Context: an optimization exercise on an open-source flow, tuned for small area. The choices shown serve that exercise and are no tape-out recipe.
In this exercise RTL edits were held to simulation tests only and were not proved equivalent to the original.
Some runs may be left out. An edit can pass the tests and still lose a function that they never use.
In runs 7 to 13 the design's own scripts or RTL, not TritonCTS, make the clock network.
The flow treats the clock pin as an ideal source. Dropping or thinning the clock tree relies on that and would not hold on a real chip.

===== flow/run.sh =====
#!/bin/bash
# synth_recipe.tcl (not shown) runs the flow's synth.tcl, then flattens the netlist and writes it again
# the make line also repeats each setting of config.mk as NAME=value (left out here)
make -C /OpenROAD-flow-scripts/flow DESIGN_CONFIG=/design/flow/config.mk WORK_HOME=/design/flow/orfs CLKGATE_MAP_FILE= SYNTH_SCRIPT=/design/flow/synth_recipe.tcl finish

===== flow/config.mk =====
export PLATFORM = sky130hd
export DESIGN_NAME = traffic_light_controller
export DESIGN_NICKNAME = traffic_light_controller
export VERILOG_FILES = /design/flow/design.v
export SDC_FILE = /design/flow/constraint.sdc
export NUM_CORES = 4
export LEC_CHECK = 0
export CAP_MARGIN = 20
export CORE_MARGIN = 2
export CORE_UTILIZATION = 40
export SLEW_MARGIN = 20

===== flow/constraint.sdc =====
create_clock -name core_clock -period 7.0 [get_ports {clk}]
set_input_delay 1.4000 -clock core_clock [delete_from_list [all_inputs] [get_ports {clk}]]
set_output_delay 1.4000 -clock core_clock [all_outputs]
set_load 0.01 [all_outputs]

===== flow/design.v =====
package light_package;
  typedef enum logic[1:0] {red, yellow, green} colors;
endpackage
import light_package ::*;            
module traffic_light_controller(
  input         clk, reset,
                e_left_sensor,   
                 e_str_sensor,
                w_left_sensor,
                 w_str_sensor,
                    ns_sensor,
  output light_package::colors e_left_light ,   
                 e_str_light ,
                w_left_light ,
                 w_str_light ,
                    ns_light );
  typedef enum {GRRRR, YRRRR, ZRRRR, HRRRR,
                RGRRR, RYRRR, RZRRR, RHRRR,
                RRGRR, RRYRR, RRZRR, RRHRR,
                RRRGR, RRRYR, RRRZR, RRRHR,
                RRRRG, RRRRY, RRRRZ, RRRRH} tlc_states;
  tlc_states    present_state, next_state;
  integer ctr5,  next_ctr5,       
          ctr10, next_ctr10;      
  always_ff @(posedge clk)
    if(reset) begin
      present_state <= RRRRH;       
      ctr5          <= 0;
      ctr10         <= 0;
    end
    else begin
      present_state <= next_state;
      ctr5          <= next_ctr5;
      ctr10         <= next_ctr10;
    end
logic  s_sn,  e_sn,  w_sn,  l_sn,  n_sn,
      sx_sn, ex_sn, wx_sn, lx_sn, nx_sn;
  always_comb begin
    next_state = HRRRR;           
    next_ctr5  = 0;
    next_ctr10 = 0;
     s_sn =  e_str_sensor &&  w_str_sensor ;
     e_sn = e_left_sensor &&  e_str_sensor ;
     w_sn = w_left_sensor &&  w_str_sensor ;
     l_sn = e_left_sensor && w_left_sensor ;
     n_sn = ns_sensor;
    sx_sn =  e_str_sensor ||  w_str_sensor ;
    ex_sn = e_left_sensor ||  e_str_sensor ;
    wx_sn = w_left_sensor ||  w_str_sensor ;
    lx_sn = e_left_sensor || w_left_sensor ;
    nx_sn = ns_sensor;
    case(present_state)
      GRRRR: begin
        next_ctr5  = ctr5  + (!s_sn || ctr5 > 0);
        next_ctr10 = ctr10 + (ex_sn || wx_sn || lx_sn || nx_sn || ctr10 > 0);
        next_state = (next_ctr5 == 5 || next_ctr10 == 10) ? YRRRR : GRRRR;
      end
      YRRRR: next_state = ZRRRR;
      ZRRRR: next_state = HRRRR;
      HRRRR: begin
             if (ex_sn) next_state = RGRRR;
        else if (wx_sn) next_state = RRGRR;
        else if (lx_sn) next_state = RRRGR;
        else if (nx_sn) next_state = RRRRG;
        else            next_state = HRRRR;
      end
      RGRRR: begin
        next_ctr5  = ctr5  + (!e_sn || ctr5 > 0);
        next_ctr10 = ctr10 + (wx_sn || lx_sn || nx_sn || sx_sn || ctr10 > 0);
        next_state = (next_ctr5 == 5 || next_ctr10 == 10) ? RYRRR : RGRRR;
      end
      RYRRR: next_state = RZRRR;
      RZRRR: next_state = RHRRR;
      RHRRR: begin
             if (wx_sn) next_state = RRGRR;
        else if (lx_sn) next_state = RRRGR;
        else if (nx_sn) next_state = RRRRG;
        else if (sx_sn) next_state = GRRRR;
        else            next_state = RHRRR;
      end
      RRGRR: begin
        next_ctr5  = ctr5  + (!w_sn || ctr5 > 0);
        next_ctr10 = ctr10 + (lx_sn || nx_sn || sx_sn || ex_sn || ctr10 > 0);
        next_state = (next_ctr5 == 5 || next_ctr10 == 10) ? RRYRR : RRGRR;
      end
      RRYRR: next_state = RRZRR;
      RRZRR: next_state = RRHRR;
      RRHRR: begin
             if (lx_sn) next_state = RRRGR;
        else if (nx_sn) next_state = RRRRG;
        else if (sx_sn) next_state = GRRRR;
        else if (ex_sn) next_state = RGRRR;
        else            next_state = RRHRR;
      end
      RRRGR: begin
        next_ctr5  = ctr5  + (!l_sn || ctr5 > 0);
        next_ctr10 = ctr10 + (nx_sn || sx_sn || ex_sn || wx_sn || ctr10 > 0);
        next_state = (next_ctr5 == 5 || next_ctr10 == 10) ? RRRYR : RRRGR;
      end
      RRRYR: next_state = RRRZR;
      RRRZR: next_state = RRRHR;
      RRRHR: begin
             if (nx_sn) next_state = RRRRG;
        else if (sx_sn) next_state = GRRRR;
        else if (ex_sn) next_state = RGRRR;
        else if (wx_sn) next_state = RRGRR;
        else            next_state = RRRHR;
      end
      RRRRG: begin
        next_ctr5  = ctr5  + (!n_sn || ctr5 > 0);
        next_ctr10 = ctr10 + (sx_sn || ex_sn || wx_sn || lx_sn || ctr10 > 0);
        next_state = (next_ctr5 == 5 || next_ctr10 == 10) ? RRRRY : RRRRG;
      end
      RRRRY: next_state = RRRRZ;
      RRRRZ: next_state = RRRRH;
      RRRRH: begin
             if (sx_sn) next_state = GRRRR;
        else if (ex_sn) next_state = RGRRR;
        else if (wx_sn) next_state = RRGRR;
        else if (lx_sn) next_state = RRRGR;
        else            next_state = RRRRH;
      end
    endcase
  end
  always_comb begin
    e_left_light = red;                  
     e_str_light = red;
    w_left_light = red;
     w_str_light = red;
        ns_light = red;
    case(present_state)       
      GRRRR: begin
          e_str_light = green;
          w_str_light = green;
        end
      YRRRR,ZRRRR: begin
          e_str_light = yellow;
          w_str_light = yellow;
        end
      RGRRR: begin
          e_left_light = green;
           e_str_light = green;
        end
      RYRRR,RZRRR: begin
          e_left_light = yellow;
           e_str_light = yellow;
        end
      RRGRR: begin
          w_left_light = green;
           w_str_light = green;
        end
      RRYRR,RRZRR: begin
          w_left_light = yellow;
           w_str_light = yellow;
        end
      RRRGR: begin
          e_left_light = green;
          w_left_light = green;
        end
      RRRYR,RRRZR: begin
          e_left_light = yellow;
          w_left_light = yellow;
        end
      RRRRG: begin
          ns_light = green;
        end
      RRRRY,RRRRZ: begin
          ns_light = yellow;
        end
    endcase
  end
endmodule

==> impl_metrics.env, run 1 <==
export IMPL_rr_endpoint="e_str_light[0]"
export IMPL_utilization=0.4374
export IMPL_final_nets=1714
export IMPL_wl_per_cell_um=28.38
export IMPL_clock_path_buffers=2
export IMPL_die_h_um=172.4
export IMPL_ios=17
export IMPL_nClkBuffers=10
export IMPL_synth_seq_area_share=0.1394
export IMPL_worstPathCellList="clkdlybuf4s50_1 > or2_2 > or3_1 > o21bai_1 > or2_2 > ha_1 > ha_1 > nand2_1 > or3_1 > nor3_2 > a211oi_1 > o2111ai_1 > or4_1 > o32a_1 > nand4_1 > a31oi_1 > ha_1 > nand2_1 > nor2_1"
export IMPL_setup_viol_count_final=0
export IMPL_async_flop_share=0
export IMPL_diodes=0
export IMPL_required_ns=7.22
export IMPL_start_util=0.4073
export IMPL_cpMaxStageDelayCell="or4_1"
export IMPL_core_area_sq_um=27860
export IMPL_tns_ns=0
export IMPL_wl_met1_um=21850
export IMPL_synthAdderAreaFrac=0.02757
export IMPL_grt_antenna_before_repair=1
export IMPL_layout_common_cells="nor2_1 (196), nand2_1 (156), a21oi_1 (132), nor3_1 (94), o21ai_0 (91)"
export IMPL_vias_per_cell=7.170
export IMPL_top_regs="ctr10 (32), ctr5 (32), present_state (5)"
export IMPL_critical_path_top_delay_family="simple AND/OR/NAND/NOR gates"
export IMPL_cp_startpoint="w_str_sensor"
export IMPL_min_period_ns=6.176
export IMPL_start_kind="input port"
export IMPL_syn_num_nets=1792
export IMPL_rsz0062_at_grt="false"
export IMPL_ys_top_cells_by_area="dfxtp_1 (14%), nor2_1 (6.5%), xnor2_1 (5.9%), a21oi_1 (5.8%), nand2_1 (5.2%)"
export IMPL_critPathKind="input port to flop"
export IMPL_htree_levels=3
export IMPL_dr_pass1_iters=8
export IMPL_grt_overflow=0
export IMPL_top_usage_layer="met2"
export IMPL_tightest_slew_ns=1.095
export IMPL_hold_viol_final=0
export IMPL_endpoint="e_str_light[0]"
export IMPL_arrival_ns=6.40
export IMPL_met3_usage=0.07942
export IMPL_ys_flop_type="dfxtp_1"
export IMPL_synth_top_family_by_area="simple AND/OR/NAND/NOR gates"
export IMPL_multi_input_area_share=0.7429
export IMPL_dr_wl_met2_um=25360
export IMPL_grtUsageMet1=0.4848
export IMPL_grt_max_degree=34
export IMPL_wirelength_um=58550
export IMPL_n_all_inverters=14
export IMPL_hp_start="ctr10[30]"
export IMPL_holdPathEnd="ctr10[30]"
export IMPL_critPathMaxFanout=10
export IMPL_final_common_cell="nor2_1"
export IMPL_status="finished clean"
export IMPL_seq_cells=79
export IMPL_synth_cells=1760
export IMPL_drive_above_1_share=0.07596
export IMPL_grt_pass1_wl_um=87040
export IMPL_grt_pass1_vias=13580
export IMPL_synth_edf_count=0
export IMPL_syn_area_sq_um=11350
export IMPL_clock_skew_ns=0.01103
export IMPL_routed_top_layer="met5"
export IMPL_min_period_over_period=0.8822
export IMPL_multi_input_cells=1485
export IMPL_placed_cell_area_sq_um=11880
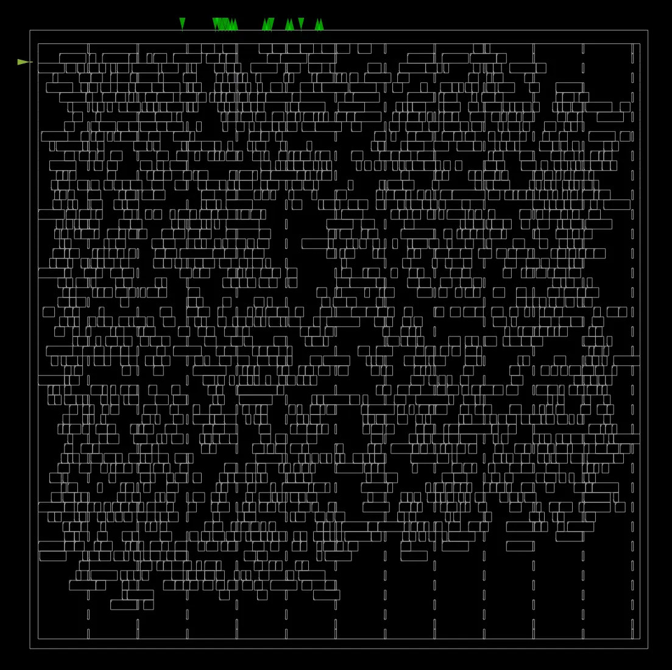
**Above:** run 1 (cell outlines without signal wires).
Layout fillers: 2,979
Post-Layout Cell Count: 2,063
sequential cell area share: 0.1299

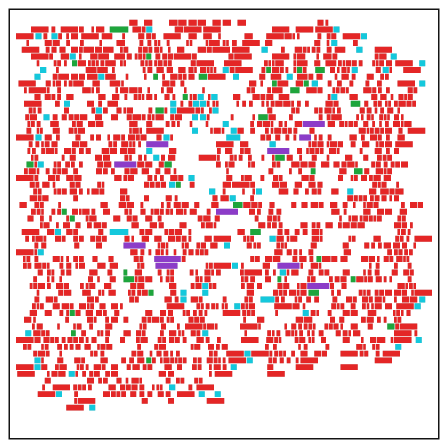
**Above:** run 1 (drive-strength map).
[cyan] drive 3 to 4 | cells: 81
[purple] drive 6 and up | cells: 11
[green] drive 2 | cells: 36
[red] drive 1 or less | cells: 1,557
Non-clk bufs: 93
fin area: 12,190 sq um
worst setup margin: 0.8243 ns
Area Overhead vs Synth: 7.387%

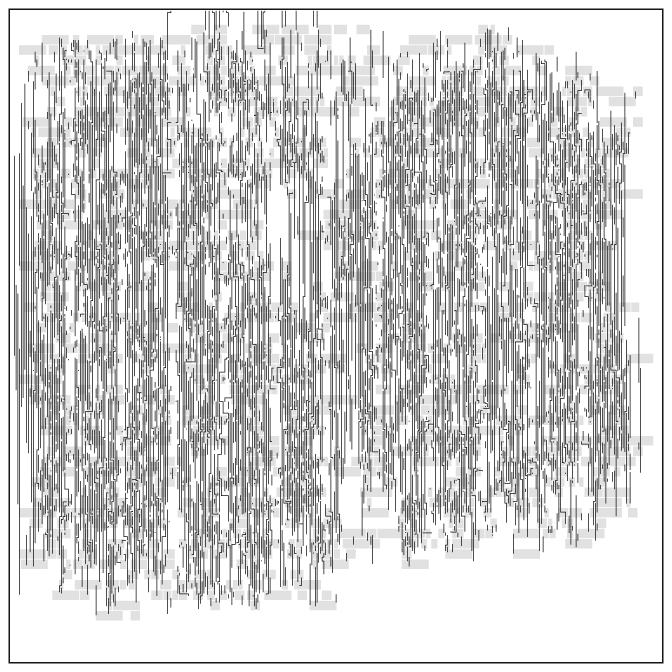
**Above:** run 1 (M2 wires).
nets with wire on the layer: 1,371
wire length on this layer: 25.4 mm
main direction: vertical
longest straight run: 80.2 um
share of all routed wire: 43%

==> run 2, diff against run 1 <==
==> flow/design.v (replaced) <==
package light_package;
  typedef enum logic[1:0] {red, yellow, green} colors;
endpackage
import light_package ::*;
module traffic_light_controller(
  input         clk, reset,
                e_left_sensor,   
                 e_str_sensor,
                w_left_sensor,
                 w_str_sensor,
                    ns_sensor,
  output light_package::colors e_left_light ,   
                 e_str_light ,
                w_left_light ,
                 w_str_light ,
                    ns_light );
  localparam logic [2:0] MS = 3'b000, ME = 3'b001, MW = 3'b010,
                         ML = 3'b011, MN = 3'b111;
  localparam logic [3:0] PH = 4'd0, PZ = 4'd1, PY = 4'd2, PIDLE = 4'd12;
  logic [2:0] mov, next_mov;
  logic [3:0] ph,  next_ph;
  always_ff @(posedge clk)
    if (reset) begin
      mov <= MN;
      ph  <= PH;
    end else begin
      mov <= next_mov;
      ph  <= next_ph;
    end
  wire el = e_left_sensor, es = e_str_sensor, wl = w_left_sensor,
       ws = w_str_sensor,  ns = ns_sensor;
  wire sx = es | ws, ex = el | es, wx = wl | ws, lx = el | wl, nx = ns;
  logic own_all, other_any;
  always_comb begin
    case (mov)
      MS:      own_all = es & ws;
      ME:      own_all = el & es;
      MW:      own_all = wl & ws;
      ML:      own_all = el & wl;
      default: own_all = ns;
    endcase
    other_any = el | es | wl | ws | (ns & (mov != MN));
  end
  always_comb begin
    next_mov = mov;
    next_ph  = ph;
    if (ph == PH) begin
      next_ph = PIDLE;
      case (mov)
        MS:      if (ex) next_mov = ME; else if (wx) next_mov = MW; else if (lx) next_mov = ML; else if (nx) next_mov = MN; else next_ph = PH;
        ME:      if (wx) next_mov = MW; else if (lx) next_mov = ML; else if (nx) next_mov = MN; else if (sx) next_mov = MS; else next_ph = PH;
        MW:      if (lx) next_mov = ML; else if (nx) next_mov = MN; else if (sx) next_mov = MS; else if (ex) next_mov = ME; else next_ph = PH;
        ML:      if (nx) next_mov = MN; else if (sx) next_mov = MS; else if (ex) next_mov = ME; else if (wx) next_mov = MW; else next_ph = PH;
        default: if (sx) next_mov = MS; else if (ex) next_mov = ME; else if (wx) next_mov = MW; else if (lx) next_mov = ML; else next_ph = PH;
      endcase
    end else if (ph == PIDLE) begin
      if (!own_all)       next_ph = 4'd6;    
      else if (other_any) next_ph = 4'd11;   
    end else if (!own_all && ph > 4'd7)
      next_ph = 4'd6;
    else
      next_ph = ph - 4'd1;
  end
  wire g  = ph >= 4'd3;
  wire yz = (ph == PY) || (ph == PZ);
  wire a = mov[0], b = mov[1], n = mov[2];
  assign e_left_light = light_package::colors'({g & a & ~n, yz & a & ~n});
  assign w_left_light = light_package::colors'({g & b & ~n, yz & b & ~n});
  assign e_str_light  = light_package::colors'({g & ~b, yz & ~b});
  assign w_str_light  = light_package::colors'({g & ~a, yz & ~a});
  assign ns_light     = light_package::colors'({g & n, yz & n});
endmodule
==> flow/flow/run.sh (new file) <==
#!/bin/bash
# Standard ORFS layout with two changes:
#  - synthesis maps the logic with an area-oriented ABC script (flow/abc.script)
#    in place of ORFS's own; everything else in synthesis is the standard script;
#  - port buffers are sky130_fd_sc_hd__buf_1 cells.
set -euo pipefail
cd "$(dirname "$0")/.."
W=$PWD
rm -rf "$W/scripts_synth"
cp -r "$FLOW_HOME/scripts" "$W/scripts_synth"
cp "$W/flow/abc.script" "$W/scripts_synth/abc_area.script"
SCRIPTS_DIR="$W/scripts_synth" ABC_AREA=1 bash standard.sh synth > "$W/synth.log" 2>&1
export BUFFER_PORTS_ARGS="-buffer_cell sky130_fd_sc_hd__buf_1"
bash standard.sh > "$W/layout.log" 2>&1
==> flow/flow/abc.script (new file) <==
strash
&get -n
&deepsyn -T 30
&put
dch
amap
topo
stime -c
==> flow/standard.sh (new file) <==
#!/bin/bash
# synth_recipe.tcl (not shown) runs the flow's synth.tcl, then flattens the netlist and writes it again
# the make line also repeats each setting of config.mk as NAME=value (left out here)
make -C /OpenROAD-flow-scripts/flow DESIGN_CONFIG=/design/flow/config.mk WORK_HOME=/design/flow/orfs CLKGATE_MAP_FILE= SYNTH_SCRIPT=/design/flow/synth_recipe.tcl "${@:-finish}"
--- a/flow/config.mk
+++ b/flow/config.mk
@@ -7,5 +7,7 @@
 export LEC_CHECK = 0
 export CAP_MARGIN = 20
-export CORE_MARGIN = 2
+export CORE_AREA = 2.3 2.72 57.7 57.28
 export CORE_UTILIZATION = 40
+export CTS_BUF_LIST = sky130_fd_sc_hd__clkbuf_1
+export DIE_AREA = 0 0 60 60
 export SLEW_MARGIN = 20
removed: flow/run.sh
==> run 2 against run 1 <==
- the flow now stops in floorplan
==> impl_metrics.env, run 2 <==
export IMPL_tool_error="Error: Floorplan initialization methods are mutually exclusive, pick one."
export IMPL_yosysWarnings=1
export IMPL_status="stopped before the end"
export IMPL_lastStage="floorplan"
==> run 3, diff against run 2 <==
--- a/flow/config.mk
+++ b/flow/config.mk
@@ -8,6 +8,5 @@
 export CAP_MARGIN = 20
 export CORE_AREA = 2.3 2.72 57.7 57.28
-export CORE_UTILIZATION = 40
-export CTS_BUF_LIST = sky130_fd_sc_hd__clkbuf_1
+export CTS_BUF_LIST = sky130_fd_sc_hd__clkbuf_2
 export DIE_AREA = 0 0 60 60
 export SLEW_MARGIN = 20
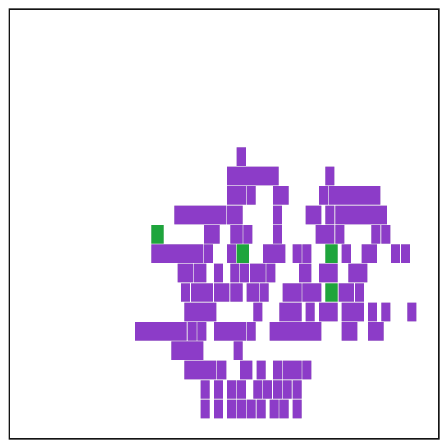
**Above:** run 3 (drive-strength map).
[green] drive 2 | cells: 4
[purple] drive 1 or less | cells: 96

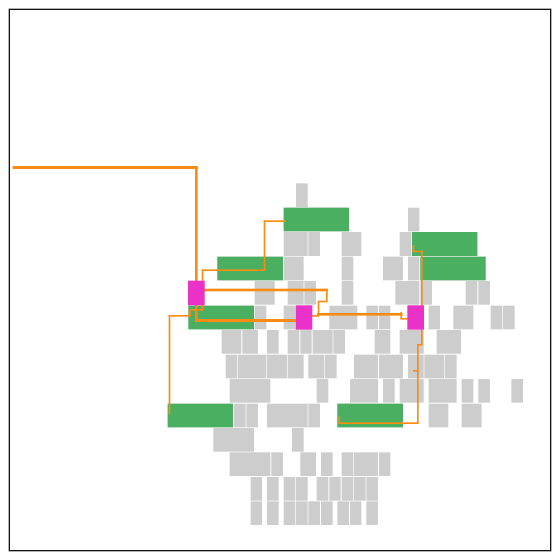
**Above:** run 3 (routed clock nets over the placement).
[green] flip-flops | count: 7
[orange] clock wires | length: 146 um
[magenta] cells driving clock nets | count: 3
routed clock nets: 4
Clock Skew: 0.006746 ns

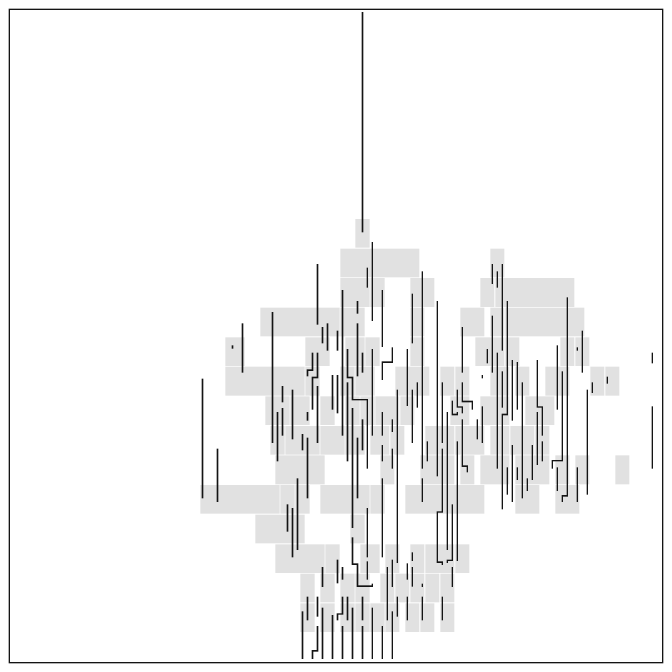
**Above:** run 3 (M2 wires).
share of all routed wire: 46%
nets with wire on the layer: 91
wire length on this layer: 597 um
main direction: vertical
longest straight run: 20.1 um

==> run 3 against run 2 <==
- the run now finishes clean
==> impl_metrics.env, run 3 <==
export IMPL_multi_input_area_sq_um=360.3
export IMPL_seq_share=0.2137
export IMPL_final_area_sq_um=655.6
export IMPL_synth_area_leader_cell="dfxtp_1"
export IMPL_synth_seq_area_share=0.2623
export IMPL_vias=619
export IMPL_hold_path_depth=2
export IMPL_rsz0062_at_grt="false"
export IMPL_fillers=342
export IMPL_seqCellArea_sq_um=140.1
export IMPL_dpl_worst_slack_ns=4.069
export IMPL_critPathKind="flop to primary output"
export IMPL_wl_per_cell_um=9.707
export IMPL_critPathMaxFanout=5
export IMPL_relSlewSlack=0.6652
export IMPL_tritoncts="yes"
export IMPL_routed_top_layer="met4"
export IMPL_required_ns=5.60
export IMPL_dr_pass1_iters=4
export IMPL_utilization=0.2183
export IMPL_grt_util_all_layers=0.07945
export IMPL_synth_edf_count=0
export IMPL_top_usage_layer="met2"
export IMPL_met3_usage=0.05195
export IMPL_vias_per_cell=4.654
export IMPL_wl_met1_um=579
export IMPL_ys_flop_type="dfxtp_1"
export IMPL_top_regs="ph (4), mov (3)"
export IMPL_dr_wl_met2_um=596
export IMPL_setup_ws_ns=4.001
export IMPL_syn_num_nets=91
export IMPL_seq_cells=7
export IMPL_status="finished clean"
export IMPL_final_common_cell="nor2_1"
export IMPL_die_h_um=60
export IMPL_die_x_um=60
export IMPL_ys_top_cells_by_area="dfxtp_1 (26%), nor2_1 (18%), ha_1 (9.4%), clkinv_1 (6.3%), o21ai_0 (4.7%)"
export IMPL_grt_pass1_wl_um=2035
export IMPL_layout_common_cells="nor2_1 (26), buf_1 (16), clkinv_1 (9), dfxtp_1 (7)"
export IMPL_placed_cell_area_sq_um=635.6
export IMPL_async_flop_share=0
export IMPL_clock_fmax_ghz=0.3334
export IMPL_wirelength_um=1291
export IMPL_yosysUniqueCellTypes=24
export IMPL_htree_levels=1
export IMPL_synth_cells=80
export IMPL_clock_sinks=7
export IMPL_tns_ns=0
export IMPL_multi_input_cells=64
export IMPL_instances_no_fill=133
export IMPL_drive_above_1_share=0.04000
export IMPL_cp_depth=5
export IMPL_grtUsageMet1=0.08973
export IMPL_min_period_over_period=0.4284
export IMPL_worstPathCellList="clkinv_1 > ha_1 > o21ai_0 > nor2_1 > buf_1"
export IMPL_clk_share=0.03053
export IMPL_regMostFlops="ph"
export IMPL_nClkBuffers=4
export IMPL_diodes=0
export IMPL_cts_buffers=3
export IMPL_rr_endpoint="mov[1]"
export IMPL_core_area_sq_um=3003
export IMPL_grt_max_degree=12
export IMPL_multi_input_area_share=0.5496
export IMPL_endpoint="e_left_light[0]"
export IMPL_yosysWarnings=1
export IMPL_grt_overflow=0
export IMPL_setup_viol_count_final=0
export IMPL_tightest_slew_ns=0.4970
export IMPL_synthAdderAreaFrac=0.09368
export IMPL_clk_pin_slew_ns=0.07
export IMPL_ios=17
export IMPL_cp_startpoint="ph[0]"
export IMPL_hold_viol_final=0
export IMPL_route_met3_wl_um=98
export IMPL_critical_path_top_delay_family="compound AO/OA/AOI/OAI gates"
export IMPL_n_all_inverters=9
export IMPL_n_all_buffers=16
export IMPL_synth_top_family_by_area="simple AND/OR/NAND/NOR gates"
export IMPL_grt_antenna_before_repair=0
export IMPL_dominant_cells="multi-input gates"
export IMPL_synth_xor_area_frac=0
export IMPL_syn_to_final_growth_pct=22.72
export IMPL_start_util=0.1779
export IMPL_clock_path_buffers=2
export IMPL_final_nets=112
export IMPL_grt_pass1_vias=513
export IMPL_start_kind="flop"
export IMPL_min_period_ns=2.999
export IMPL_syn_area_sq_um=534.3
export IMPL_hp_start="ph[1]"
export IMPL_arrival_ns=1.60
export IMPL_holdPathEnd="ph[1]"
export IMPL_cpMaxStageDelayCell="o21ai_0"
==> run 4, diff against run 3 <==
--- a/flow/config.mk
+++ b/flow/config.mk
@@ -8,5 +8,5 @@
 export CAP_MARGIN = 20
 export CORE_AREA = 2.3 2.72 57.7 57.28
-export CTS_BUF_LIST = sky130_fd_sc_hd__clkbuf_2
+export CTS_BUF_LIST = sky130_fd_sc_hd__clkbuf_1 sky130_fd_sc_hd__clkbuf_2
 export DIE_AREA = 0 0 60 60
 export SLEW_MARGIN = 20
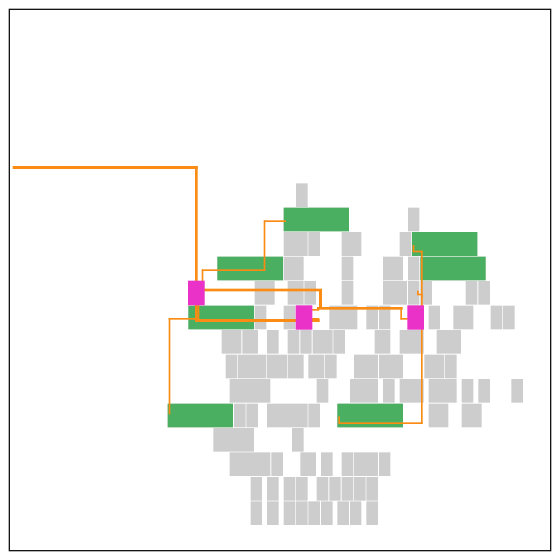
**Above:** run 4 (routed clock nets over the placement).
Clock Latency Late Sink: 0.24 ns

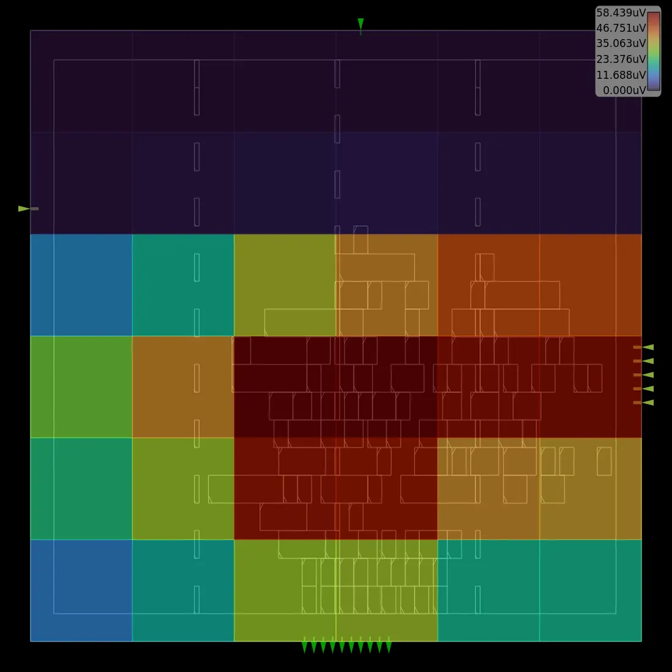
**Above:** run 4 (IR drop over the die).

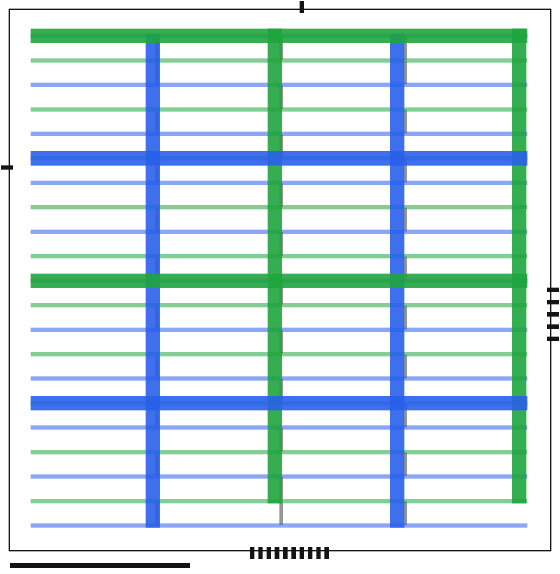
**Above:** run 4 (supply network).
The bar under the picture is 20 um long. Pins as bars on the die edge. Tap cells in gray.
[blue] VSS
[green] VDD
met5 straps: 4
met1 rails: 21
tap cells: 33

==> run 4 against run 3 <==
- critical endpoint unchanged
- area after synthesis unchanged
- die area stayed put
- final area decreased by 0.19%
- worst hold slack got worse by 0.0012 ns
- still clean
- setup slack worse by 0.0016 ns
- highest routed layer unchanged
- global-route usage stayed put
- routed wire length increased by 1.7%
- register-to-register slack worse by 0.03 ns
- critical path type unchanged
- non-clock buffer count stayed put
==> impl_metrics.env, run 4 <==
export IMPL_post_cts_setup_buffer_count=0
export IMPL_grt_overflow=0
export IMPL_start_kind="flop"
export IMPL_die_x_um=60
export IMPL_syn_num_nets=91
export IMPL_worstPathCellList="clkinv_1 > ha_1 > o21ai_0 > nor2_1 > buf_1"
export IMPL_placed_cell_area_sq_um=635.6
export IMPL_hp_start="ph[1]"
export IMPL_wirelength_um=1313
export IMPL_multi_input_cells=64
export IMPL_drtIter0Drc=37
export IMPL_ys_flop_type="dfxtp_1"
export IMPL_dominant_cells="multi-input gates"
export IMPL_cp_startpoint="ph[0]"
export IMPL_critPathMaxFanout=5
export IMPL_clock_skew_ns=0.006057
export IMPL_final_nets=112
export IMPL_grtUsageMet1=0.08973
export IMPL_grt_pass1_vias=510
export IMPL_cpMaxStageDelayCell="o21ai_0"
export IMPL_rr_endpoint="mov[1]"
export IMPL_final_area_sq_um=654.4
export IMPL_htree_levels=1
export IMPL_synth_cells=80
export IMPL_critPathKind="flop to primary output"
export IMPL_hold_path_depth=2
export IMPL_ios=17
export IMPL_diodes=0
export IMPL_crit_path_max_incr_delay_ns=0.41
export IMPL_hold_viol_final=0
export IMPL_nWellTaps=33
export IMPL_seqCellArea_sq_um=140.1
export IMPL_seq_cells=7
export IMPL_synth_area_leader_cell="dfxtp_1"
export IMPL_cts_root_buf="clkbuf_2"
export IMPL_setup_viol_count_final=0
export IMPL_met3_usage=0.05195
export IMPL_drive_above_1_share=0.03000
export IMPL_cts_buffers=3
export IMPL_r2r_start="ph[0]"
export IMPL_top_usage_layer="met2"
export IMPL_ys_top_cells_by_area="dfxtp_1 (26%), nor2_1 (18%), ha_1 (9.4%), clkinv_1 (6.3%), o21ai_0 (4.7%)"
export IMPL_required_ns=5.60
export IMPL_cp_depth=5
export IMPL_route_met3_wl_um=84
export IMPL_core_area_sq_um=3003
export IMPL_rsz0062_at_grt="false"
export IMPL_wl_per_cell_um=9.872
export IMPL_die_h_um=60
export IMPL_synth_seq_area_share=0.2623
export IMPL_tightest_slew_ns=0.5019
export IMPL_n_all_buffers=16
export IMPL_clk_pin_slew_ns=0.07
export IMPL_synth_xor_area_frac=0
export IMPL_tritoncts="yes"
export IMPL_vias_per_cell=4.496
export IMPL_grt_antenna_before_repair=0
export IMPL_utilization=0.2179
export IMPL_async_flop_share=0
export IMPL_syn_area_sq_um=534.3
export IMPL_endpoint="e_left_light[0]"
export IMPL_tns_ns=0
export IMPL_n_all_inverters=9
export IMPL_multi_input_area_sq_um=360.3
export IMPL_dr_wl_met2_um=570
export IMPL_status="finished clean"
export IMPL_regMostFlops="ph"
export IMPL_yosysWarnings=1
export IMPL_clock_fmax_ghz=0.3333
export IMPL_min_period_ns=3.001
export IMPL_seq_share=0.2141
export IMPL_clock_sinks=7
export IMPL_clk_share=0.02868
export IMPL_routed_top_layer="met4"
export IMPL_min_period_over_period=0.4287
export IMPL_start_util=0.1779
export IMPL_vias=598
export IMPL_nClkBuffers=4
export IMPL_relSlewSlack=0.6619
export IMPL_dr_pass1_iters=6
export IMPL_wl_met1_um=632
export IMPL_multi_input_area_share=0.5507
export IMPL_instances_no_fill=133
export IMPL_arrival_ns=1.60
export IMPL_dpl_worst_slack_ns=4.069
export IMPL_yosysUniqueCellTypes=24
export IMPL_holdPathEnd="ph[1]"
export IMPL_clock_path_buffers=2
export IMPL_critical_path_top_delay_family="compound AO/OA/AOI/OAI gates"
export IMPL_top_regs="ph (4), mov (3)"
export IMPL_drv_cap=0
export IMPL_setup_ws_ns=3.999
export IMPL_synth_top_family_by_area="simple AND/OR/NAND/NOR gates"
export IMPL_grt_max_degree=12
export IMPL_final_common_cell="nor2_1"
export IMPL_layout_common_cells="nor2_1 (26), buf_1 (16), clkinv_1 (9), dfxtp_1 (7)"
export IMPL_grt_pass1_wl_um=2035
export IMPL_grt_util_all_layers=0.07945
export IMPL_syn_to_final_growth_pct=22.48
export IMPL_fillers=344
export IMPL_crit_buf_inv=2
export IMPL_ant_nets=0
export IMPL_synth_edf_count=0
export IMPL_synthAdderAreaFrac=0.09368
==> run 5, diff against run 4 <==
--- a/flow/config.mk
+++ b/flow/config.mk
@@ -9,4 +9,6 @@
 export CORE_AREA = 2.3 2.72 57.7 57.28
 export CTS_BUF_LIST = sky130_fd_sc_hd__clkbuf_1 sky130_fd_sc_hd__clkbuf_2
+export CTS_CLUSTER_DIAMETER = 100
+export CTS_CLUSTER_SIZE = 10
 export DIE_AREA = 0 0 60 60
 export SLEW_MARGIN = 20
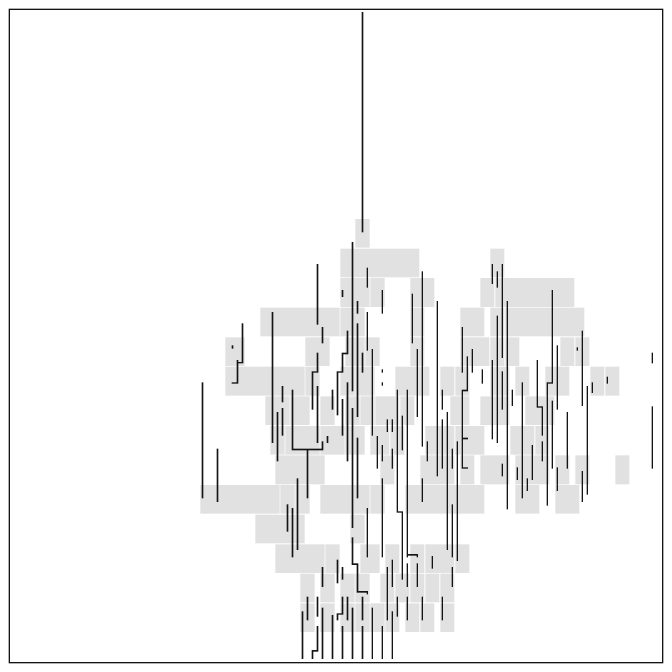
**Above:** run 5 (M2 wires).
vias post-DR: 598
final wirelength: 1313 um
met2 GRT Util: 0.1118

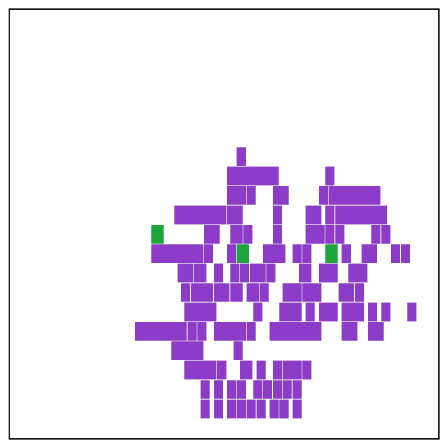
**Above:** run 5 (drive-strength map).
[green] drive 2 | cells: 3
[purple] drive 1 or less | cells: 97

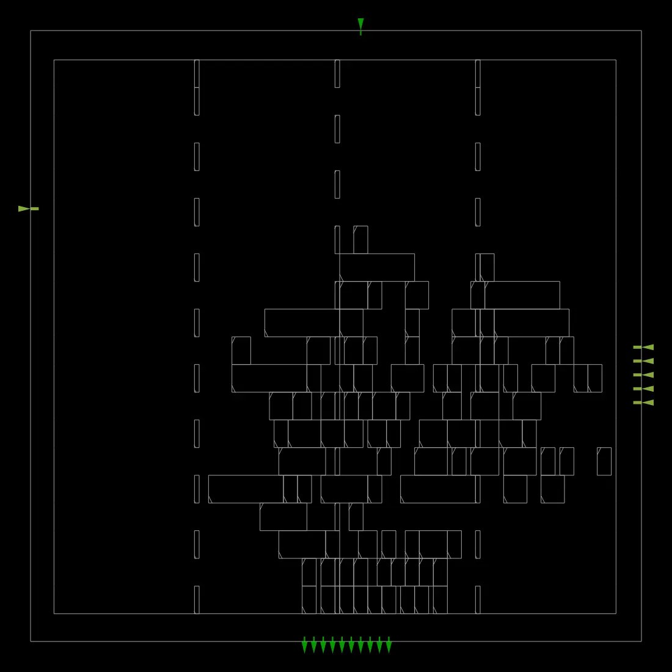
**Above:** run 5 (cell outlines without signal wires).
row cnt: 20
n_taps: 33

==> run 5 against run 4 <==
- still clean
- clock skew stayed put
- routed wire length stayed put
- synthesized cell count stayed put
- register-to-register slack hardly changed
- area after synthesis stayed put
- first-iteration DRC count stayed put
- worst hold slack stayed put
==> impl_metrics.env, run 5 <==
export IMPL_dr_wl_met2_um=570
export IMPL_setup_viol_count_final=0
export IMPL_arrival_ns=1.60
export IMPL_wl_per_cell_um=9.872
export IMPL_worstPathCellList="clkinv_1 > ha_1 > o21ai_0 > nor2_1 > buf_1"
export IMPL_seq_cells=7
export IMPL_multi_input_cells=64
export IMPL_clk_insertion_delay_late_ns=0.24
export IMPL_relSlewSlack=0.6619
export IMPL_regMostFlops="ph"
export IMPL_start_util=0.1779
export IMPL_die_h_um=60
export IMPL_setup_ws_ns=3.999
export IMPL_yosysUniqueCellTypes=24
export IMPL_hold_viol_final=0
export IMPL_critPathKind="flop to primary output"
export IMPL_utilization=0.2179
export IMPL_multi_input_area_share=0.5507
export IMPL_syn_area_sq_um=534.3
export IMPL_start_kind="flop"
export IMPL_drive_above_1_share=0.03000
export IMPL_final_common_cell="nor2_1"
export IMPL_drtIter0Drc=37
export IMPL_critical_path_top_delay_family="compound AO/OA/AOI/OAI gates"
export IMPL_grt_max_degree=12
export IMPL_top_usage_layer="met2"
export IMPL_vias_per_cell=4.496
export IMPL_drv_cap=0
export IMPL_dpl_worst_slack_ns=4.069
export IMPL_multi_input_area_sq_um=360.3
export IMPL_cp_depth=5
export IMPL_dr_pass1_iters=6
export IMPL_status="finished clean"
export IMPL_grt_pass1_wl_um=2035
export IMPL_min_period_over_period=0.4287
export IMPL_final_nets=112
export IMPL_layout_common_cells="nor2_1 (26), buf_1 (16), clkinv_1 (9), dfxtp_1 (7)"
export IMPL_synth_area_leader_cell="dfxtp_1"
export IMPL_hp_start="ph[1]"
export IMPL_ant_nets=0
export IMPL_nClkBuffers=4
export IMPL_synth_cells=80
export IMPL_critPathMaxFanout=5
export IMPL_cts_root_buf="clkbuf_2"
export IMPL_routed_top_layer="met4"
export IMPL_seqCellArea_sq_um=140.1
export IMPL_synthAdderAreaFrac=0.09368
export IMPL_clk_share=0.02868
export IMPL_placed_cell_area_sq_um=635.6
export IMPL_cp_startpoint="ph[0]"
export IMPL_core_area_sq_um=3003
export IMPL_top_regs="ph (4), mov (3)"
export IMPL_clock_skew_ns=0.006057
export IMPL_crit_path_max_incr_delay_ns=0.41
export IMPL_seq_share=0.2141
export IMPL_clock_sinks=7
export IMPL_synth_xor_area_frac=0
export IMPL_rr_endpoint="mov[1]"
export IMPL_synth_edf_count=0
export IMPL_async_flop_share=0
export IMPL_grtUsageMet1=0.08973
export IMPL_htree_levels=1
export IMPL_clk_pin_slew_ns=0.07
export IMPL_grt_antenna_before_repair=0
export IMPL_cts_buffers=3
export IMPL_clock_path_buffers=2
export IMPL_dominant_cells="multi-input gates"
export IMPL_crit_buf_inv=2
export IMPL_largest_register_ffs=4
export IMPL_instances_no_fill=133
export IMPL_rsz0062_at_grt="false"
export IMPL_ys_flop_type="dfxtp_1"
export IMPL_cpMaxStageDelayCell="o21ai_0"
export IMPL_route_met3_wl_um=84
export IMPL_grt_pass1_vias=510
export IMPL_hold_path_depth=2
export IMPL_post_cts_setup_buffer_count=0
export IMPL_tns_ns=0
export IMPL_die_x_um=60
export IMPL_ios=17
export IMPL_final_area_sq_um=654.4
export IMPL_required_ns=5.60
export IMPL_r2r_start="ph[0]"
export IMPL_holdPathEnd="ph[1]"
export IMPL_n_all_buffers=16
export IMPL_synth_seq_area_share=0.2623
export IMPL_endpoint="e_left_light[0]"
export IMPL_yosysWarnings=1
export IMPL_syn_num_nets=91
export IMPL_syn_to_final_growth_pct=22.48
export IMPL_wl_met1_um=632
export IMPL_n_all_inverters=9
export IMPL_clock_fmax_ghz=0.3333
export IMPL_min_period_ns=3.001
==> run 6, diff against run 5 <==
--- a/flow/flow/run.sh
+++ b/flow/flow/run.sh
@@ -12,3 +12,4 @@
 SCRIPTS_DIR="$W/scripts_synth" ABC_AREA=1 bash standard.sh synth > "$W/synth.log" 2>&1
 export BUFFER_PORTS_ARGS="-buffer_cell sky130_fd_sc_hd__buf_1"
+export CTS_ARGS="-buf_list sky130_fd_sc_hd__clkbuf_2 -root_buf sky130_fd_sc_hd__clkbuf_2 -repair_clock_nets"
 bash standard.sh > "$W/layout.log" 2>&1
--- a/flow/config.mk
+++ b/flow/config.mk
@@ -9,6 +9,4 @@
 export CORE_AREA = 2.3 2.72 57.7 57.28
 export CTS_BUF_LIST = sky130_fd_sc_hd__clkbuf_1 sky130_fd_sc_hd__clkbuf_2
-export CTS_CLUSTER_DIAMETER = 100
-export CTS_CLUSTER_SIZE = 10
 export DIE_AREA = 0 0 60 60
 export SLEW_MARGIN = 20
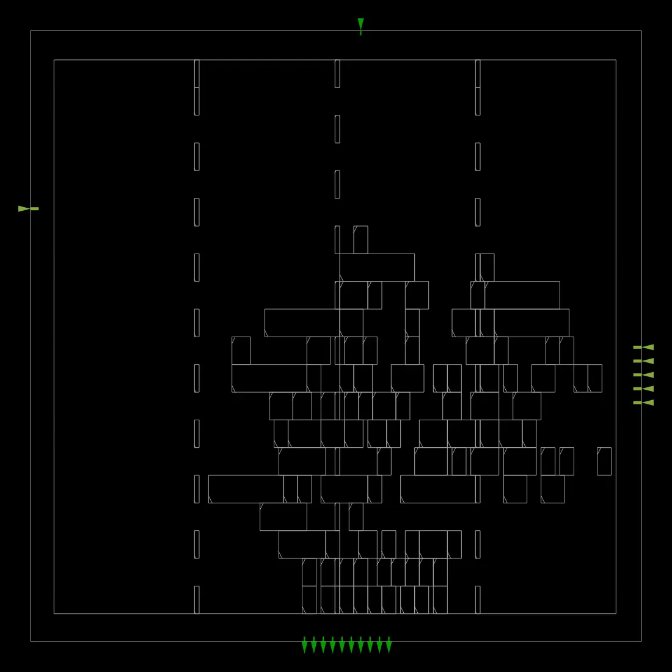
**Above:** run 6 (cell outlines without signal wires).
Finished Core Util: 0.2183
flip-flop and latch count: 7

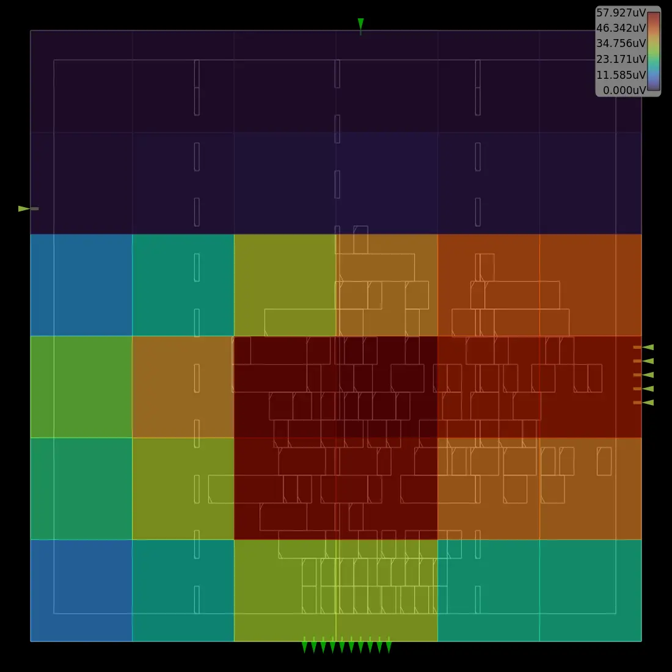
**Above:** run 6 (IR drop over the die).

==> run 6 against run 5 <==
- first-iteration DRC count up 16%
- global-route usage unchanged
- worst hold slack improved by 0.0012 ns
- synthesized cell count unchanged
- clock-buffer cell count is the same
==> impl_metrics.env, run 6 <==
export IMPL_yosysWarnings=1
export IMPL_die_h_um=60
export IMPL_min_period_ns=2.999
export IMPL_htree_levels=1
export IMPL_arrival_ns=1.60
export IMPL_critical_path_top_delay_family="compound AO/OA/AOI/OAI gates"
export IMPL_syn_area_sq_um=534.3
export IMPL_cp_startpoint="ph[0]"
export IMPL_synth_top_area_frac=0.2623
export IMPL_rr_endpoint="mov[1]"
export IMPL_rsz0062_at_grt="false"
export IMPL_rows=20
export IMPL_wl_met1_um=579
export IMPL_clk_share=0.03053
export IMPL_tns_ns=0
export IMPL_synth_area_leader_cell="dfxtp_1"
export IMPL_hp_start="ph[1]"
export IMPL_synth_cells=80
export IMPL_grt_pass1_wl_um=2035
export IMPL_setup_viol_count_final=0
export IMPL_core_area_sq_um=3003
export IMPL_hold_path_depth=2
export IMPL_regMostFlops="ph"
export IMPL_dominant_cells="multi-input gates"
export IMPL_async_flop_share=0
export IMPL_drive_above_1_share=0.04000
export IMPL_dpl_worst_slack_ns=4.069
export IMPL_clock_fmax_ghz=0.3334
export IMPL_min_period_over_period=0.4284
export IMPL_route_met3_wl_um=98
export IMPL_tightest_slew_ns=0.4970
export IMPL_worstPathCellList="clkinv_1 > ha_1 > o21ai_0 > nor2_1 > buf_1"
export IMPL_dr_pass1_iters=4
export IMPL_ys_flop_type="dfxtp_1"
export IMPL_ys_top_cells_by_area="dfxtp_1 (26%), nor2_1 (18%), ha_1 (9.4%), clkinv_1 (6.3%), o21ai_0 (4.7%)"
export IMPL_n_all_inverters=9
export IMPL_use_met2=0.1118
export IMPL_grt_pass1_vias=513
export IMPL_ios=17
export IMPL_placed_cell_area_sq_um=635.6
export IMPL_synthAdderAreaFrac=0.09368
export IMPL_drc=0
export IMPL_endpoint="e_left_light[0]"
export IMPL_r2r_start="ph[0]"
export IMPL_fillers=342
export IMPL_hold_viol_final=0
export IMPL_holdPathEnd="ph[1]"
export IMPL_cts_buffers=3
export IMPL_multi_input_cells=64
export IMPL_top_regs="ph (4), mov (3)"
export IMPL_vias_per_cell=4.654
export IMPL_drv_cap=0
export IMPL_setup_ws_ns=4.001
export IMPL_final_nets=112
export IMPL_nWellTaps=33
export IMPL_multi_input_area_share=0.5496
export IMPL_clock_sinks=7
export IMPL_tritoncts="yes"
export IMPL_final_area_sq_um=655.6
export IMPL_wl_per_cell_um=9.707
export IMPL_grt_util_all_layers=0.07945
export IMPL_cpMaxStageDelayCell="o21ai_0"
export IMPL_clk_insertion_delay_late_ns=0.24
export IMPL_clock_skew_ns=0.006746
export IMPL_start_util=0.1779
export IMPL_synth_edf_count=0
export IMPL_critPathKind="flop to primary output"
export IMPL_multi_input_area_sq_um=360.3
export IMPL_dr_wl_met2_um=596
export IMPL_largest_register_ffs=4
export IMPL_cts_root_buf="clkbuf_2"
export IMPL_clk_pin_slew_ns=0.07
export IMPL_required_ns=5.60
export IMPL_vias=619
export IMPL_syn_to_final_growth_pct=22.72
export IMPL_post_cts_setup_buffer_count=0
export IMPL_top_usage_layer="met2"
export IMPL_nClkBuffers=4
export IMPL_instances_no_fill=133
export IMPL_crit_buf_inv=2
export IMPL_routed_top_layer="met4"
export IMPL_syn_num_nets=91
export IMPL_diodes=0
export IMPL_grtUsageMet1=0.08973
export IMPL_drtIter0Drc=43
export IMPL_grt_antenna_before_repair=0
export IMPL_final_common_cell="nor2_1"
export IMPL_met3_usage=0.05195
export IMPL_ant_nets=0
export IMPL_hold_buffers=0
export IMPL_relSlewSlack=0.6652
export IMPL_synth_xor_area_frac=0
export IMPL_critPathMaxFanout=5
export IMPL_synth_seq_area_share=0.2623
export IMPL_status="finished clean"
export IMPL_grt_overflow=0
export IMPL_clock_path_buffers=2
export IMPL_wirelength_um=1291
export IMPL_layout_common_cells="nor2_1 (26), buf_1 (16), clkinv_1 (9), dfxtp_1 (7)"
export IMPL_cp_depth=5
export IMPL_synth_top_family_by_area="simple AND/OR/NAND/NOR gates"
export IMPL_start_kind="flop"
export IMPL_n_all_buffers=16
export IMPL_seqCellArea_sq_um=140.1
export IMPL_crit_path_max_incr_delay_ns=0.41
export IMPL_grt_max_degree=12
export IMPL_yosysUniqueCellTypes=24
export IMPL_die_x_um=60
export IMPL_seq_share=0.2137
==> run 7, diff against run 6 <==
==> flow/flow/run.sh (replaced) <==
#!/bin/bash
# Standard ORFS layout with three changes:
#  - synthesis maps the logic with an area-oriented ABC script (flow/abc.script)
#    in place of ORFS's own; everything else in synthesis is the standard script;
#  - port buffers are sky130_fd_sc_hd__buf_1 cells;
#  - the clock tree is a single buffer (flow/cts_simple.tcl) in place of
#    TritonCTS's tree; the rest of the CTS step (repair, placement) is standard.
set -euo pipefail
cd "$(dirname "$0")/.."
W=$PWD
rm -rf "$W/scripts_mod"
cp -r "$FLOW_HOME/scripts" "$W/scripts_mod"
cp "$W/flow/abc.script" "$W/scripts_mod/abc_area.script"
python3 - "$W/scripts_mod/cts.tcl" "$W/flow/cts_simple.tcl" <<'PY'
import sys
p, s = sys.argv[1], sys.argv[2]
t = open(p).read()
old = "log_cmd clock_tree_synthesis {*}$cts_args"
assert old in t
open(p, "w").write(t.replace(old, "source " + s))
PY
export SCRIPTS_DIR="$W/scripts_mod"
export SIMPLE_CTS_BUF=sky130_fd_sc_hd__clkbuf_4
export BUFFER_PORTS_ARGS="-buffer_cell sky130_fd_sc_hd__buf_1"
ABC_AREA=1 bash standard.sh synth > "$W/synth.log" 2>&1
bash standard.sh > "$W/layout.log" 2>&1
==> flow/flow/cts_simple.tcl (new file) <==
# Clock tree for a handful of flip-flops: one clock buffer, placed at the
# centroid of the flip-flops, drives every clock pin.
set block [ord::get_db_block]
set sx 0.0; set sy 0.0; set n 0
foreach inst [$block getInsts] {
  if {[string match "sky130_fd_sc_hd__df*" [[$inst getMaster] getName]]} {
    set loc [$inst getLocation]
    set sx [expr {$sx + [lindex $loc 0]}]
    set sy [expr {$sy + [lindex $loc 1]}]
    incr n
  }
}
set dbu [$block getDbUnitsPerMicron]
set x [expr {$sx / $n / $dbu}]
set y [expr {$sy / $n / $dbu}]
puts "simple CTS: $n flip-flops, buffer at $x $y"
insert_buffer -buffer_cell $::env(SIMPLE_CTS_BUF) -net [get_nets clk] -location [list $x $y] -buffer_name clkbuf_root -net_name clk_root
set_propagated_clock [all_clocks]
report_clock_skew
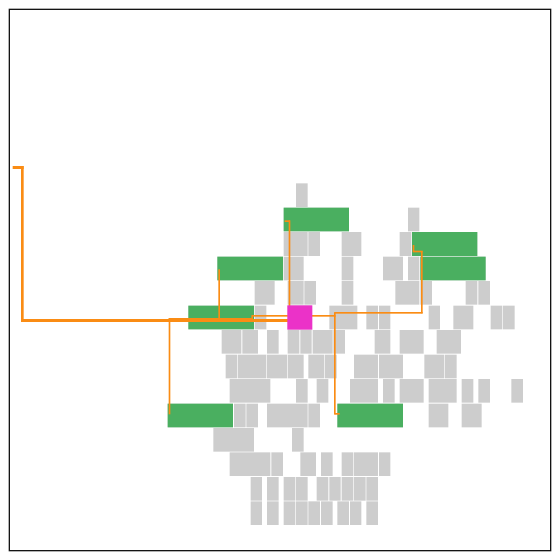
**Above:** run 7 (routed clock nets over the placement).
[orange] clock wires | length: 124 um
[green] flip-flops | count: 7
[magenta] cells driving clock nets | count: 1
routed clock nets: 2
Clock Skew: 0.00009445 ns
Clock Latency Late Sink: 0.15 ns

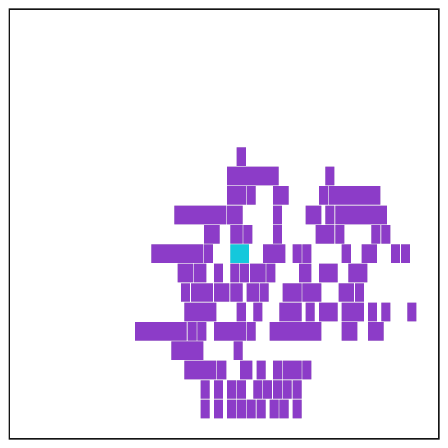
**Above:** run 7 (drive-strength map).
[cyan] drive 3 to 4 | cells: 1
[purple] drive 1 or less | cells: 96
worst setup margin: 4.069 ns
Area Overhead vs Synth: 20.37%
fin area: 643.1 sq um

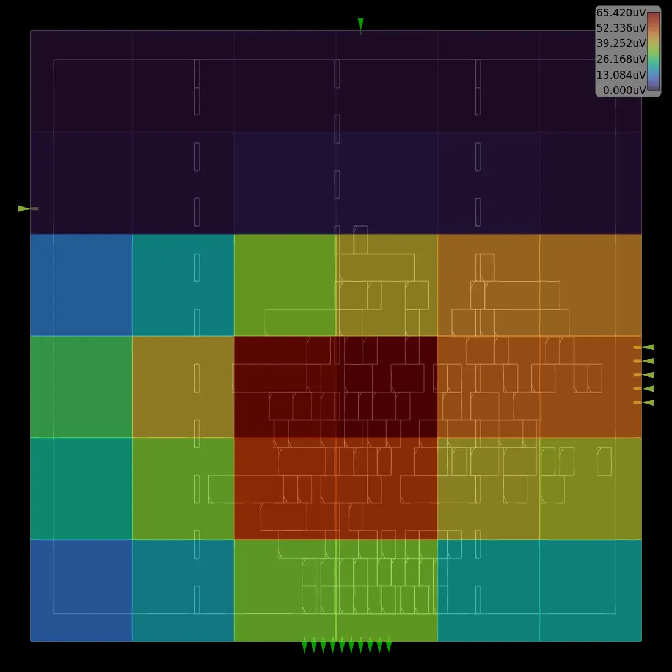
**Above:** run 7 (IR drop over the die).

==> run 7 against run 6 <==
- routed wire length is 0.23% higher
- core utilization is 0.42 points lower
- largest cell class unchanged
- synthesized cell count stayed put
- maximum frequency is 2.3% higher
- register-to-register slack worse by 0.02 ns
==> impl_metrics.env, run 7 <==
export IMPL_status="finished clean"
export IMPL_dr_pass1_iters=4
export IMPL_grtUsageMet1=0.08973
export IMPL_cp_startpoint="ph[0]"
export IMPL_synth_compound_area_frac=0.2834
export IMPL_die_h_um=60
export IMPL_synth_cells=80
export IMPL_hold_ws_ns=0.6012
export IMPL_hp_start="ph[1]"
export IMPL_start_util=0.1779
export IMPL_seq_cells=7
export IMPL_dp_cells=129
export IMPL_synth_seq_area_share=0.2623
export IMPL_ys_flop_type="dfxtp_1"
export IMPL_vias_per_cell=4.600
export IMPL_n_all_inverters=9
export IMPL_hold_viol_final=0
export IMPL_multi_input_area_share=0.5603
export IMPL_holdPathEnd="ph[1]"
export IMPL_instances_no_fill=130
export IMPL_placed_cell_area_sq_um=635.6
export IMPL_grt_max_degree=12
export IMPL_grt_pass1_wl_um=1994
export IMPL_ys_top_cells_by_count="nor2_1 (26), clkinv_1 (9), dfxtp_1 (7), nand2_1 (5), o21ai_0 (5)"
export IMPL_yosysUniqueCellTypes=24
export IMPL_drtIter0Drc=43
export IMPL_cpMaxStageDelayCell="o21ai_0"
export IMPL_setup_viol_count_final=0
export IMPL_seq_share=0.2179
export IMPL_die_x_um=60
export IMPL_synth_seq_cells=7
export IMPL_clk_pin_slew_ns=0.09
export IMPL_regMostFlops="ph"
export IMPL_ctsResizeCount=0
export IMPL_vias=598
export IMPL_gp_congestion=0.8771
export IMPL_r2r_start="ph[0]"
export IMPL_tightest_slew_ns=0.4992
export IMPL_crit_path_max_incr_delay_ns=0.41
export IMPL_ios=17
export IMPL_min_period_over_period=0.4187
export IMPL_required_ns=5.60
export IMPL_layout_common_cells="nor2_1 (26), buf_1 (16), clkinv_1 (9), dfxtp_1 (7)"
export IMPL_synthMuxAreaShare=0
export IMPL_route_met3_wl_um=48
export IMPL_ys_top_cells_by_area="dfxtp_1 (26%), nor2_1 (18%), ha_1 (9.4%), clkinv_1 (6.3%), o21ai_0 (4.7%)"
export IMPL_hold_path_depth=2
export IMPL_relSlewSlack=0.6637
export IMPL_critical_path_top_delay_family="compound AO/OA/AOI/OAI gates"
export IMPL_multi_input_area_sq_um=360.3
export IMPL_grt_antenna_before_repair=0
export IMPL_yosysWarnings=1
export IMPL_synth_edf_count=0
export IMPL_post_cts_setup_buffer_count=0
export IMPL_synth_top_area_frac=0.2623
export IMPL_rr_endpoint="mov[1]"
export IMPL_dominant_cells="multi-input gates"
export IMPL_slew_violations=0
export IMPL_yosysMostFrequentCell="nor2_1"
export IMPL_wl_met1_um=617
export IMPL_drv_cap=0
export IMPL_rows=20
export IMPL_cp_depth=5
export IMPL_diodes=0
export IMPL_routed_top_layer="met4"
export IMPL_hold_path_class="flop to flop"
export IMPL_arrival_ns=1.53
export IMPL_critPathMaxFanout=5
export IMPL_use_met2=0.1149
export IMPL_hpwl_um=1034
export IMPL_syn_num_nets=91
export IMPL_synthSimpleGateAreaFrac=0.2974
export IMPL_wl_per_cell_um=9.954
export IMPL_start_kind="flop"
export IMPL_utilization=0.2142
export IMPL_dr_wl_met2_um=611
export IMPL_wirelength_um=1294
export IMPL_fillers=347
export IMPL_nWellTaps=33
export IMPL_core_area_sq_um=3003
export IMPL_portBuffers=16
export IMPL_synthAdderAreaFrac=0.09368
export IMPL_drive_above_1_share=0.01031
export IMPL_grt_pass1_vias=494
export IMPL_crit_buf_inv=2
export IMPL_seqCellArea_sq_um=140.1
export IMPL_rsz0062_at_grt="false"
export IMPL_dieArea_sq_um=3600
export IMPL_async_flop_share=0
export IMPL_grt_util_all_layers=0.06791
export IMPL_setup_worst_path_end_class="primary output"
export IMPL_endpoint="e_left_light[0]"
export IMPL_multi_input_cells=64
export IMPL_hold_buffers=0
export IMPL_top_usage_layer="met2"
export IMPL_avgSynthCellArea_sq_um=6.678
export IMPL_synth_area_leader_cell="dfxtp_1"
export IMPL_grt_overflow=0
export IMPL_r2r_cells=9
export IMPL_synth_xor_area_frac=0
export IMPL_regToRegSetupSlack_ns=5.07
export IMPL_dpl_worst_slack_ns=4.069
export IMPL_largest_register_ffs=4
export IMPL_worstPathCellList="clkinv_1 > ha_1 > o21ai_0 > nor2_1 > buf_1"
export IMPL_ant_nets=0
export IMPL_min_period_ns=2.931
export IMPL_final_common_cell="nor2_1"
export IMPL_top_regs="ph (4), mov (3)"
export IMPL_critPathKind="flop to primary output"
export IMPL_synth_top_family_by_area="simple AND/OR/NAND/NOR gates"
export IMPL_clock_fmax_ghz=0.3412
export IMPL_final_nets=110
export IMPL_met3_usage=0.01082
export IMPL_drc=0
export IMPL_syn_area_sq_um=534.3
export IMPL_tns_ns=0
==> run 8, diff against run 7 <==
--- a/flow/flow/run.sh
+++ b/flow/flow/run.sh
@@ -23,4 +23,4 @@
 export SIMPLE_CTS_BUF=sky130_fd_sc_hd__clkbuf_4
 export BUFFER_PORTS_ARGS="-buffer_cell sky130_fd_sc_hd__buf_1"
-ABC_AREA=1 bash standard.sh synth > "$W/synth.log" 2>&1
+ADDER_MAP_FILE= ABC_AREA=1 bash standard.sh synth > "$W/synth.log" 2>&1
 bash standard.sh > "$W/layout.log" 2>&1
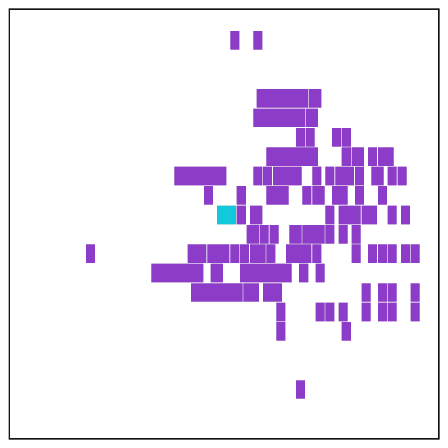
**Above:** run 8 (drive-strength map).
[cyan] drive 3 to 4 | cells: 1
[purple] drive 1 or less | cells: 87
worst setup margin: 3.931 ns
Area Overhead vs Synth: 24.23%
fin area: 558.0 sq um

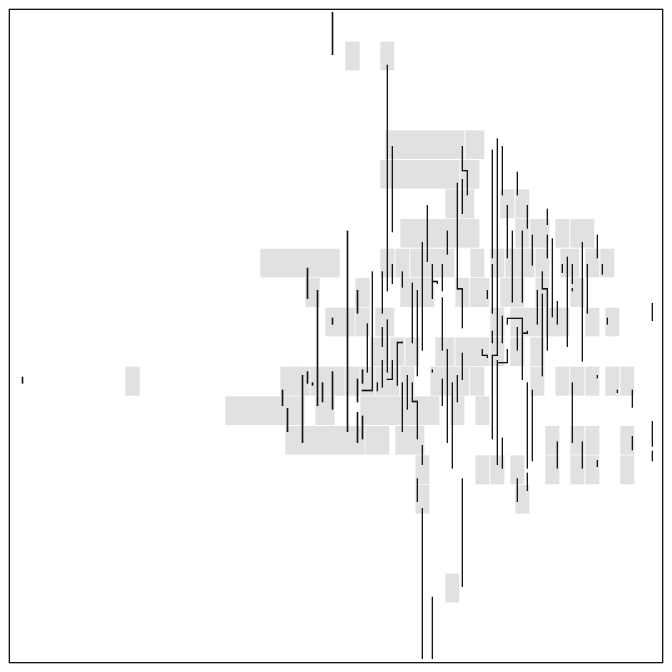
**Above:** run 8 (M2 wires).
main direction: vertical
nets with wire on the layer: 79
share of all routed wire: 41%
wire length on this layer: 460 um
vias post-DR: 530
met2 GRT Util: 0.09938

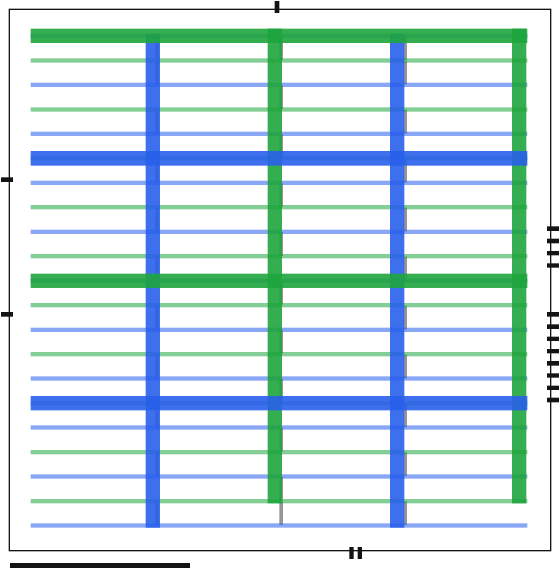
**Above:** run 8 (supply network).
The bar under the picture is 20 um long. Pins as bars on the die edge. Tap cells in gray.
[green] VDD
[blue] VSS
met1 rails: 21
rows: 20
tap cells: 33

==> run 8 against run 7 <==
- still clean on timing, DRC and antenna
- maximum frequency decreased by 4.5%
- worst hold slack got worse by 0.077 ns
- critical path depth decreased by 1
- first-iteration DRC count increased by 9.3%
- routed wire length decreased by 14%
- sequential share of layout area increased by 3.3 points
- setup slack got worse by 0.14 ns
- die area unchanged
- critical endpoint unchanged
- highest routed layer unchanged
==> impl_metrics.env, run 8 <==
export IMPL_grtUsageMet1=0.08560
export IMPL_seq_cells=7
export IMPL_synth_top_family_by_area="simple AND/OR/NAND/NOR gates"
export IMPL_dr_wl_met2_um=459
export IMPL_yosysWarnings=1
export IMPL_post_cts_setup_buffer_count=0
export IMPL_drive_above_1_share=0.01136
export IMPL_clock_fmax_ghz=0.3259
export IMPL_critical_path_top_delay_family="compound AO/OA/AOI/OAI gates"
export IMPL_die_h_um=60
export IMPL_hold_viol_final=0
export IMPL_slew_violations=0
export IMPL_required_ns=5.60
export IMPL_ys_top_cells_by_area="dfxtp_1 (31%), nor2_1 (19%), clkinv_1 (7.5%), nand2_1 (7.5%), o21ai_0 (4.5%)"
export IMPL_top_regs="ph (4), mov (3)"
export IMPL_wl_met1_um=544
export IMPL_rsz0062_at_grt="false"
export IMPL_async_flop_share=0
export IMPL_clk_pin_slew_ns=0.07
export IMPL_tightest_slew_ns=0.6760
export IMPL_grt_max_degree=10
export IMPL_grt_pass1_wl_um=1842
export IMPL_setup_worst_path_end_class="primary output"
export IMPL_syn_area_sq_um=449.2
export IMPL_r2r_start="ph[0]"
export IMPL_arrival_ns=1.67
export IMPL_core_area_sq_um=3003
export IMPL_nWellTaps=33
export IMPL_multi_input_cells=55
export IMPL_rows=20
export IMPL_placed_cell_area_sq_um=550.5
export IMPL_multi_input_area_sq_um=275.3
export IMPL_hp_start="ph[2]"
export IMPL_dr_pass1_iters=4
export IMPL_synth_xor_area_frac=0
export IMPL_yosysUniqueCellTypes=19
export IMPL_multi_input_area_share=0.4933
export IMPL_synth_seq_cells=7
export IMPL_start_kind="flop"
export IMPL_cpMaxStageDelayCell="a211oi_1"
export IMPL_synth_edf_count=0
export IMPL_hpwl_um=947.5
export IMPL_hold_ws_ns=0.5243
export IMPL_hold_path_class="flop to flop"
export IMPL_drc=0
export IMPL_critPathKind="flop to primary output"
export IMPL_ant_nets=0
export IMPL_synth_seq_area_share=0.3120
export IMPL_wirelength_um=1113
export IMPL_ios=17
export IMPL_ys_top_cells_by_count="nor2_1 (23), clkinv_1 (9), nand2_1 (9), dfxtp_1 (7), o21ai_0 (4)"
export IMPL_hold_path_depth=2
export IMPL_fillers=351
export IMPL_grt_util_all_layers=0.06164
export IMPL_r2r_cells=9
export IMPL_synthSimpleGateAreaFrac=0.3287
export IMPL_synthMuxAreaShare=0
export IMPL_seqCellArea_sq_um=140.1
export IMPL_final_common_cell="nor2_1"
export IMPL_synth_top_area_frac=0.3120
export IMPL_regMostFlops="ph"
export IMPL_clock_skew_ns=0.0001380
export IMPL_synth_cells=71
export IMPL_top_usage_layer="met2"
export IMPL_diodes=0
export IMPL_crit_path_max_incr_delay_ns=0.60
export IMPL_critPathMaxFanout=6
export IMPL_met3_usage=0.01299
export IMPL_drv_cap=0
export IMPL_final_nets=97
export IMPL_layout_common_cells="nor2_1 (23), buf_1 (16), clkinv_1 (9), nand2_1 (9), dfxtp_1 (7)"
export IMPL_grt_antenna_before_repair=0
export IMPL_avgSynthCellArea_sq_um=6.326
export IMPL_die_x_um=60
export IMPL_wl_per_cell_um=9.198
export IMPL_worstPathCellList="a211oi_1 > nand2_1 > nor2_1 > buf_1"
export IMPL_ctsResizeCount=0
export IMPL_rr_endpoint="mov[0]"
export IMPL_dpl_worst_slack_ns=3.981
export IMPL_instances_no_fill=121
export IMPL_synth_compound_area_frac=0.2841
export IMPL_cp_depth=4
export IMPL_route_met3_wl_um=100
export IMPL_synth_area_leader_cell="dfxtp_1"
export IMPL_routed_top_layer="met4"
export IMPL_dp_cells=120
export IMPL_ys_flop_type="dfxtp_1"
export IMPL_min_period_ns=3.069
export IMPL_portBuffers=16
export IMPL_status="finished clean"
==> run 9, diff against run 8 <==
--- a/flow/design.v
+++ b/flow/design.v
@@ -20,11 +20,17 @@
   logic [2:0] mov, next_mov;
   logic [3:0] ph,  next_ph;
+  localparam logic [2:0] MOV_INV = 3'd0;
+  localparam logic [3:0] PH_INV  = 4'd15;
+  logic [2:0] mov_q;
+  logic [3:0] ph_q;
+  assign mov = mov_q ^ MOV_INV;
+  assign ph  = ph_q  ^ PH_INV;
   always_ff @(posedge clk)
     if (reset) begin
-      mov <= MN;
-      ph  <= PH;
+      mov_q <= MN ^ MOV_INV;
+      ph_q  <= PH ^ PH_INV;
     end else begin
-      mov <= next_mov;
-      ph  <= next_ph;
+      mov_q <= next_mov ^ MOV_INV;
+      ph_q  <= next_ph ^ PH_INV;
     end
   wire el = e_left_sensor, es = e_str_sensor, wl = w_left_sensor,
==> flow/flow/abc.script (replaced) <==
strash
&get -n
&deepsyn -J 100 -S 1
&put
dch
amap
topo
stime -c
--- a/flow/config.mk
+++ b/flow/config.mk
@@ -8,5 +8,4 @@
 export CAP_MARGIN = 20
 export CORE_AREA = 2.3 2.72 57.7 57.28
-export CTS_BUF_LIST = sky130_fd_sc_hd__clkbuf_1 sky130_fd_sc_hd__clkbuf_2
 export DIE_AREA = 0 0 60 60
 export SLEW_MARGIN = 20
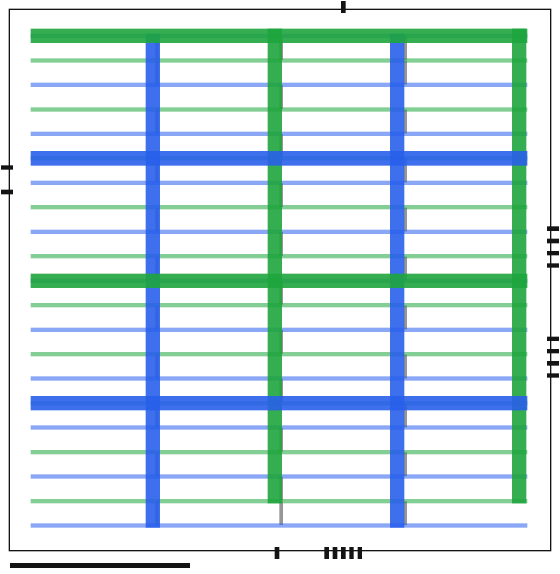
**Above:** run 9 (supply network).
The bar under the picture is 20 um long. Pins as bars on the die edge. Tap cells in gray.
[blue] VSS
[green] VDD
met1 rails: 21
signal pins: 17
met5 straps: 4
tap cells: 33
rows: 20
Placeable Area: 3003 sq um
Die Height: 60 um
chip width: 60 um

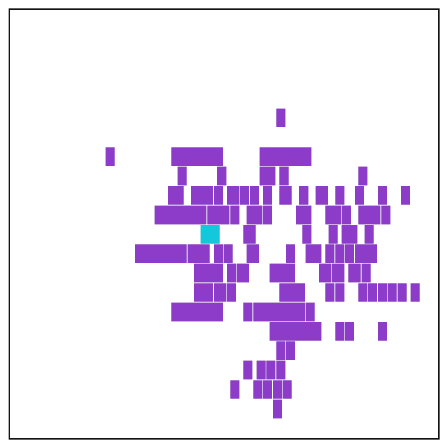
**Above:** run 9 (drive-strength map).
[purple] drive 1 or less | cells: 89
[cyan] drive 3 to 4 | cells: 1

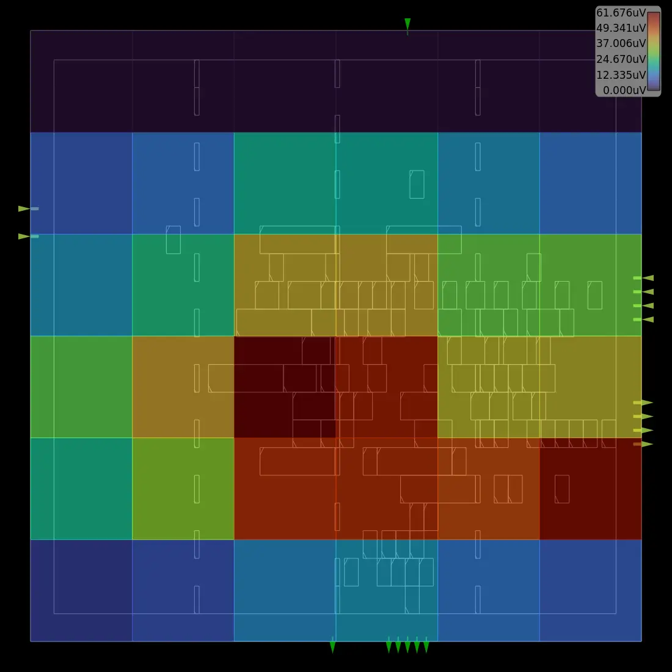
**Above:** run 9 (IR drop over the die).

==> run 9 against run 8 <==
- clock skew barely moved
- final area is 3.1% higher
- core utilization grew 0.58 points
- global-route usage increased by 0.44 points
- sequential cell count unchanged
- still clean on timing, DRC and antenna
- register-to-register slack improved by 0.03 ns
- cell count is 1.7% higher
- area after synthesis up 3.9%
==> impl_metrics.env, run 9 <==
export IMPL_final_area_sq_um=575.6
export IMPL_drtIter0Drc=48
export IMPL_slew_violations=0
export IMPL_regToRegSetupSlack_ns=5.12
export IMPL_ys_top_cells_by_count="nor2_1 (24), clkinv_1 (11), dfxtp_1 (7), nand2_1 (5), nor3_1 (4)"
export IMPL_async_flop_share=0
export IMPL_cp_startpoint="w_left_sensor"
export IMPL_syn_to_final_growth_pct=23.32
export IMPL_synth_edf_count=0
export IMPL_r2r_cells=6
export IMPL_regMostFlops="ph_q"
export IMPL_synthAdderAreaFrac=0
export IMPL_grtUsageMet1=0.09067
export IMPL_status="finished clean"
export IMPL_seq_share=0.2435
export IMPL_cpMaxStageDelayCell="or3_1"
export IMPL_dominant_cells="multi-input gates"
export IMPL_drc=0
export IMPL_yosysWarnings=1
export IMPL_routed_top_layer="met4"
export IMPL_setup_viol_count_final=0
export IMPL_grt_max_degree=8
export IMPL_start_kind="input port"
export IMPL_tns_ns=0
export IMPL_synth_cells=73
export IMPL_largest_register_ffs=4
export IMPL_yosysUniqueCellTypes=20
export IMPL_multi_input_area_share=0.4957
export IMPL_critical_path_top_delay_family="simple AND/OR/NAND/NOR gates"
export IMPL_grt_util_all_layers=0.06605
export IMPL_synthSimpleGateAreaFrac=0.3539
export IMPL_nWellTaps=33
export IMPL_use_met2=0.1071
export IMPL_min_period_over_period=0.4511
export IMPL_synth_top_family_by_area="simple AND/OR/NAND/NOR gates"
export IMPL_hold_viol_final=0
export IMPL_final_common_cell="nor2_1"
export IMPL_hpwl_um=1018
export IMPL_multi_input_cells=55
export IMPL_crit_buf_inv=2
export IMPL_r2r_start="mov_q[1]"
export IMPL_start_util=0.1554
export IMPL_synth_compound_area_frac=0.2574
export IMPL_grt_antenna_before_repair=0
export IMPL_dp_cells=122
export IMPL_placed_cell_area_sq_um=568.0
export IMPL_clk_pin_slew_ns=0.08
export IMPL_multi_input_area_sq_um=285.3
export IMPL_rsz0062_at_grt="false"
export IMPL_clk_insertion_delay_late_ns=0.14
export IMPL_top_regs="ph_q (4), mov_q (3)"
export IMPL_n_all_inverters=11
export IMPL_diodes=0
export IMPL_synth_top_area_frac=0.3003
export IMPL_ys_top_cells_by_area="dfxtp_1 (30%), nor2_1 (19%), clkinv_1 (8.8%), nor3_1 (4.3%), o32a_1 (4.3%)"
export IMPL_critPathMaxFanout=4
export IMPL_hold_path_class="flop to flop"
export IMPL_ys_flop_type="dfxtp_1"
export IMPL_drv_cap=0
export IMPL_yosysMostFrequentCell="nor2_1"
export IMPL_synth_seq_area_share=0.3003
export IMPL_worstPathCellList="buf_1 > or3_1 > nor2_1 > o21ai_0 > nand3_1 > clkinv_1 > a31oi_1 > o221ai_1 > or3b_1"
export IMPL_dr_wl_met2_um=546
export IMPL_synth_seq_cells=7
export IMPL_avgSynthCellArea_sq_um=6.393
export IMPL_required_ns=7.03
export IMPL_setup_worst_path_end_class="flop"
export IMPL_synth_area_leader_cell="dfxtp_1"
export IMPL_route_met3_wl_um=63
export IMPL_syn_area_sq_um=466.7
export IMPL_seqCellArea_sq_um=140.1
export IMPL_wl_per_cell_um=9.756
export IMPL_final_nets=99
export IMPL_grt_pass1_vias=494
export IMPL_rr_endpoint="ph_q[0]"
export IMPL_top_usage_layer="met2"
export IMPL_grt_pass1_wl_um=1980
export IMPL_vias_per_cell=4.472
export IMPL_endpoint="ph_q[0]"
export IMPL_synth_xor_area_frac=0
export IMPL_holdPathEnd="ph_q[0]"
export IMPL_critPathKind="input port to flop"
export IMPL_hold_ws_ns=0.5211
export IMPL_dpl_worst_slack_ns=3.708
export IMPL_ctsResizeCount=0
export IMPL_dr_pass1_iters=4
export IMPL_utilization=0.1917
export IMPL_relSlewSlack=0.6011
export IMPL_crit_path_max_incr_delay_ns=0.41
export IMPL_drive_above_1_share=0.01111
export IMPL_cp_depth=9
export IMPL_dieArea_sq_um=3600
export IMPL_gp_congestion=0.8221
export IMPL_hp_start="ph_q[0]"
export IMPL_clock_fmax_ghz=0.3167
export IMPL_post_cts_setup_buffer_count=0
export IMPL_portBuffers=16
export IMPL_grt_overflow=0
export IMPL_clock_skew_ns=0.0002085
export IMPL_arrival_ns=3.19
export IMPL_synthMuxAreaShare=0
export IMPL_ios=17
export IMPL_setup_ws_ns=3.842
export IMPL_min_period_ns=3.158
export IMPL_tightest_slew_ns=0.5938
export IMPL_vias=550
export IMPL_rows=20
export IMPL_seq_cells=7
export IMPL_hold_buffers=0
export IMPL_met3_usage=0.008658
export IMPL_fillers=353
export IMPL_instances_no_fill=123
export IMPL_syn_num_nets=80
export IMPL_layout_common_cells="nor2_1 (24), buf_1 (16), clkinv_1 (11), dfxtp_1 (7), nand2_1 (5)"
export IMPL_hold_path_depth=1
export IMPL_wirelength_um=1200
export IMPL_wl_met1_um=577
export IMPL_ant_nets=0
==> run 10, diff against run 9 <==
--- a/flow/flow/run.sh
+++ b/flow/flow/run.sh
@@ -21,5 +21,5 @@
 PY
 export SCRIPTS_DIR="$W/scripts_mod"
-export SIMPLE_CTS_BUF=sky130_fd_sc_hd__clkbuf_4
+export SIMPLE_CTS_BUF=sky130_fd_sc_hd__buf_2
 export BUFFER_PORTS_ARGS="-buffer_cell sky130_fd_sc_hd__buf_1"
 ADDER_MAP_FILE= ABC_AREA=1 bash standard.sh synth > "$W/synth.log" 2>&1
--- a/flow/config.mk
+++ b/flow/config.mk
@@ -9,3 +9,4 @@
 export CORE_AREA = 2.3 2.72 57.7 57.28
 export DIE_AREA = 0 0 60 60
+export PLACE_DENSITY = 0.9
 export SLEW_MARGIN = 20
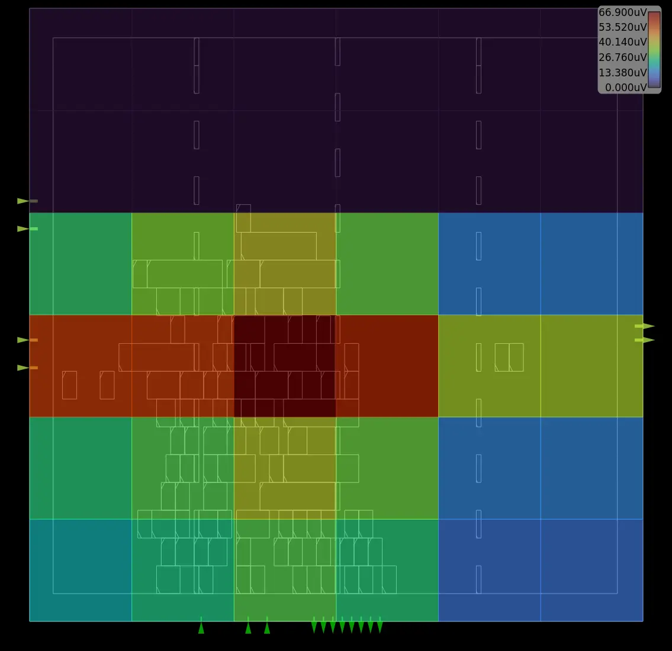
**Above:** run 10 (IR drop over the die).

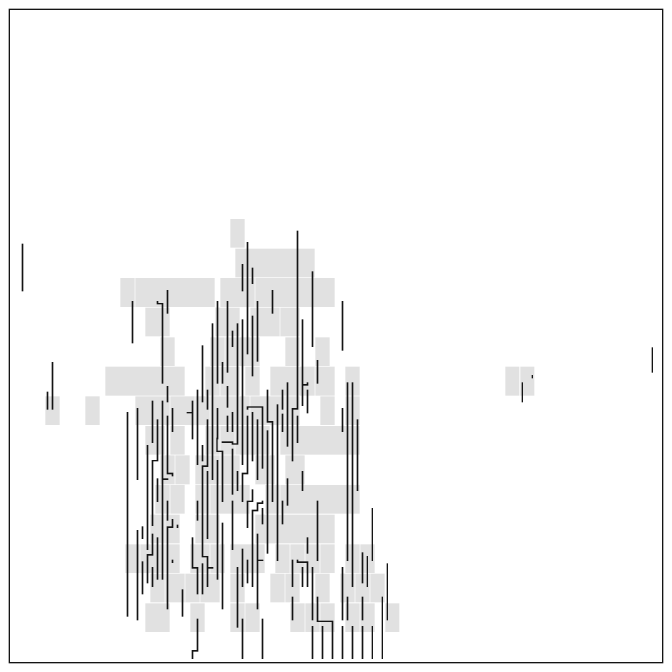
**Above:** run 10 (M2 wires).
nets with wire on the layer: 88
longest straight run: 18.7 um
wire length on this layer: 605 um
met2 GRT Util: 0.1273
final wirelength: 1243 um
vias post-DR: 566

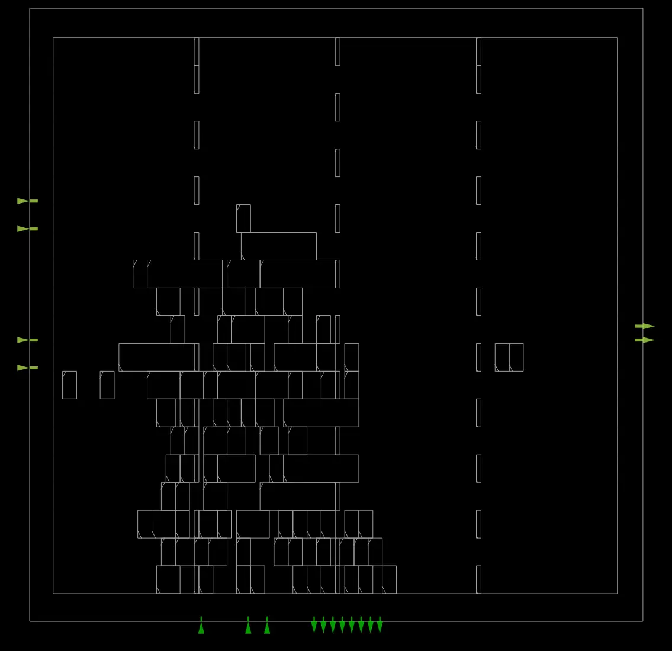
**Above:** run 10 (cell outlines without signal wires).
sequential cell area share: 0.2445
Post-Layout Cell Count: 123
Layout fillers: 359
Finished Core Util: 0.1908

==> run 10 against run 9 <==
- sequential cell count is the same
- die area did not move
- first-iteration DRC count decreased by 79%
- worst hold slack lost 0.0015 ns
- maximum frequency up 0.65%
- area after synthesis is the same
- global-route usage is 0.58 points higher
==> impl_metrics.env, run 10 <==
export IMPL_status="finished clean"
export IMPL_multi_input_area_sq_um=285.3
export IMPL_setup_ws_ns=3.863
export IMPL_nWellTaps=33
export IMPL_required_ns=5.60
export IMPL_dr_pass1_iters=5
export IMPL_yosysUniqueCellTypes=20
export IMPL_synth_seq_area_share=0.3003
export IMPL_dieArea_sq_um=3600
export IMPL_async_flop_share=0
export IMPL_largest_register_ffs=4
export IMPL_layout_common_cells="nor2_1 (24), buf_1 (16), clkinv_1 (11), dfxtp_1 (7), nand2_1 (5)"
export IMPL_crit_path_max_incr_delay_ns=0.53
export IMPL_regMostFlops="ph_q"
export IMPL_critPathKind="flop to primary output"
export IMPL_rows=20
export IMPL_ctsResizeCount=0
export IMPL_ant_nets=0
export IMPL_ys_top_cells_by_count="nor2_1 (24), clkinv_1 (11), dfxtp_1 (7), nand2_1 (5), nor3_1 (4)"
export IMPL_relSlewSlack=0.6172
export IMPL_synth_area_leader_cell="dfxtp_1"
export IMPL_syn_num_nets=80
export IMPL_hold_ws_ns=0.5196
export IMPL_dr_wl_met2_um=604
export IMPL_met3_usage=0.008658
export IMPL_multi_input_cells=55
export IMPL_portBuffers=16
export IMPL_synth_seq_cells=7
export IMPL_drive_above_1_share=0.01111
export IMPL_setup_viol_count_final=0
export IMPL_slew_violations=0
export IMPL_avgSynthCellArea_sq_um=6.393
export IMPL_regToRegSetupSlack_ns=5.14
export IMPL_multi_input_area_share=0.4978
export IMPL_routed_top_layer="met4"
export IMPL_hp_start="ph_q[0]"
export IMPL_holdPathEnd="ph_q[0]"
export IMPL_drc=0
export IMPL_die_x_um=60
export IMPL_vias_per_cell=4.602
export IMPL_grt_overflow=0
export IMPL_final_common_cell="nor2_1"
export IMPL_n_all_inverters=11
export IMPL_worstPathCellList="clkinv_1 > nor3_1 > nand2_1 > nor2_1 > buf_1"
export IMPL_setup_worst_path_end_class="primary output"
export IMPL_dp_cells=122
export IMPL_rr_endpoint="ph_q[0]"
export IMPL_arrival_ns=1.74
export IMPL_ios=17
export IMPL_grt_pass1_wl_um=2159
export IMPL_synth_top_family_by_area="simple AND/OR/NAND/NOR gates"
export IMPL_r2r_cells=6
export IMPL_start_kind="flop"
export IMPL_final_area_sq_um=573.1
export IMPL_final_nets=99
export IMPL_placed_cell_area_sq_um=568.0
export IMPL_hold_path_class="flop to flop"
export IMPL_r2r_start="mov_q[1]"
export IMPL_syn_area_sq_um=466.7
export IMPL_core_area_sq_um=3003
export IMPL_endpoint="e_left_light[0]"
export IMPL_clock_skew_ns=0.0002512
export IMPL_cpMaxStageDelayCell="nor3_1"
export IMPL_dpl_worst_slack_ns=3.724
export IMPL_grt_antenna_before_repair=0
export IMPL_synth_edf_count=0
export IMPL_grtUsageMet1=0.09468
export IMPL_grt_max_degree=8
export IMPL_gp_congestion=0.9708
export IMPL_synth_xor_area_frac=0
export IMPL_crit_buf_inv=2
export IMPL_hold_viol_final=0
export IMPL_seq_cells=7
export IMPL_seqCellArea_sq_um=140.1
export IMPL_ys_top_cells_by_area="dfxtp_1 (30%), nor2_1 (19%), clkinv_1 (8.8%), nor3_1 (4.3%), o32a_1 (4.3%)"
export IMPL_drv_cap=0
export IMPL_hpwl_um=1002
export IMPL_cp_depth=5
export IMPL_die_h_um=60
export IMPL_wl_per_cell_um=10.11
export IMPL_yosysWarnings=1
export IMPL_start_util=0.1554
export IMPL_synthSimpleGateAreaFrac=0.3539
export IMPL_diodes=0
export IMPL_rsz0062_at_grt="false"
export IMPL_grt_pass1_vias=518
export IMPL_drtIter0Drc=10
export IMPL_hold_buffers=0
export IMPL_critical_path_top_delay_family="simple AND/OR/NAND/NOR gates"
export IMPL_clk_insertion_delay_late_ns=0.14
export IMPL_grt_util_all_layers=0.07184
export IMPL_min_period_over_period=0.4482
==> run 11, diff against run 10 <==
--- a/flow/design.v
+++ b/flow/design.v
@@ -21,5 +21,5 @@
   logic [3:0] ph,  next_ph;
   localparam logic [2:0] MOV_INV = 3'd0;
-  localparam logic [3:0] PH_INV  = 4'd15;
+  localparam logic [3:0] PH_INV  = 4'd9;
   logic [2:0] mov_q;
   logic [3:0] ph_q;
==> flow/flow/abc.script (replaced) <==
strash
&get -n
&deepsyn -J 100 -S 7
&put
dch
amap
topo
stime -c
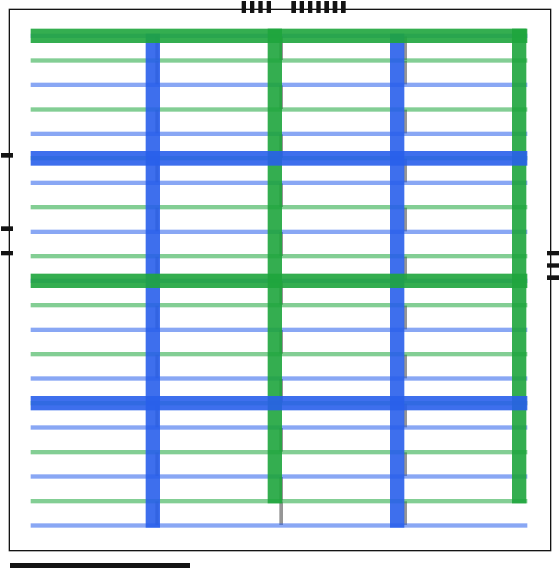
**Above:** run 11 (supply network).
The bar under the picture is 20 um long. Pins as bars on the die edge. Tap cells in gray.

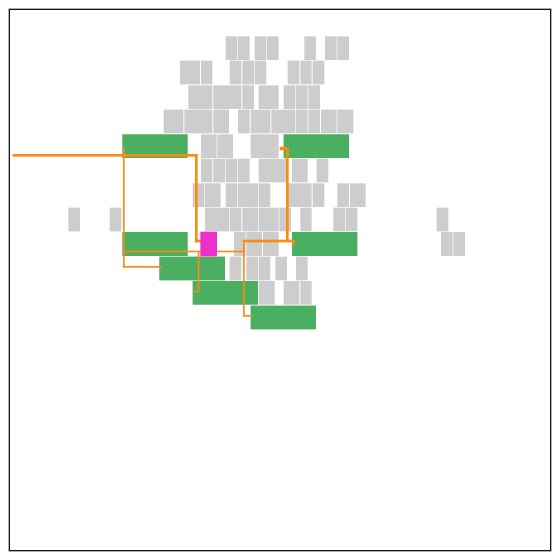
**Above:** run 11 (routed clock nets over the placement).
[orange] clock wires | length: 94.0 um
[magenta] cells driving clock nets | count: 1
[green] flip-flops | count: 7
routed clock nets: 2
Clock Skew: 0.0001518 ns

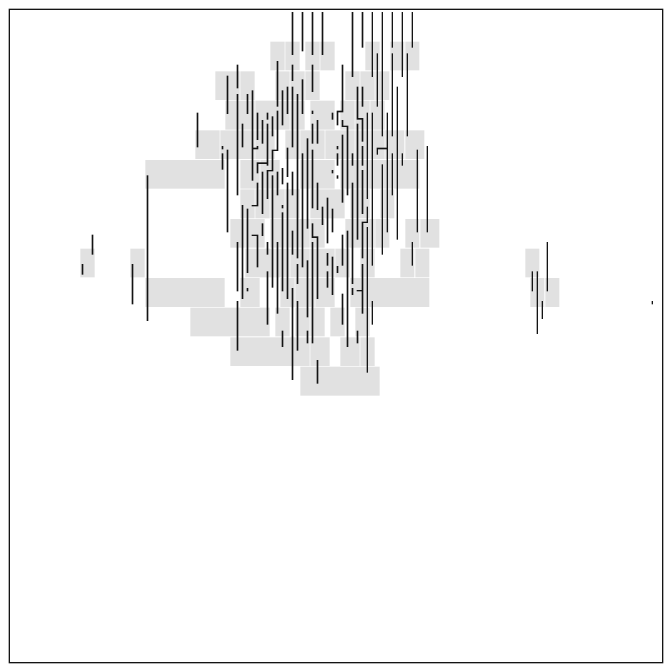
**Above:** run 11 (M2 wires).
main direction: vertical
share of all routed wire: 47%
nets with wire on the layer: 83
longest straight run: 15.0 um
wire length on this layer: 547 um

==> run 11 against run 10 <==
- still clean on timing, DRC and antenna
- via count decreased by 2.1%
- routed wire length decreased by 5.4%
- clock skew is essentially flat
- die area is the same
- setup slack got worse by 0.12 ns
- core utilization fell by 1.3 points
- area after synthesis fell by 8.3%
==> impl_metrics.env, run 11 <==
export IMPL_wl_met1_um=503
export IMPL_dr_wl_met2_um=547
export IMPL_grt_overflow=0
export IMPL_die_x_um=60
export IMPL_yosysMostFrequentCell="nor2_1"
export IMPL_ant_nets=0
export IMPL_synthMuxAreaShare=0
export IMPL_core_area_sq_um=3003
export IMPL_dominant_cells="multi-input gates"
export IMPL_use_met2=0.1102
export IMPL_instances_no_fill=116
export IMPL_seqCellArea_sq_um=140.1
export IMPL_post_cts_setup_buffer_count=0
export IMPL_drive_above_1_share=0.01205
export IMPL_hold_viol_final=0
export IMPL_ys_top_cells_by_area="dfxtp_1 (33%), nor2_1 (16%), clkinv_1 (7.0%), o21ai_0 (5.8%), nand2_1 (5.3%)"
export IMPL_synth_xor_area_frac=0
export IMPL_holdPathEnd="ph_q[0]"
export IMPL_setup_worst_path_end_class="primary output"
export IMPL_nWellTaps=33
export IMPL_clk_insertion_delay_late_ns=0.15
export IMPL_start_util=0.1425
export IMPL_drv_cap=0
export IMPL_rsz0062_at_grt="false"
export IMPL_status="finished clean"
export IMPL_fillers=351
export IMPL_tightest_slew_ns=0.7752
export IMPL_min_period_ns=3.260
export IMPL_ios=17
export IMPL_relSlewSlack=0.4767
export IMPL_portBuffers=16
export IMPL_seq_share=0.2623
export IMPL_routed_top_layer="met4"
export IMPL_top_usage_layer="met2"
export IMPL_synth_cells=66
export IMPL_hold_path_class="flop to flop"
export IMPL_multi_input_cells=51
export IMPL_min_period_over_period=0.4657
export IMPL_route_met3_wl_um=106
export IMPL_r2r_start="ph_q[0]"
export IMPL_yosysWarnings=1
export IMPL_wirelength_um=1176
export IMPL_synth_top_area_frac=0.3275
export IMPL_wl_per_cell_um=10.14
export IMPL_top_regs="ph_q (4), mov_q (3)"
export IMPL_cpMaxStageDelayCell="a211oi_1"
export IMPL_synth_compound_area_frac=0.3041
export IMPL_hold_buffers=0
export IMPL_critPathKind="flop to primary output"
export IMPL_hold_path_depth=3
export IMPL_required_ns=5.60
export IMPL_ctsResizeCount=0
export IMPL_drtIter0Drc=18
export IMPL_grt_util_all_layers=0.06664
export IMPL_endpoint="e_left_light[0]"
export IMPL_r2r_cells=10
export IMPL_critPathMaxFanout=6
export IMPL_avgSynthCellArea_sq_um=6.483
export IMPL_synthAdderAreaFrac=0
export IMPL_syn_to_final_growth_pct=24.85
export IMPL_dieArea_sq_um=3600
export IMPL_syn_area_sq_um=427.9
export IMPL_dpl_worst_slack_ns=3.921
export IMPL_dr_pass1_iters=4
export IMPL_regMostFlops="ph_q"
export IMPL_final_nets=92
export IMPL_setup_viol_count_final=0
==> run 12, diff against run 11 <==
--- a/flow/flow/run.sh
+++ b/flow/flow/run.sh
@@ -21,5 +21,5 @@
 PY
 export SCRIPTS_DIR="$W/scripts_mod"
-export SIMPLE_CTS_BUF=sky130_fd_sc_hd__buf_2
+export SIMPLE_CTS_BUF=sky130_fd_sc_hd__clkbuf_4
 export BUFFER_PORTS_ARGS="-buffer_cell sky130_fd_sc_hd__buf_1"
 ADDER_MAP_FILE= ABC_AREA=1 bash standard.sh synth > "$W/synth.log" 2>&1
--- a/flow/config.mk
+++ b/flow/config.mk
@@ -9,4 +9,3 @@
 export CORE_AREA = 2.3 2.72 57.7 57.28
 export DIE_AREA = 0 0 60 60
-export PLACE_DENSITY = 0.9
 export SLEW_MARGIN = 20
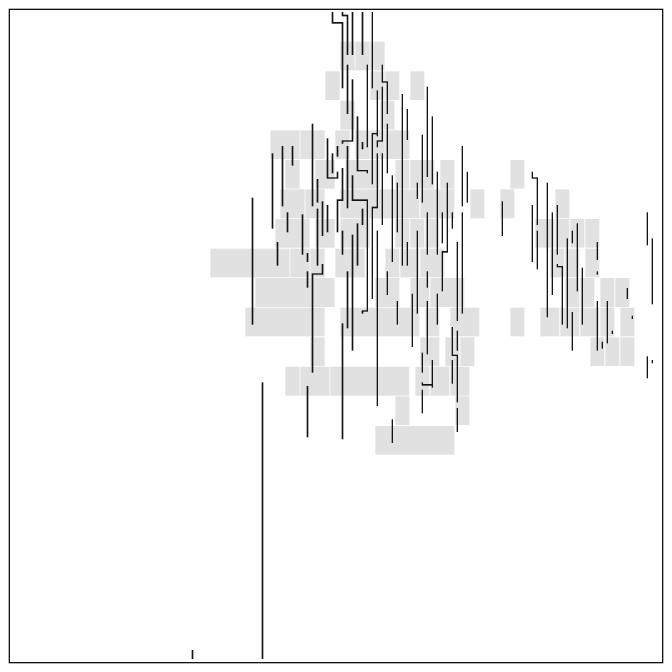
**Above:** run 12 (M2 wires).
share of all routed wire: 45%
wire length on this layer: 521 um
main direction: vertical

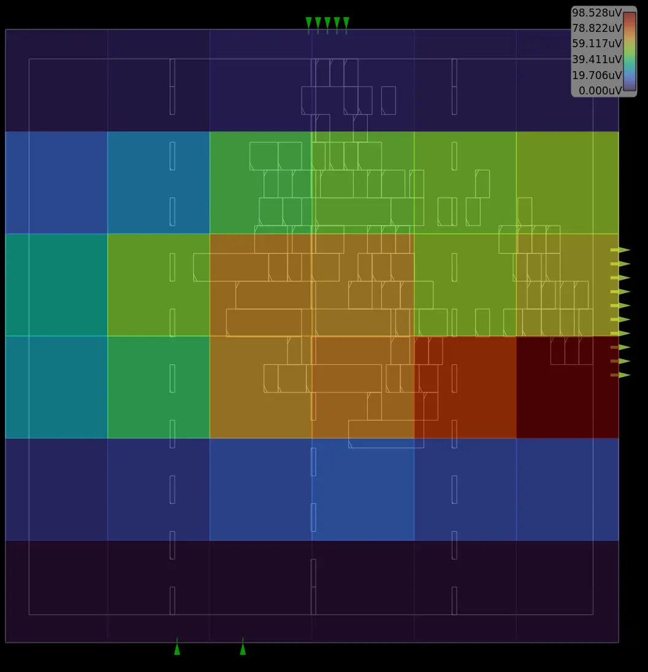
**Above:** run 12 (IR drop over the die).

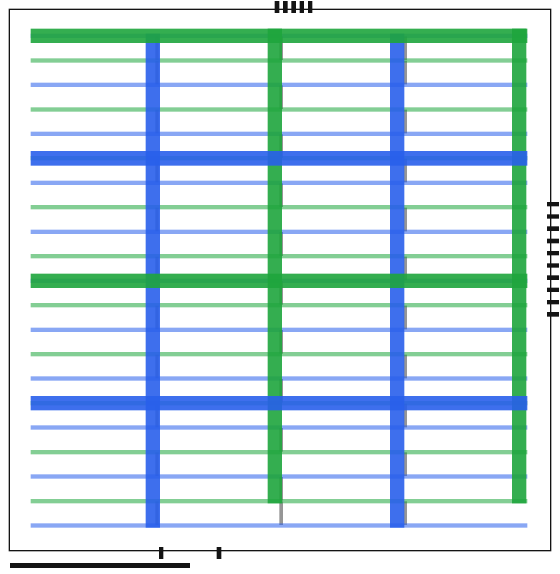
**Above:** run 12 (supply network).
The bar under the picture is 20 um long. Pins as bars on the die edge. Tap cells in gray.
[green] VDD
[blue] VSS
met4 straps: 4
tap cells: 33

==> run 12 against run 11 <==
- routed wire length fell by 1.9%
- highest routed layer unchanged
- die area did not move
- final area increased by 0.47%
- setup slack gained 0.086 ns
- synthesized cell count unchanged
- critical path depth unchanged
- maximum frequency up 2.7%
- global-route usage fell by 0.54 points
- register-to-register slack better by 0.06 ns
==> impl_metrics.env, run 12 <==
export IMPL_status="finished clean"
export IMPL_drive_above_1_share=0.01205
export IMPL_fillers=352
export IMPL_worstPathCellList="clkinv_1 > a211oi_1 > nand2_1 > nor3_1 > buf_1"
export IMPL_top_regs="ph_q (4), mov_q (3)"
export IMPL_synth_edf_count=0
export IMPL_dr_pass1_iters=4
export IMPL_hold_buffers=0
export IMPL_start_util=0.1425
export IMPL_arrival_ns=1.77
export IMPL_drtIter0Drc=13
export IMPL_dp_cells=115
export IMPL_tightest_slew_ns=0.8168
export IMPL_syn_num_nets=73
export IMPL_clock_skew_ns=0.0005641
export IMPL_yosysUniqueCellTypes=19
export IMPL_seq_cells=7
export IMPL_hold_path_class="flop to flop"
export IMPL_synthSimpleGateAreaFrac=0.2982
export IMPL_nWellTaps=33
export IMPL_largest_register_ffs=4
export IMPL_r2r_cells=10
export IMPL_seq_share=0.2611
export IMPL_start_kind="flop"
export IMPL_clk_insertion_delay_late_ns=0.14
export IMPL_endpoint="w_left_light[0]"
export IMPL_layout_common_cells="nor2_1 (18), buf_1 (16), clkinv_1 (8), dfxtp_1 (7), nand2_1 (6)"
export IMPL_min_period_over_period=0.4535
export IMPL_routed_top_layer="met4"
export IMPL_grt_util_all_layers=0.06128
export IMPL_synthAdderAreaFrac=0
export IMPL_gp_congestion=0.7147
export IMPL_synth_xor_area_frac=0
export IMPL_crit_buf_inv=2
export IMPL_ys_top_cells_by_count="nor2_1 (18), clkinv_1 (8), dfxtp_1 (7), nand2_1 (6), o21ai_0 (5)"
export IMPL_clock_fmax_ghz=0.3150
export IMPL_grt_pass1_wl_um=1821
export IMPL_vias_per_cell=4.422
export IMPL_grt_antenna_before_repair=0
export IMPL_multi_input_cells=51
export IMPL_grt_overflow=0
export IMPL_dr_wl_met2_um=520
export IMPL_top_usage_layer="met2"
export IMPL_hold_ws_ns=0.4970
export IMPL_post_cts_setup_buffer_count=0
export IMPL_cp_startpoint="ph_q[3]"
export IMPL_setup_worst_path_end_class="primary output"
export IMPL_die_h_um=60
export IMPL_final_common_cell="nor2_1"
export IMPL_ctsResizeCount=0
export IMPL_critical_path_top_delay_family="compound AO/OA/AOI/OAI gates"
export IMPL_ant_nets=0
export IMPL_yosysWarnings=1
export IMPL_regMostFlops="ph_q"
export IMPL_wirelength_um=1154
export IMPL_hp_start="ph_q[0]"
export IMPL_holdPathEnd="ph_q[0]"
export IMPL_ios=17
export IMPL_synth_top_area_frac=0.3275
export IMPL_diodes=0
export IMPL_critPathMaxFanout=6
export IMPL_hold_path_depth=3
export IMPL_synth_top_family_by_area="compound AO/OA/AOI/OAI gates"
export IMPL_core_area_sq_um=3003
export IMPL_drc=0
export IMPL_rsz0062_at_grt="false"
export IMPL_async_flop_share=0
export IMPL_seqCellArea_sq_um=140.1
export IMPL_slew_violations=0
export IMPL_regToRegSetupSlack_ns=5.20
export IMPL_synthMuxAreaShare=0
export IMPL_final_area_sq_um=536.8
export IMPL_placed_cell_area_sq_um=529.3
export IMPL_grtUsageMet1=0.08724
export IMPL_grt_max_degree=9
export IMPL_rr_endpoint="mov_q[2]"
export IMPL_hold_viol_final=0
export IMPL_cp_depth=5
export IMPL_synth_seq_cells=7
export IMPL_critPathKind="flop to primary output"
export IMPL_dpl_worst_slack_ns=3.996
export IMPL_synth_seq_area_share=0.3275
export IMPL_met3_usage=0.004329
export IMPL_synth_cells=66
export IMPL_ys_flop_type="dfxtp_1"
export IMPL_dieArea_sq_um=3600
export IMPL_route_met3_wl_um=46
export IMPL_relSlewSlack=0.4486
export IMPL_instances_no_fill=116
export IMPL_dominant_cells="multi-input gates"
export IMPL_hpwl_um=955.4
export IMPL_min_period_ns=3.174
export IMPL_cpMaxStageDelayCell="a211oi_1"
export IMPL_wl_per_cell_um=9.948
export IMPL_vias=513
export IMPL_crit_path_max_incr_delay_ns=0.53
export IMPL_final_nets=92
export IMPL_die_x_um=60
export IMPL_n_all_inverters=8
export IMPL_tns_ns=0
export IMPL_syn_to_final_growth_pct=25.44
export IMPL_clk_pin_slew_ns=0.07
export IMPL_multi_input_area_share=0.4802
export IMPL_multi_input_area_sq_um=257.7
export IMPL_drv_cap=0
==> run 13, diff against run 12 <==
--- a/flow/design.v
+++ b/flow/design.v
@@ -16,10 +16,10 @@
                     ns_light );
   localparam logic [2:0] MS = 3'b000, ME = 3'b001, MW = 3'b010,
-                         ML = 3'b011, MN = 3'b111;
+                         ML = 3'b011, MN = 3'b100;
   localparam logic [3:0] PH = 4'd0, PZ = 4'd1, PY = 4'd2, PIDLE = 4'd12;
   logic [2:0] mov, next_mov;
   logic [3:0] ph,  next_ph;
   localparam logic [2:0] MOV_INV = 3'd0;
-  localparam logic [3:0] PH_INV  = 4'd9;
+  localparam logic [3:0] PH_INV  = 4'd15;
   logic [2:0] mov_q;
   logic [3:0] ph_q;
@@ -71,8 +71,8 @@
   wire yz = (ph == PY) || (ph == PZ);
   wire a = mov[0], b = mov[1], n = mov[2];
-  assign e_left_light = light_package::colors'({g & a & ~n, yz & a & ~n});
-  assign w_left_light = light_package::colors'({g & b & ~n, yz & b & ~n});
-  assign e_str_light  = light_package::colors'({g & ~b, yz & ~b});
-  assign w_str_light  = light_package::colors'({g & ~a, yz & ~a});
+  assign e_left_light = light_package::colors'({g & a, yz & a});
+  assign w_left_light = light_package::colors'({g & b, yz & b});
+  assign e_str_light  = light_package::colors'({g & ~b & ~n, yz & ~b & ~n});
+  assign w_str_light  = light_package::colors'({g & ~a & ~n, yz & ~a & ~n});
   assign ns_light     = light_package::colors'({g & n, yz & n});
 endmodule
==> flow/flow/run.sh (replaced) <==
#!/bin/bash
# Standard ORFS layout with these changes:
#  - synthesis maps the logic with an area-oriented ABC script (flow/abc.script)
#    in place of ORFS's own, and leaves adders to ABC (no half/full-adder cell
#    extraction); everything else in synthesis is the standard script;
#  - port buffers are sky130_fd_sc_hd__buf_1 cells;
#  - the clock tree is a single buffer (flow/cts_simple.tcl, a buf_2 placed at
#    the flip-flops' centroid) in place of TritonCTS's tree; the rest of the
#    CTS step (repair, placement) is standard.
# Each tool's output goes to synth.log and layout.log here, and ORFS's own
# per-step logs under orfs/logs/.
set -euo pipefail
cd "$(dirname "$0")/.."
W=$PWD
rm -rf "$W/scripts_mod"
cp -r "$FLOW_HOME/scripts" "$W/scripts_mod"
cp "$W/flow/abc.script" "$W/scripts_mod/abc_area.script"
python3 - "$W/scripts_mod/cts.tcl" "$W/flow/cts_simple.tcl" <<'PY'
import sys
p, s = sys.argv[1], sys.argv[2]
t = open(p).read()
old = "log_cmd clock_tree_synthesis {*}$cts_args"
assert old in t
open(p, "w").write(t.replace(old, "source " + s))
PY
export SCRIPTS_DIR="$W/scripts_mod"
export SIMPLE_CTS_BUF=sky130_fd_sc_hd__buf_2
export BUFFER_PORTS_ARGS="-buffer_cell sky130_fd_sc_hd__buf_1"
ADDER_MAP_FILE= ABC_AREA=1 bash standard.sh synth > "$W/synth.log" 2>&1
bash standard.sh > "$W/layout.log" 2>&1
==> flow/flow/abc.script (replaced) <==
strash
&get -n
&deepsyn -J 100 -S 2
&put
dch
amap
topo
stime -c
--- a/flow/config.mk
+++ b/flow/config.mk
@@ -9,3 +9,4 @@
 export CORE_AREA = 2.3 2.72 57.7 57.28
 export DIE_AREA = 0 0 60 60
+export PLACE_DENSITY = 0.9
 export SLEW_MARGIN = 20
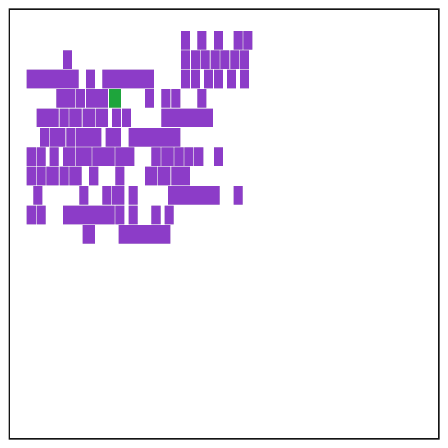
**Above:** run 13 (drive-strength map).
[purple] drive 1 or less | cells: 82
[green] drive 2 | cells: 1

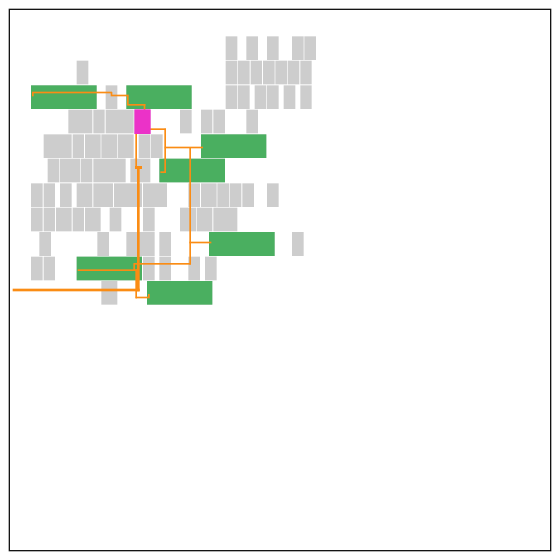
**Above:** run 13 (routed clock nets over the placement).
Clock Skew: 0.0006055 ns
Clock Latency Late Sink: 0.14 ns

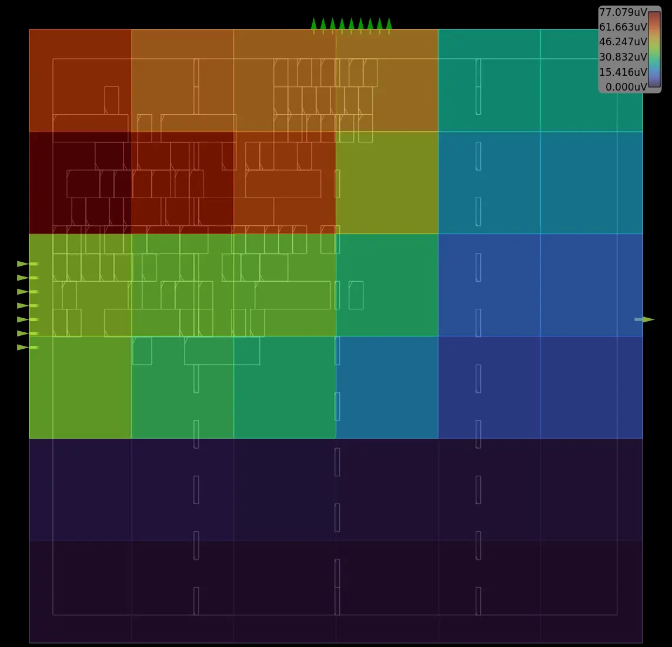
**Above:** run 13 (IR drop over the die).

==> run 13 against run 12 <==
- worst hold slack got worse by 0.052 ns
- setup slack improved by 0.24 ns
- largest cell class unchanged
- routed wire length fell by 6.8%
- highest routed layer unchanged
- critical endpoint is now mov_q[2]
- area after synthesis fell by 2.9%
==> impl_metrics.env, run 13 <==
export IMPL_critical_path_top_delay_family="compound AO/OA/AOI/OAI gates"
export IMPL_slew_violations=0
export IMPL_multi_input_area_share=0.4556
export IMPL_synth_compound_area_frac=0.2771
export IMPL_critPathMaxFanout=5
export IMPL_utilization=0.1738
export IMPL_avgSynthCellArea_sq_um=6.294
export IMPL_hpwl_um=898.9
export IMPL_routed_top_layer="met4"
export IMPL_tns_ns=0
export IMPL_seqCellArea_sq_um=140.1
export IMPL_multi_input_cells=49
export IMPL_grt_pass1_wl_um=1697
export IMPL_cp_depth=9
export IMPL_met3_usage=0.006494
export IMPL_cpMaxStageDelayCell="o21ai_0"
export IMPL_min_period_ns=2.937
export IMPL_hold_ws_ns=0.4453
export IMPL_yosysWarnings=1
export IMPL_wl_per_cell_um=9.267
export IMPL_rsz0062_at_grt="false"
export IMPL_wirelength_um=1075
export IMPL_fillers=342
export IMPL_setup_worst_path_end_class="flop"
export IMPL_hold_buffers=0
export IMPL_synth_area_leader_cell="dfxtp_1"
export IMPL_largest_register_ffs=4
export IMPL_hold_path_class="flop to flop"
export IMPL_setup_viol_count_final=0
export IMPL_synthAdderAreaFrac=0
export IMPL_grt_overflow=0
export IMPL_synthSimpleGateAreaFrac=0.2952
export IMPL_setup_ws_ns=4.063
export IMPL_synth_cells=66
export IMPL_use_met2=0.09006
export IMPL_synth_seq_cells=7
export IMPL_ys_flop_type="dfxtp_1"
export IMPL_syn_to_final_growth_pct=25.60
export IMPL_rows=20
export IMPL_clock_fmax_ghz=0.3405
export IMPL_crit_path_max_incr_delay_ns=0.42
export IMPL_die_h_um=60
export IMPL_arrival_ns=2.98
export IMPL_top_usage_layer="met2"
export IMPL_wl_met1_um=527
export IMPL_top_regs="ph_q (4), mov_q (3)"
export IMPL_vias_per_cell=4.586
export IMPL_synth_edf_count=0
export IMPL_drtIter0Drc=26
export IMPL_grt_antenna_before_repair=0
export IMPL_ys_top_cells_by_area="dfxtp_1 (34%), nor2_1 (16%), o21ai_0 (9.6%), clkinv_1 (9.0%), nand2_1 (9.0%)"
export IMPL_required_ns=7.04
export IMPL_synth_seq_area_share=0.3373
export IMPL_dr_pass1_iters=4
export IMPL_drc=0
export IMPL_portBuffers=16
export IMPL_cp_startpoint="ns_sensor"
export IMPL_regMostFlops="ph_q"
export IMPL_syn_area_sq_um=415.4
export IMPL_holdPathEnd="ph_q[0]"
export IMPL_drive_above_1_share=0.01205
export IMPL_synth_xor_area_frac=0
export IMPL_ys_top_cells_by_count="nor2_1 (18), clkinv_1 (10), nand2_1 (10), o21ai_0 (8), dfxtp_1 (7)"
export IMPL_core_area_sq_um=3003
export IMPL_syn_num_nets=73
export IMPL_hold_viol_final=0
export IMPL_yosysUniqueCellTypes=17
export IMPL_async_flop_share=0
export IMPL_vias=532
export IMPL_grtUsageMet1=0.08713
export IMPL_dominant_cells="multi-input gates"
export IMPL_synthMuxAreaShare=0
export IMPL_ctsResizeCount=0
export IMPL_regToRegSetupSlack_ns=4.96
export IMPL_status="finished clean"
export IMPL_dr_wl_met2_um=465
export IMPL_rr_endpoint="mov_q[2]"
export IMPL_ant_nets=0
export IMPL_endpoint="mov_q[2]"
export IMPL_final_area_sq_um=521.8
export IMPL_grt_pass1_vias=400
export IMPL_grt_util_all_layers=0.05770
export IMPL_gp_congestion=0.8458
export IMPL_placed_cell_area_sq_um=516.7
export IMPL_drv_cap=0
export IMPL_synth_top_area_frac=0.3373
export IMPL_dp_cells=115
export IMPL_worstPathCellList="buf_1 > clkinv_1 > nor2_1 > nor3_1 > nand2_1 > o21ai_0 > a21oi_1 > a21boi_0 > a221o_1"

==> screenshots <==
Supply network.
picture 1
The bar under the picture is 20 um long. Pins as bars on the die edge. Tap cells in gray.
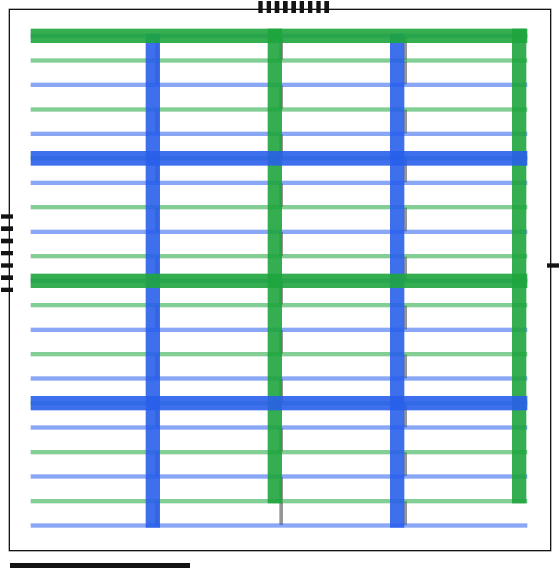
picture 2
The bar under the picture is 50 um long. Pins as bars on the die edge. Tap cells in gray.
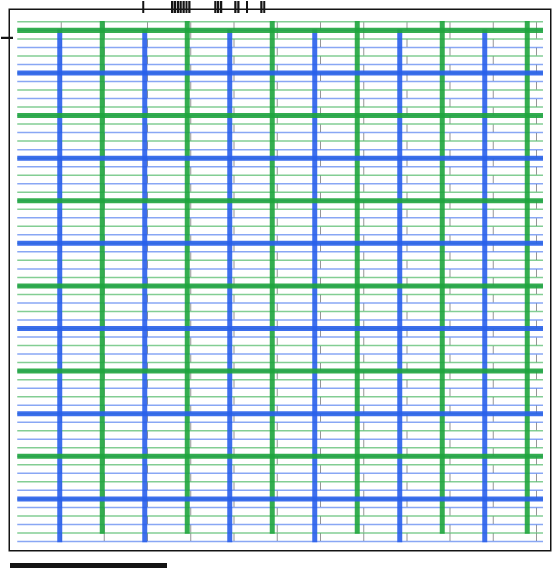
- largest die: picture 2
- run 13 = picture 1
- run 1 = picture 2

## what the ideal ports hide
Ports are ideal in the flow. The routed layouts listed here were re-timed in OpenROAD. Step 1, drivers: a clkbuf_16 drives clk and a buf_2 each remaining input, both assumed. Step 2 also shifts input and output timing later by t, the mid clock arrival at the registers, as if the neighbouring blocks saw the same clock. Slacks: ideal ports / drivers / drivers and shift; pairs: ideal ports / drivers.
| run | t (ns) | setup slack, ns | hold WS [ns] | slew at the worst register clock pin (ns) |
|---|---|---|---|---|
| run 1 | 0.407 | 0.824 / 0.852 / 0.444 | 0.633 / 0.633 / 0.633 | 0.07 / 0.07 |
| run 3 | 0.253 | 4.001 / 3.980 / 4.074 | 0.596 / 0.596 / 0.596 | 0.08 / 0.08 |
| run 4 | 0.254 | 3.999 / 3.977 / 4.028 | 0.595 / 0.595 / 0.595 | 0.08 / 0.08 |
| run 5 | 0.254 | 3.999 / 3.977 / 4.028 | 0.595 / 0.595 / 0.595 | 0.08 / 0.08 |
| run 6 | 0.253 | 4.001 / 3.980 / 4.074 | 0.596 / 0.596 / 0.596 | 0.08 / 0.08 |
| run 7 | 0.170 | 4.069 / 4.049 / 4.059 | 0.601 / 0.601 / 0.601 | 0.09 / 0.09 |
| run 8 | 0.161 | 3.931 / 3.912 / 3.952 | 0.524 / 0.524 / 0.524 | 0.07 / 0.07 |
| run 9 | 0.164 | 3.842 / 3.826 / 3.672 | 0.521 / 0.521 / 0.521 | 0.08 / 0.08 |
| run 10 | 0.162 | 3.863 / 3.843 / 3.735 | 0.520 / 0.520 / 0.520 | 0.11 / 0.11 |
| run 11 | 0.166 | 3.740 / 3.721 / 3.887 | 0.513 / 0.513 / 0.513 | 0.12 / 0.12 |
| run 12 | 0.157 | 3.826 / 3.807 / 3.964 | 0.497 / 0.497 / 0.497 | 0.07 / 0.07 |
| run 13 | 0.162 | 4.063 / 4.064 / 3.902 | 0.445 / 0.445 / 0.445 | 0.11 / 0.11 |
After both steps every run listed still meets setup and hold. The setup slack of run 1, which loses most, moves by +0.028 ns with the drivers and by -0.380 ns with both steps.
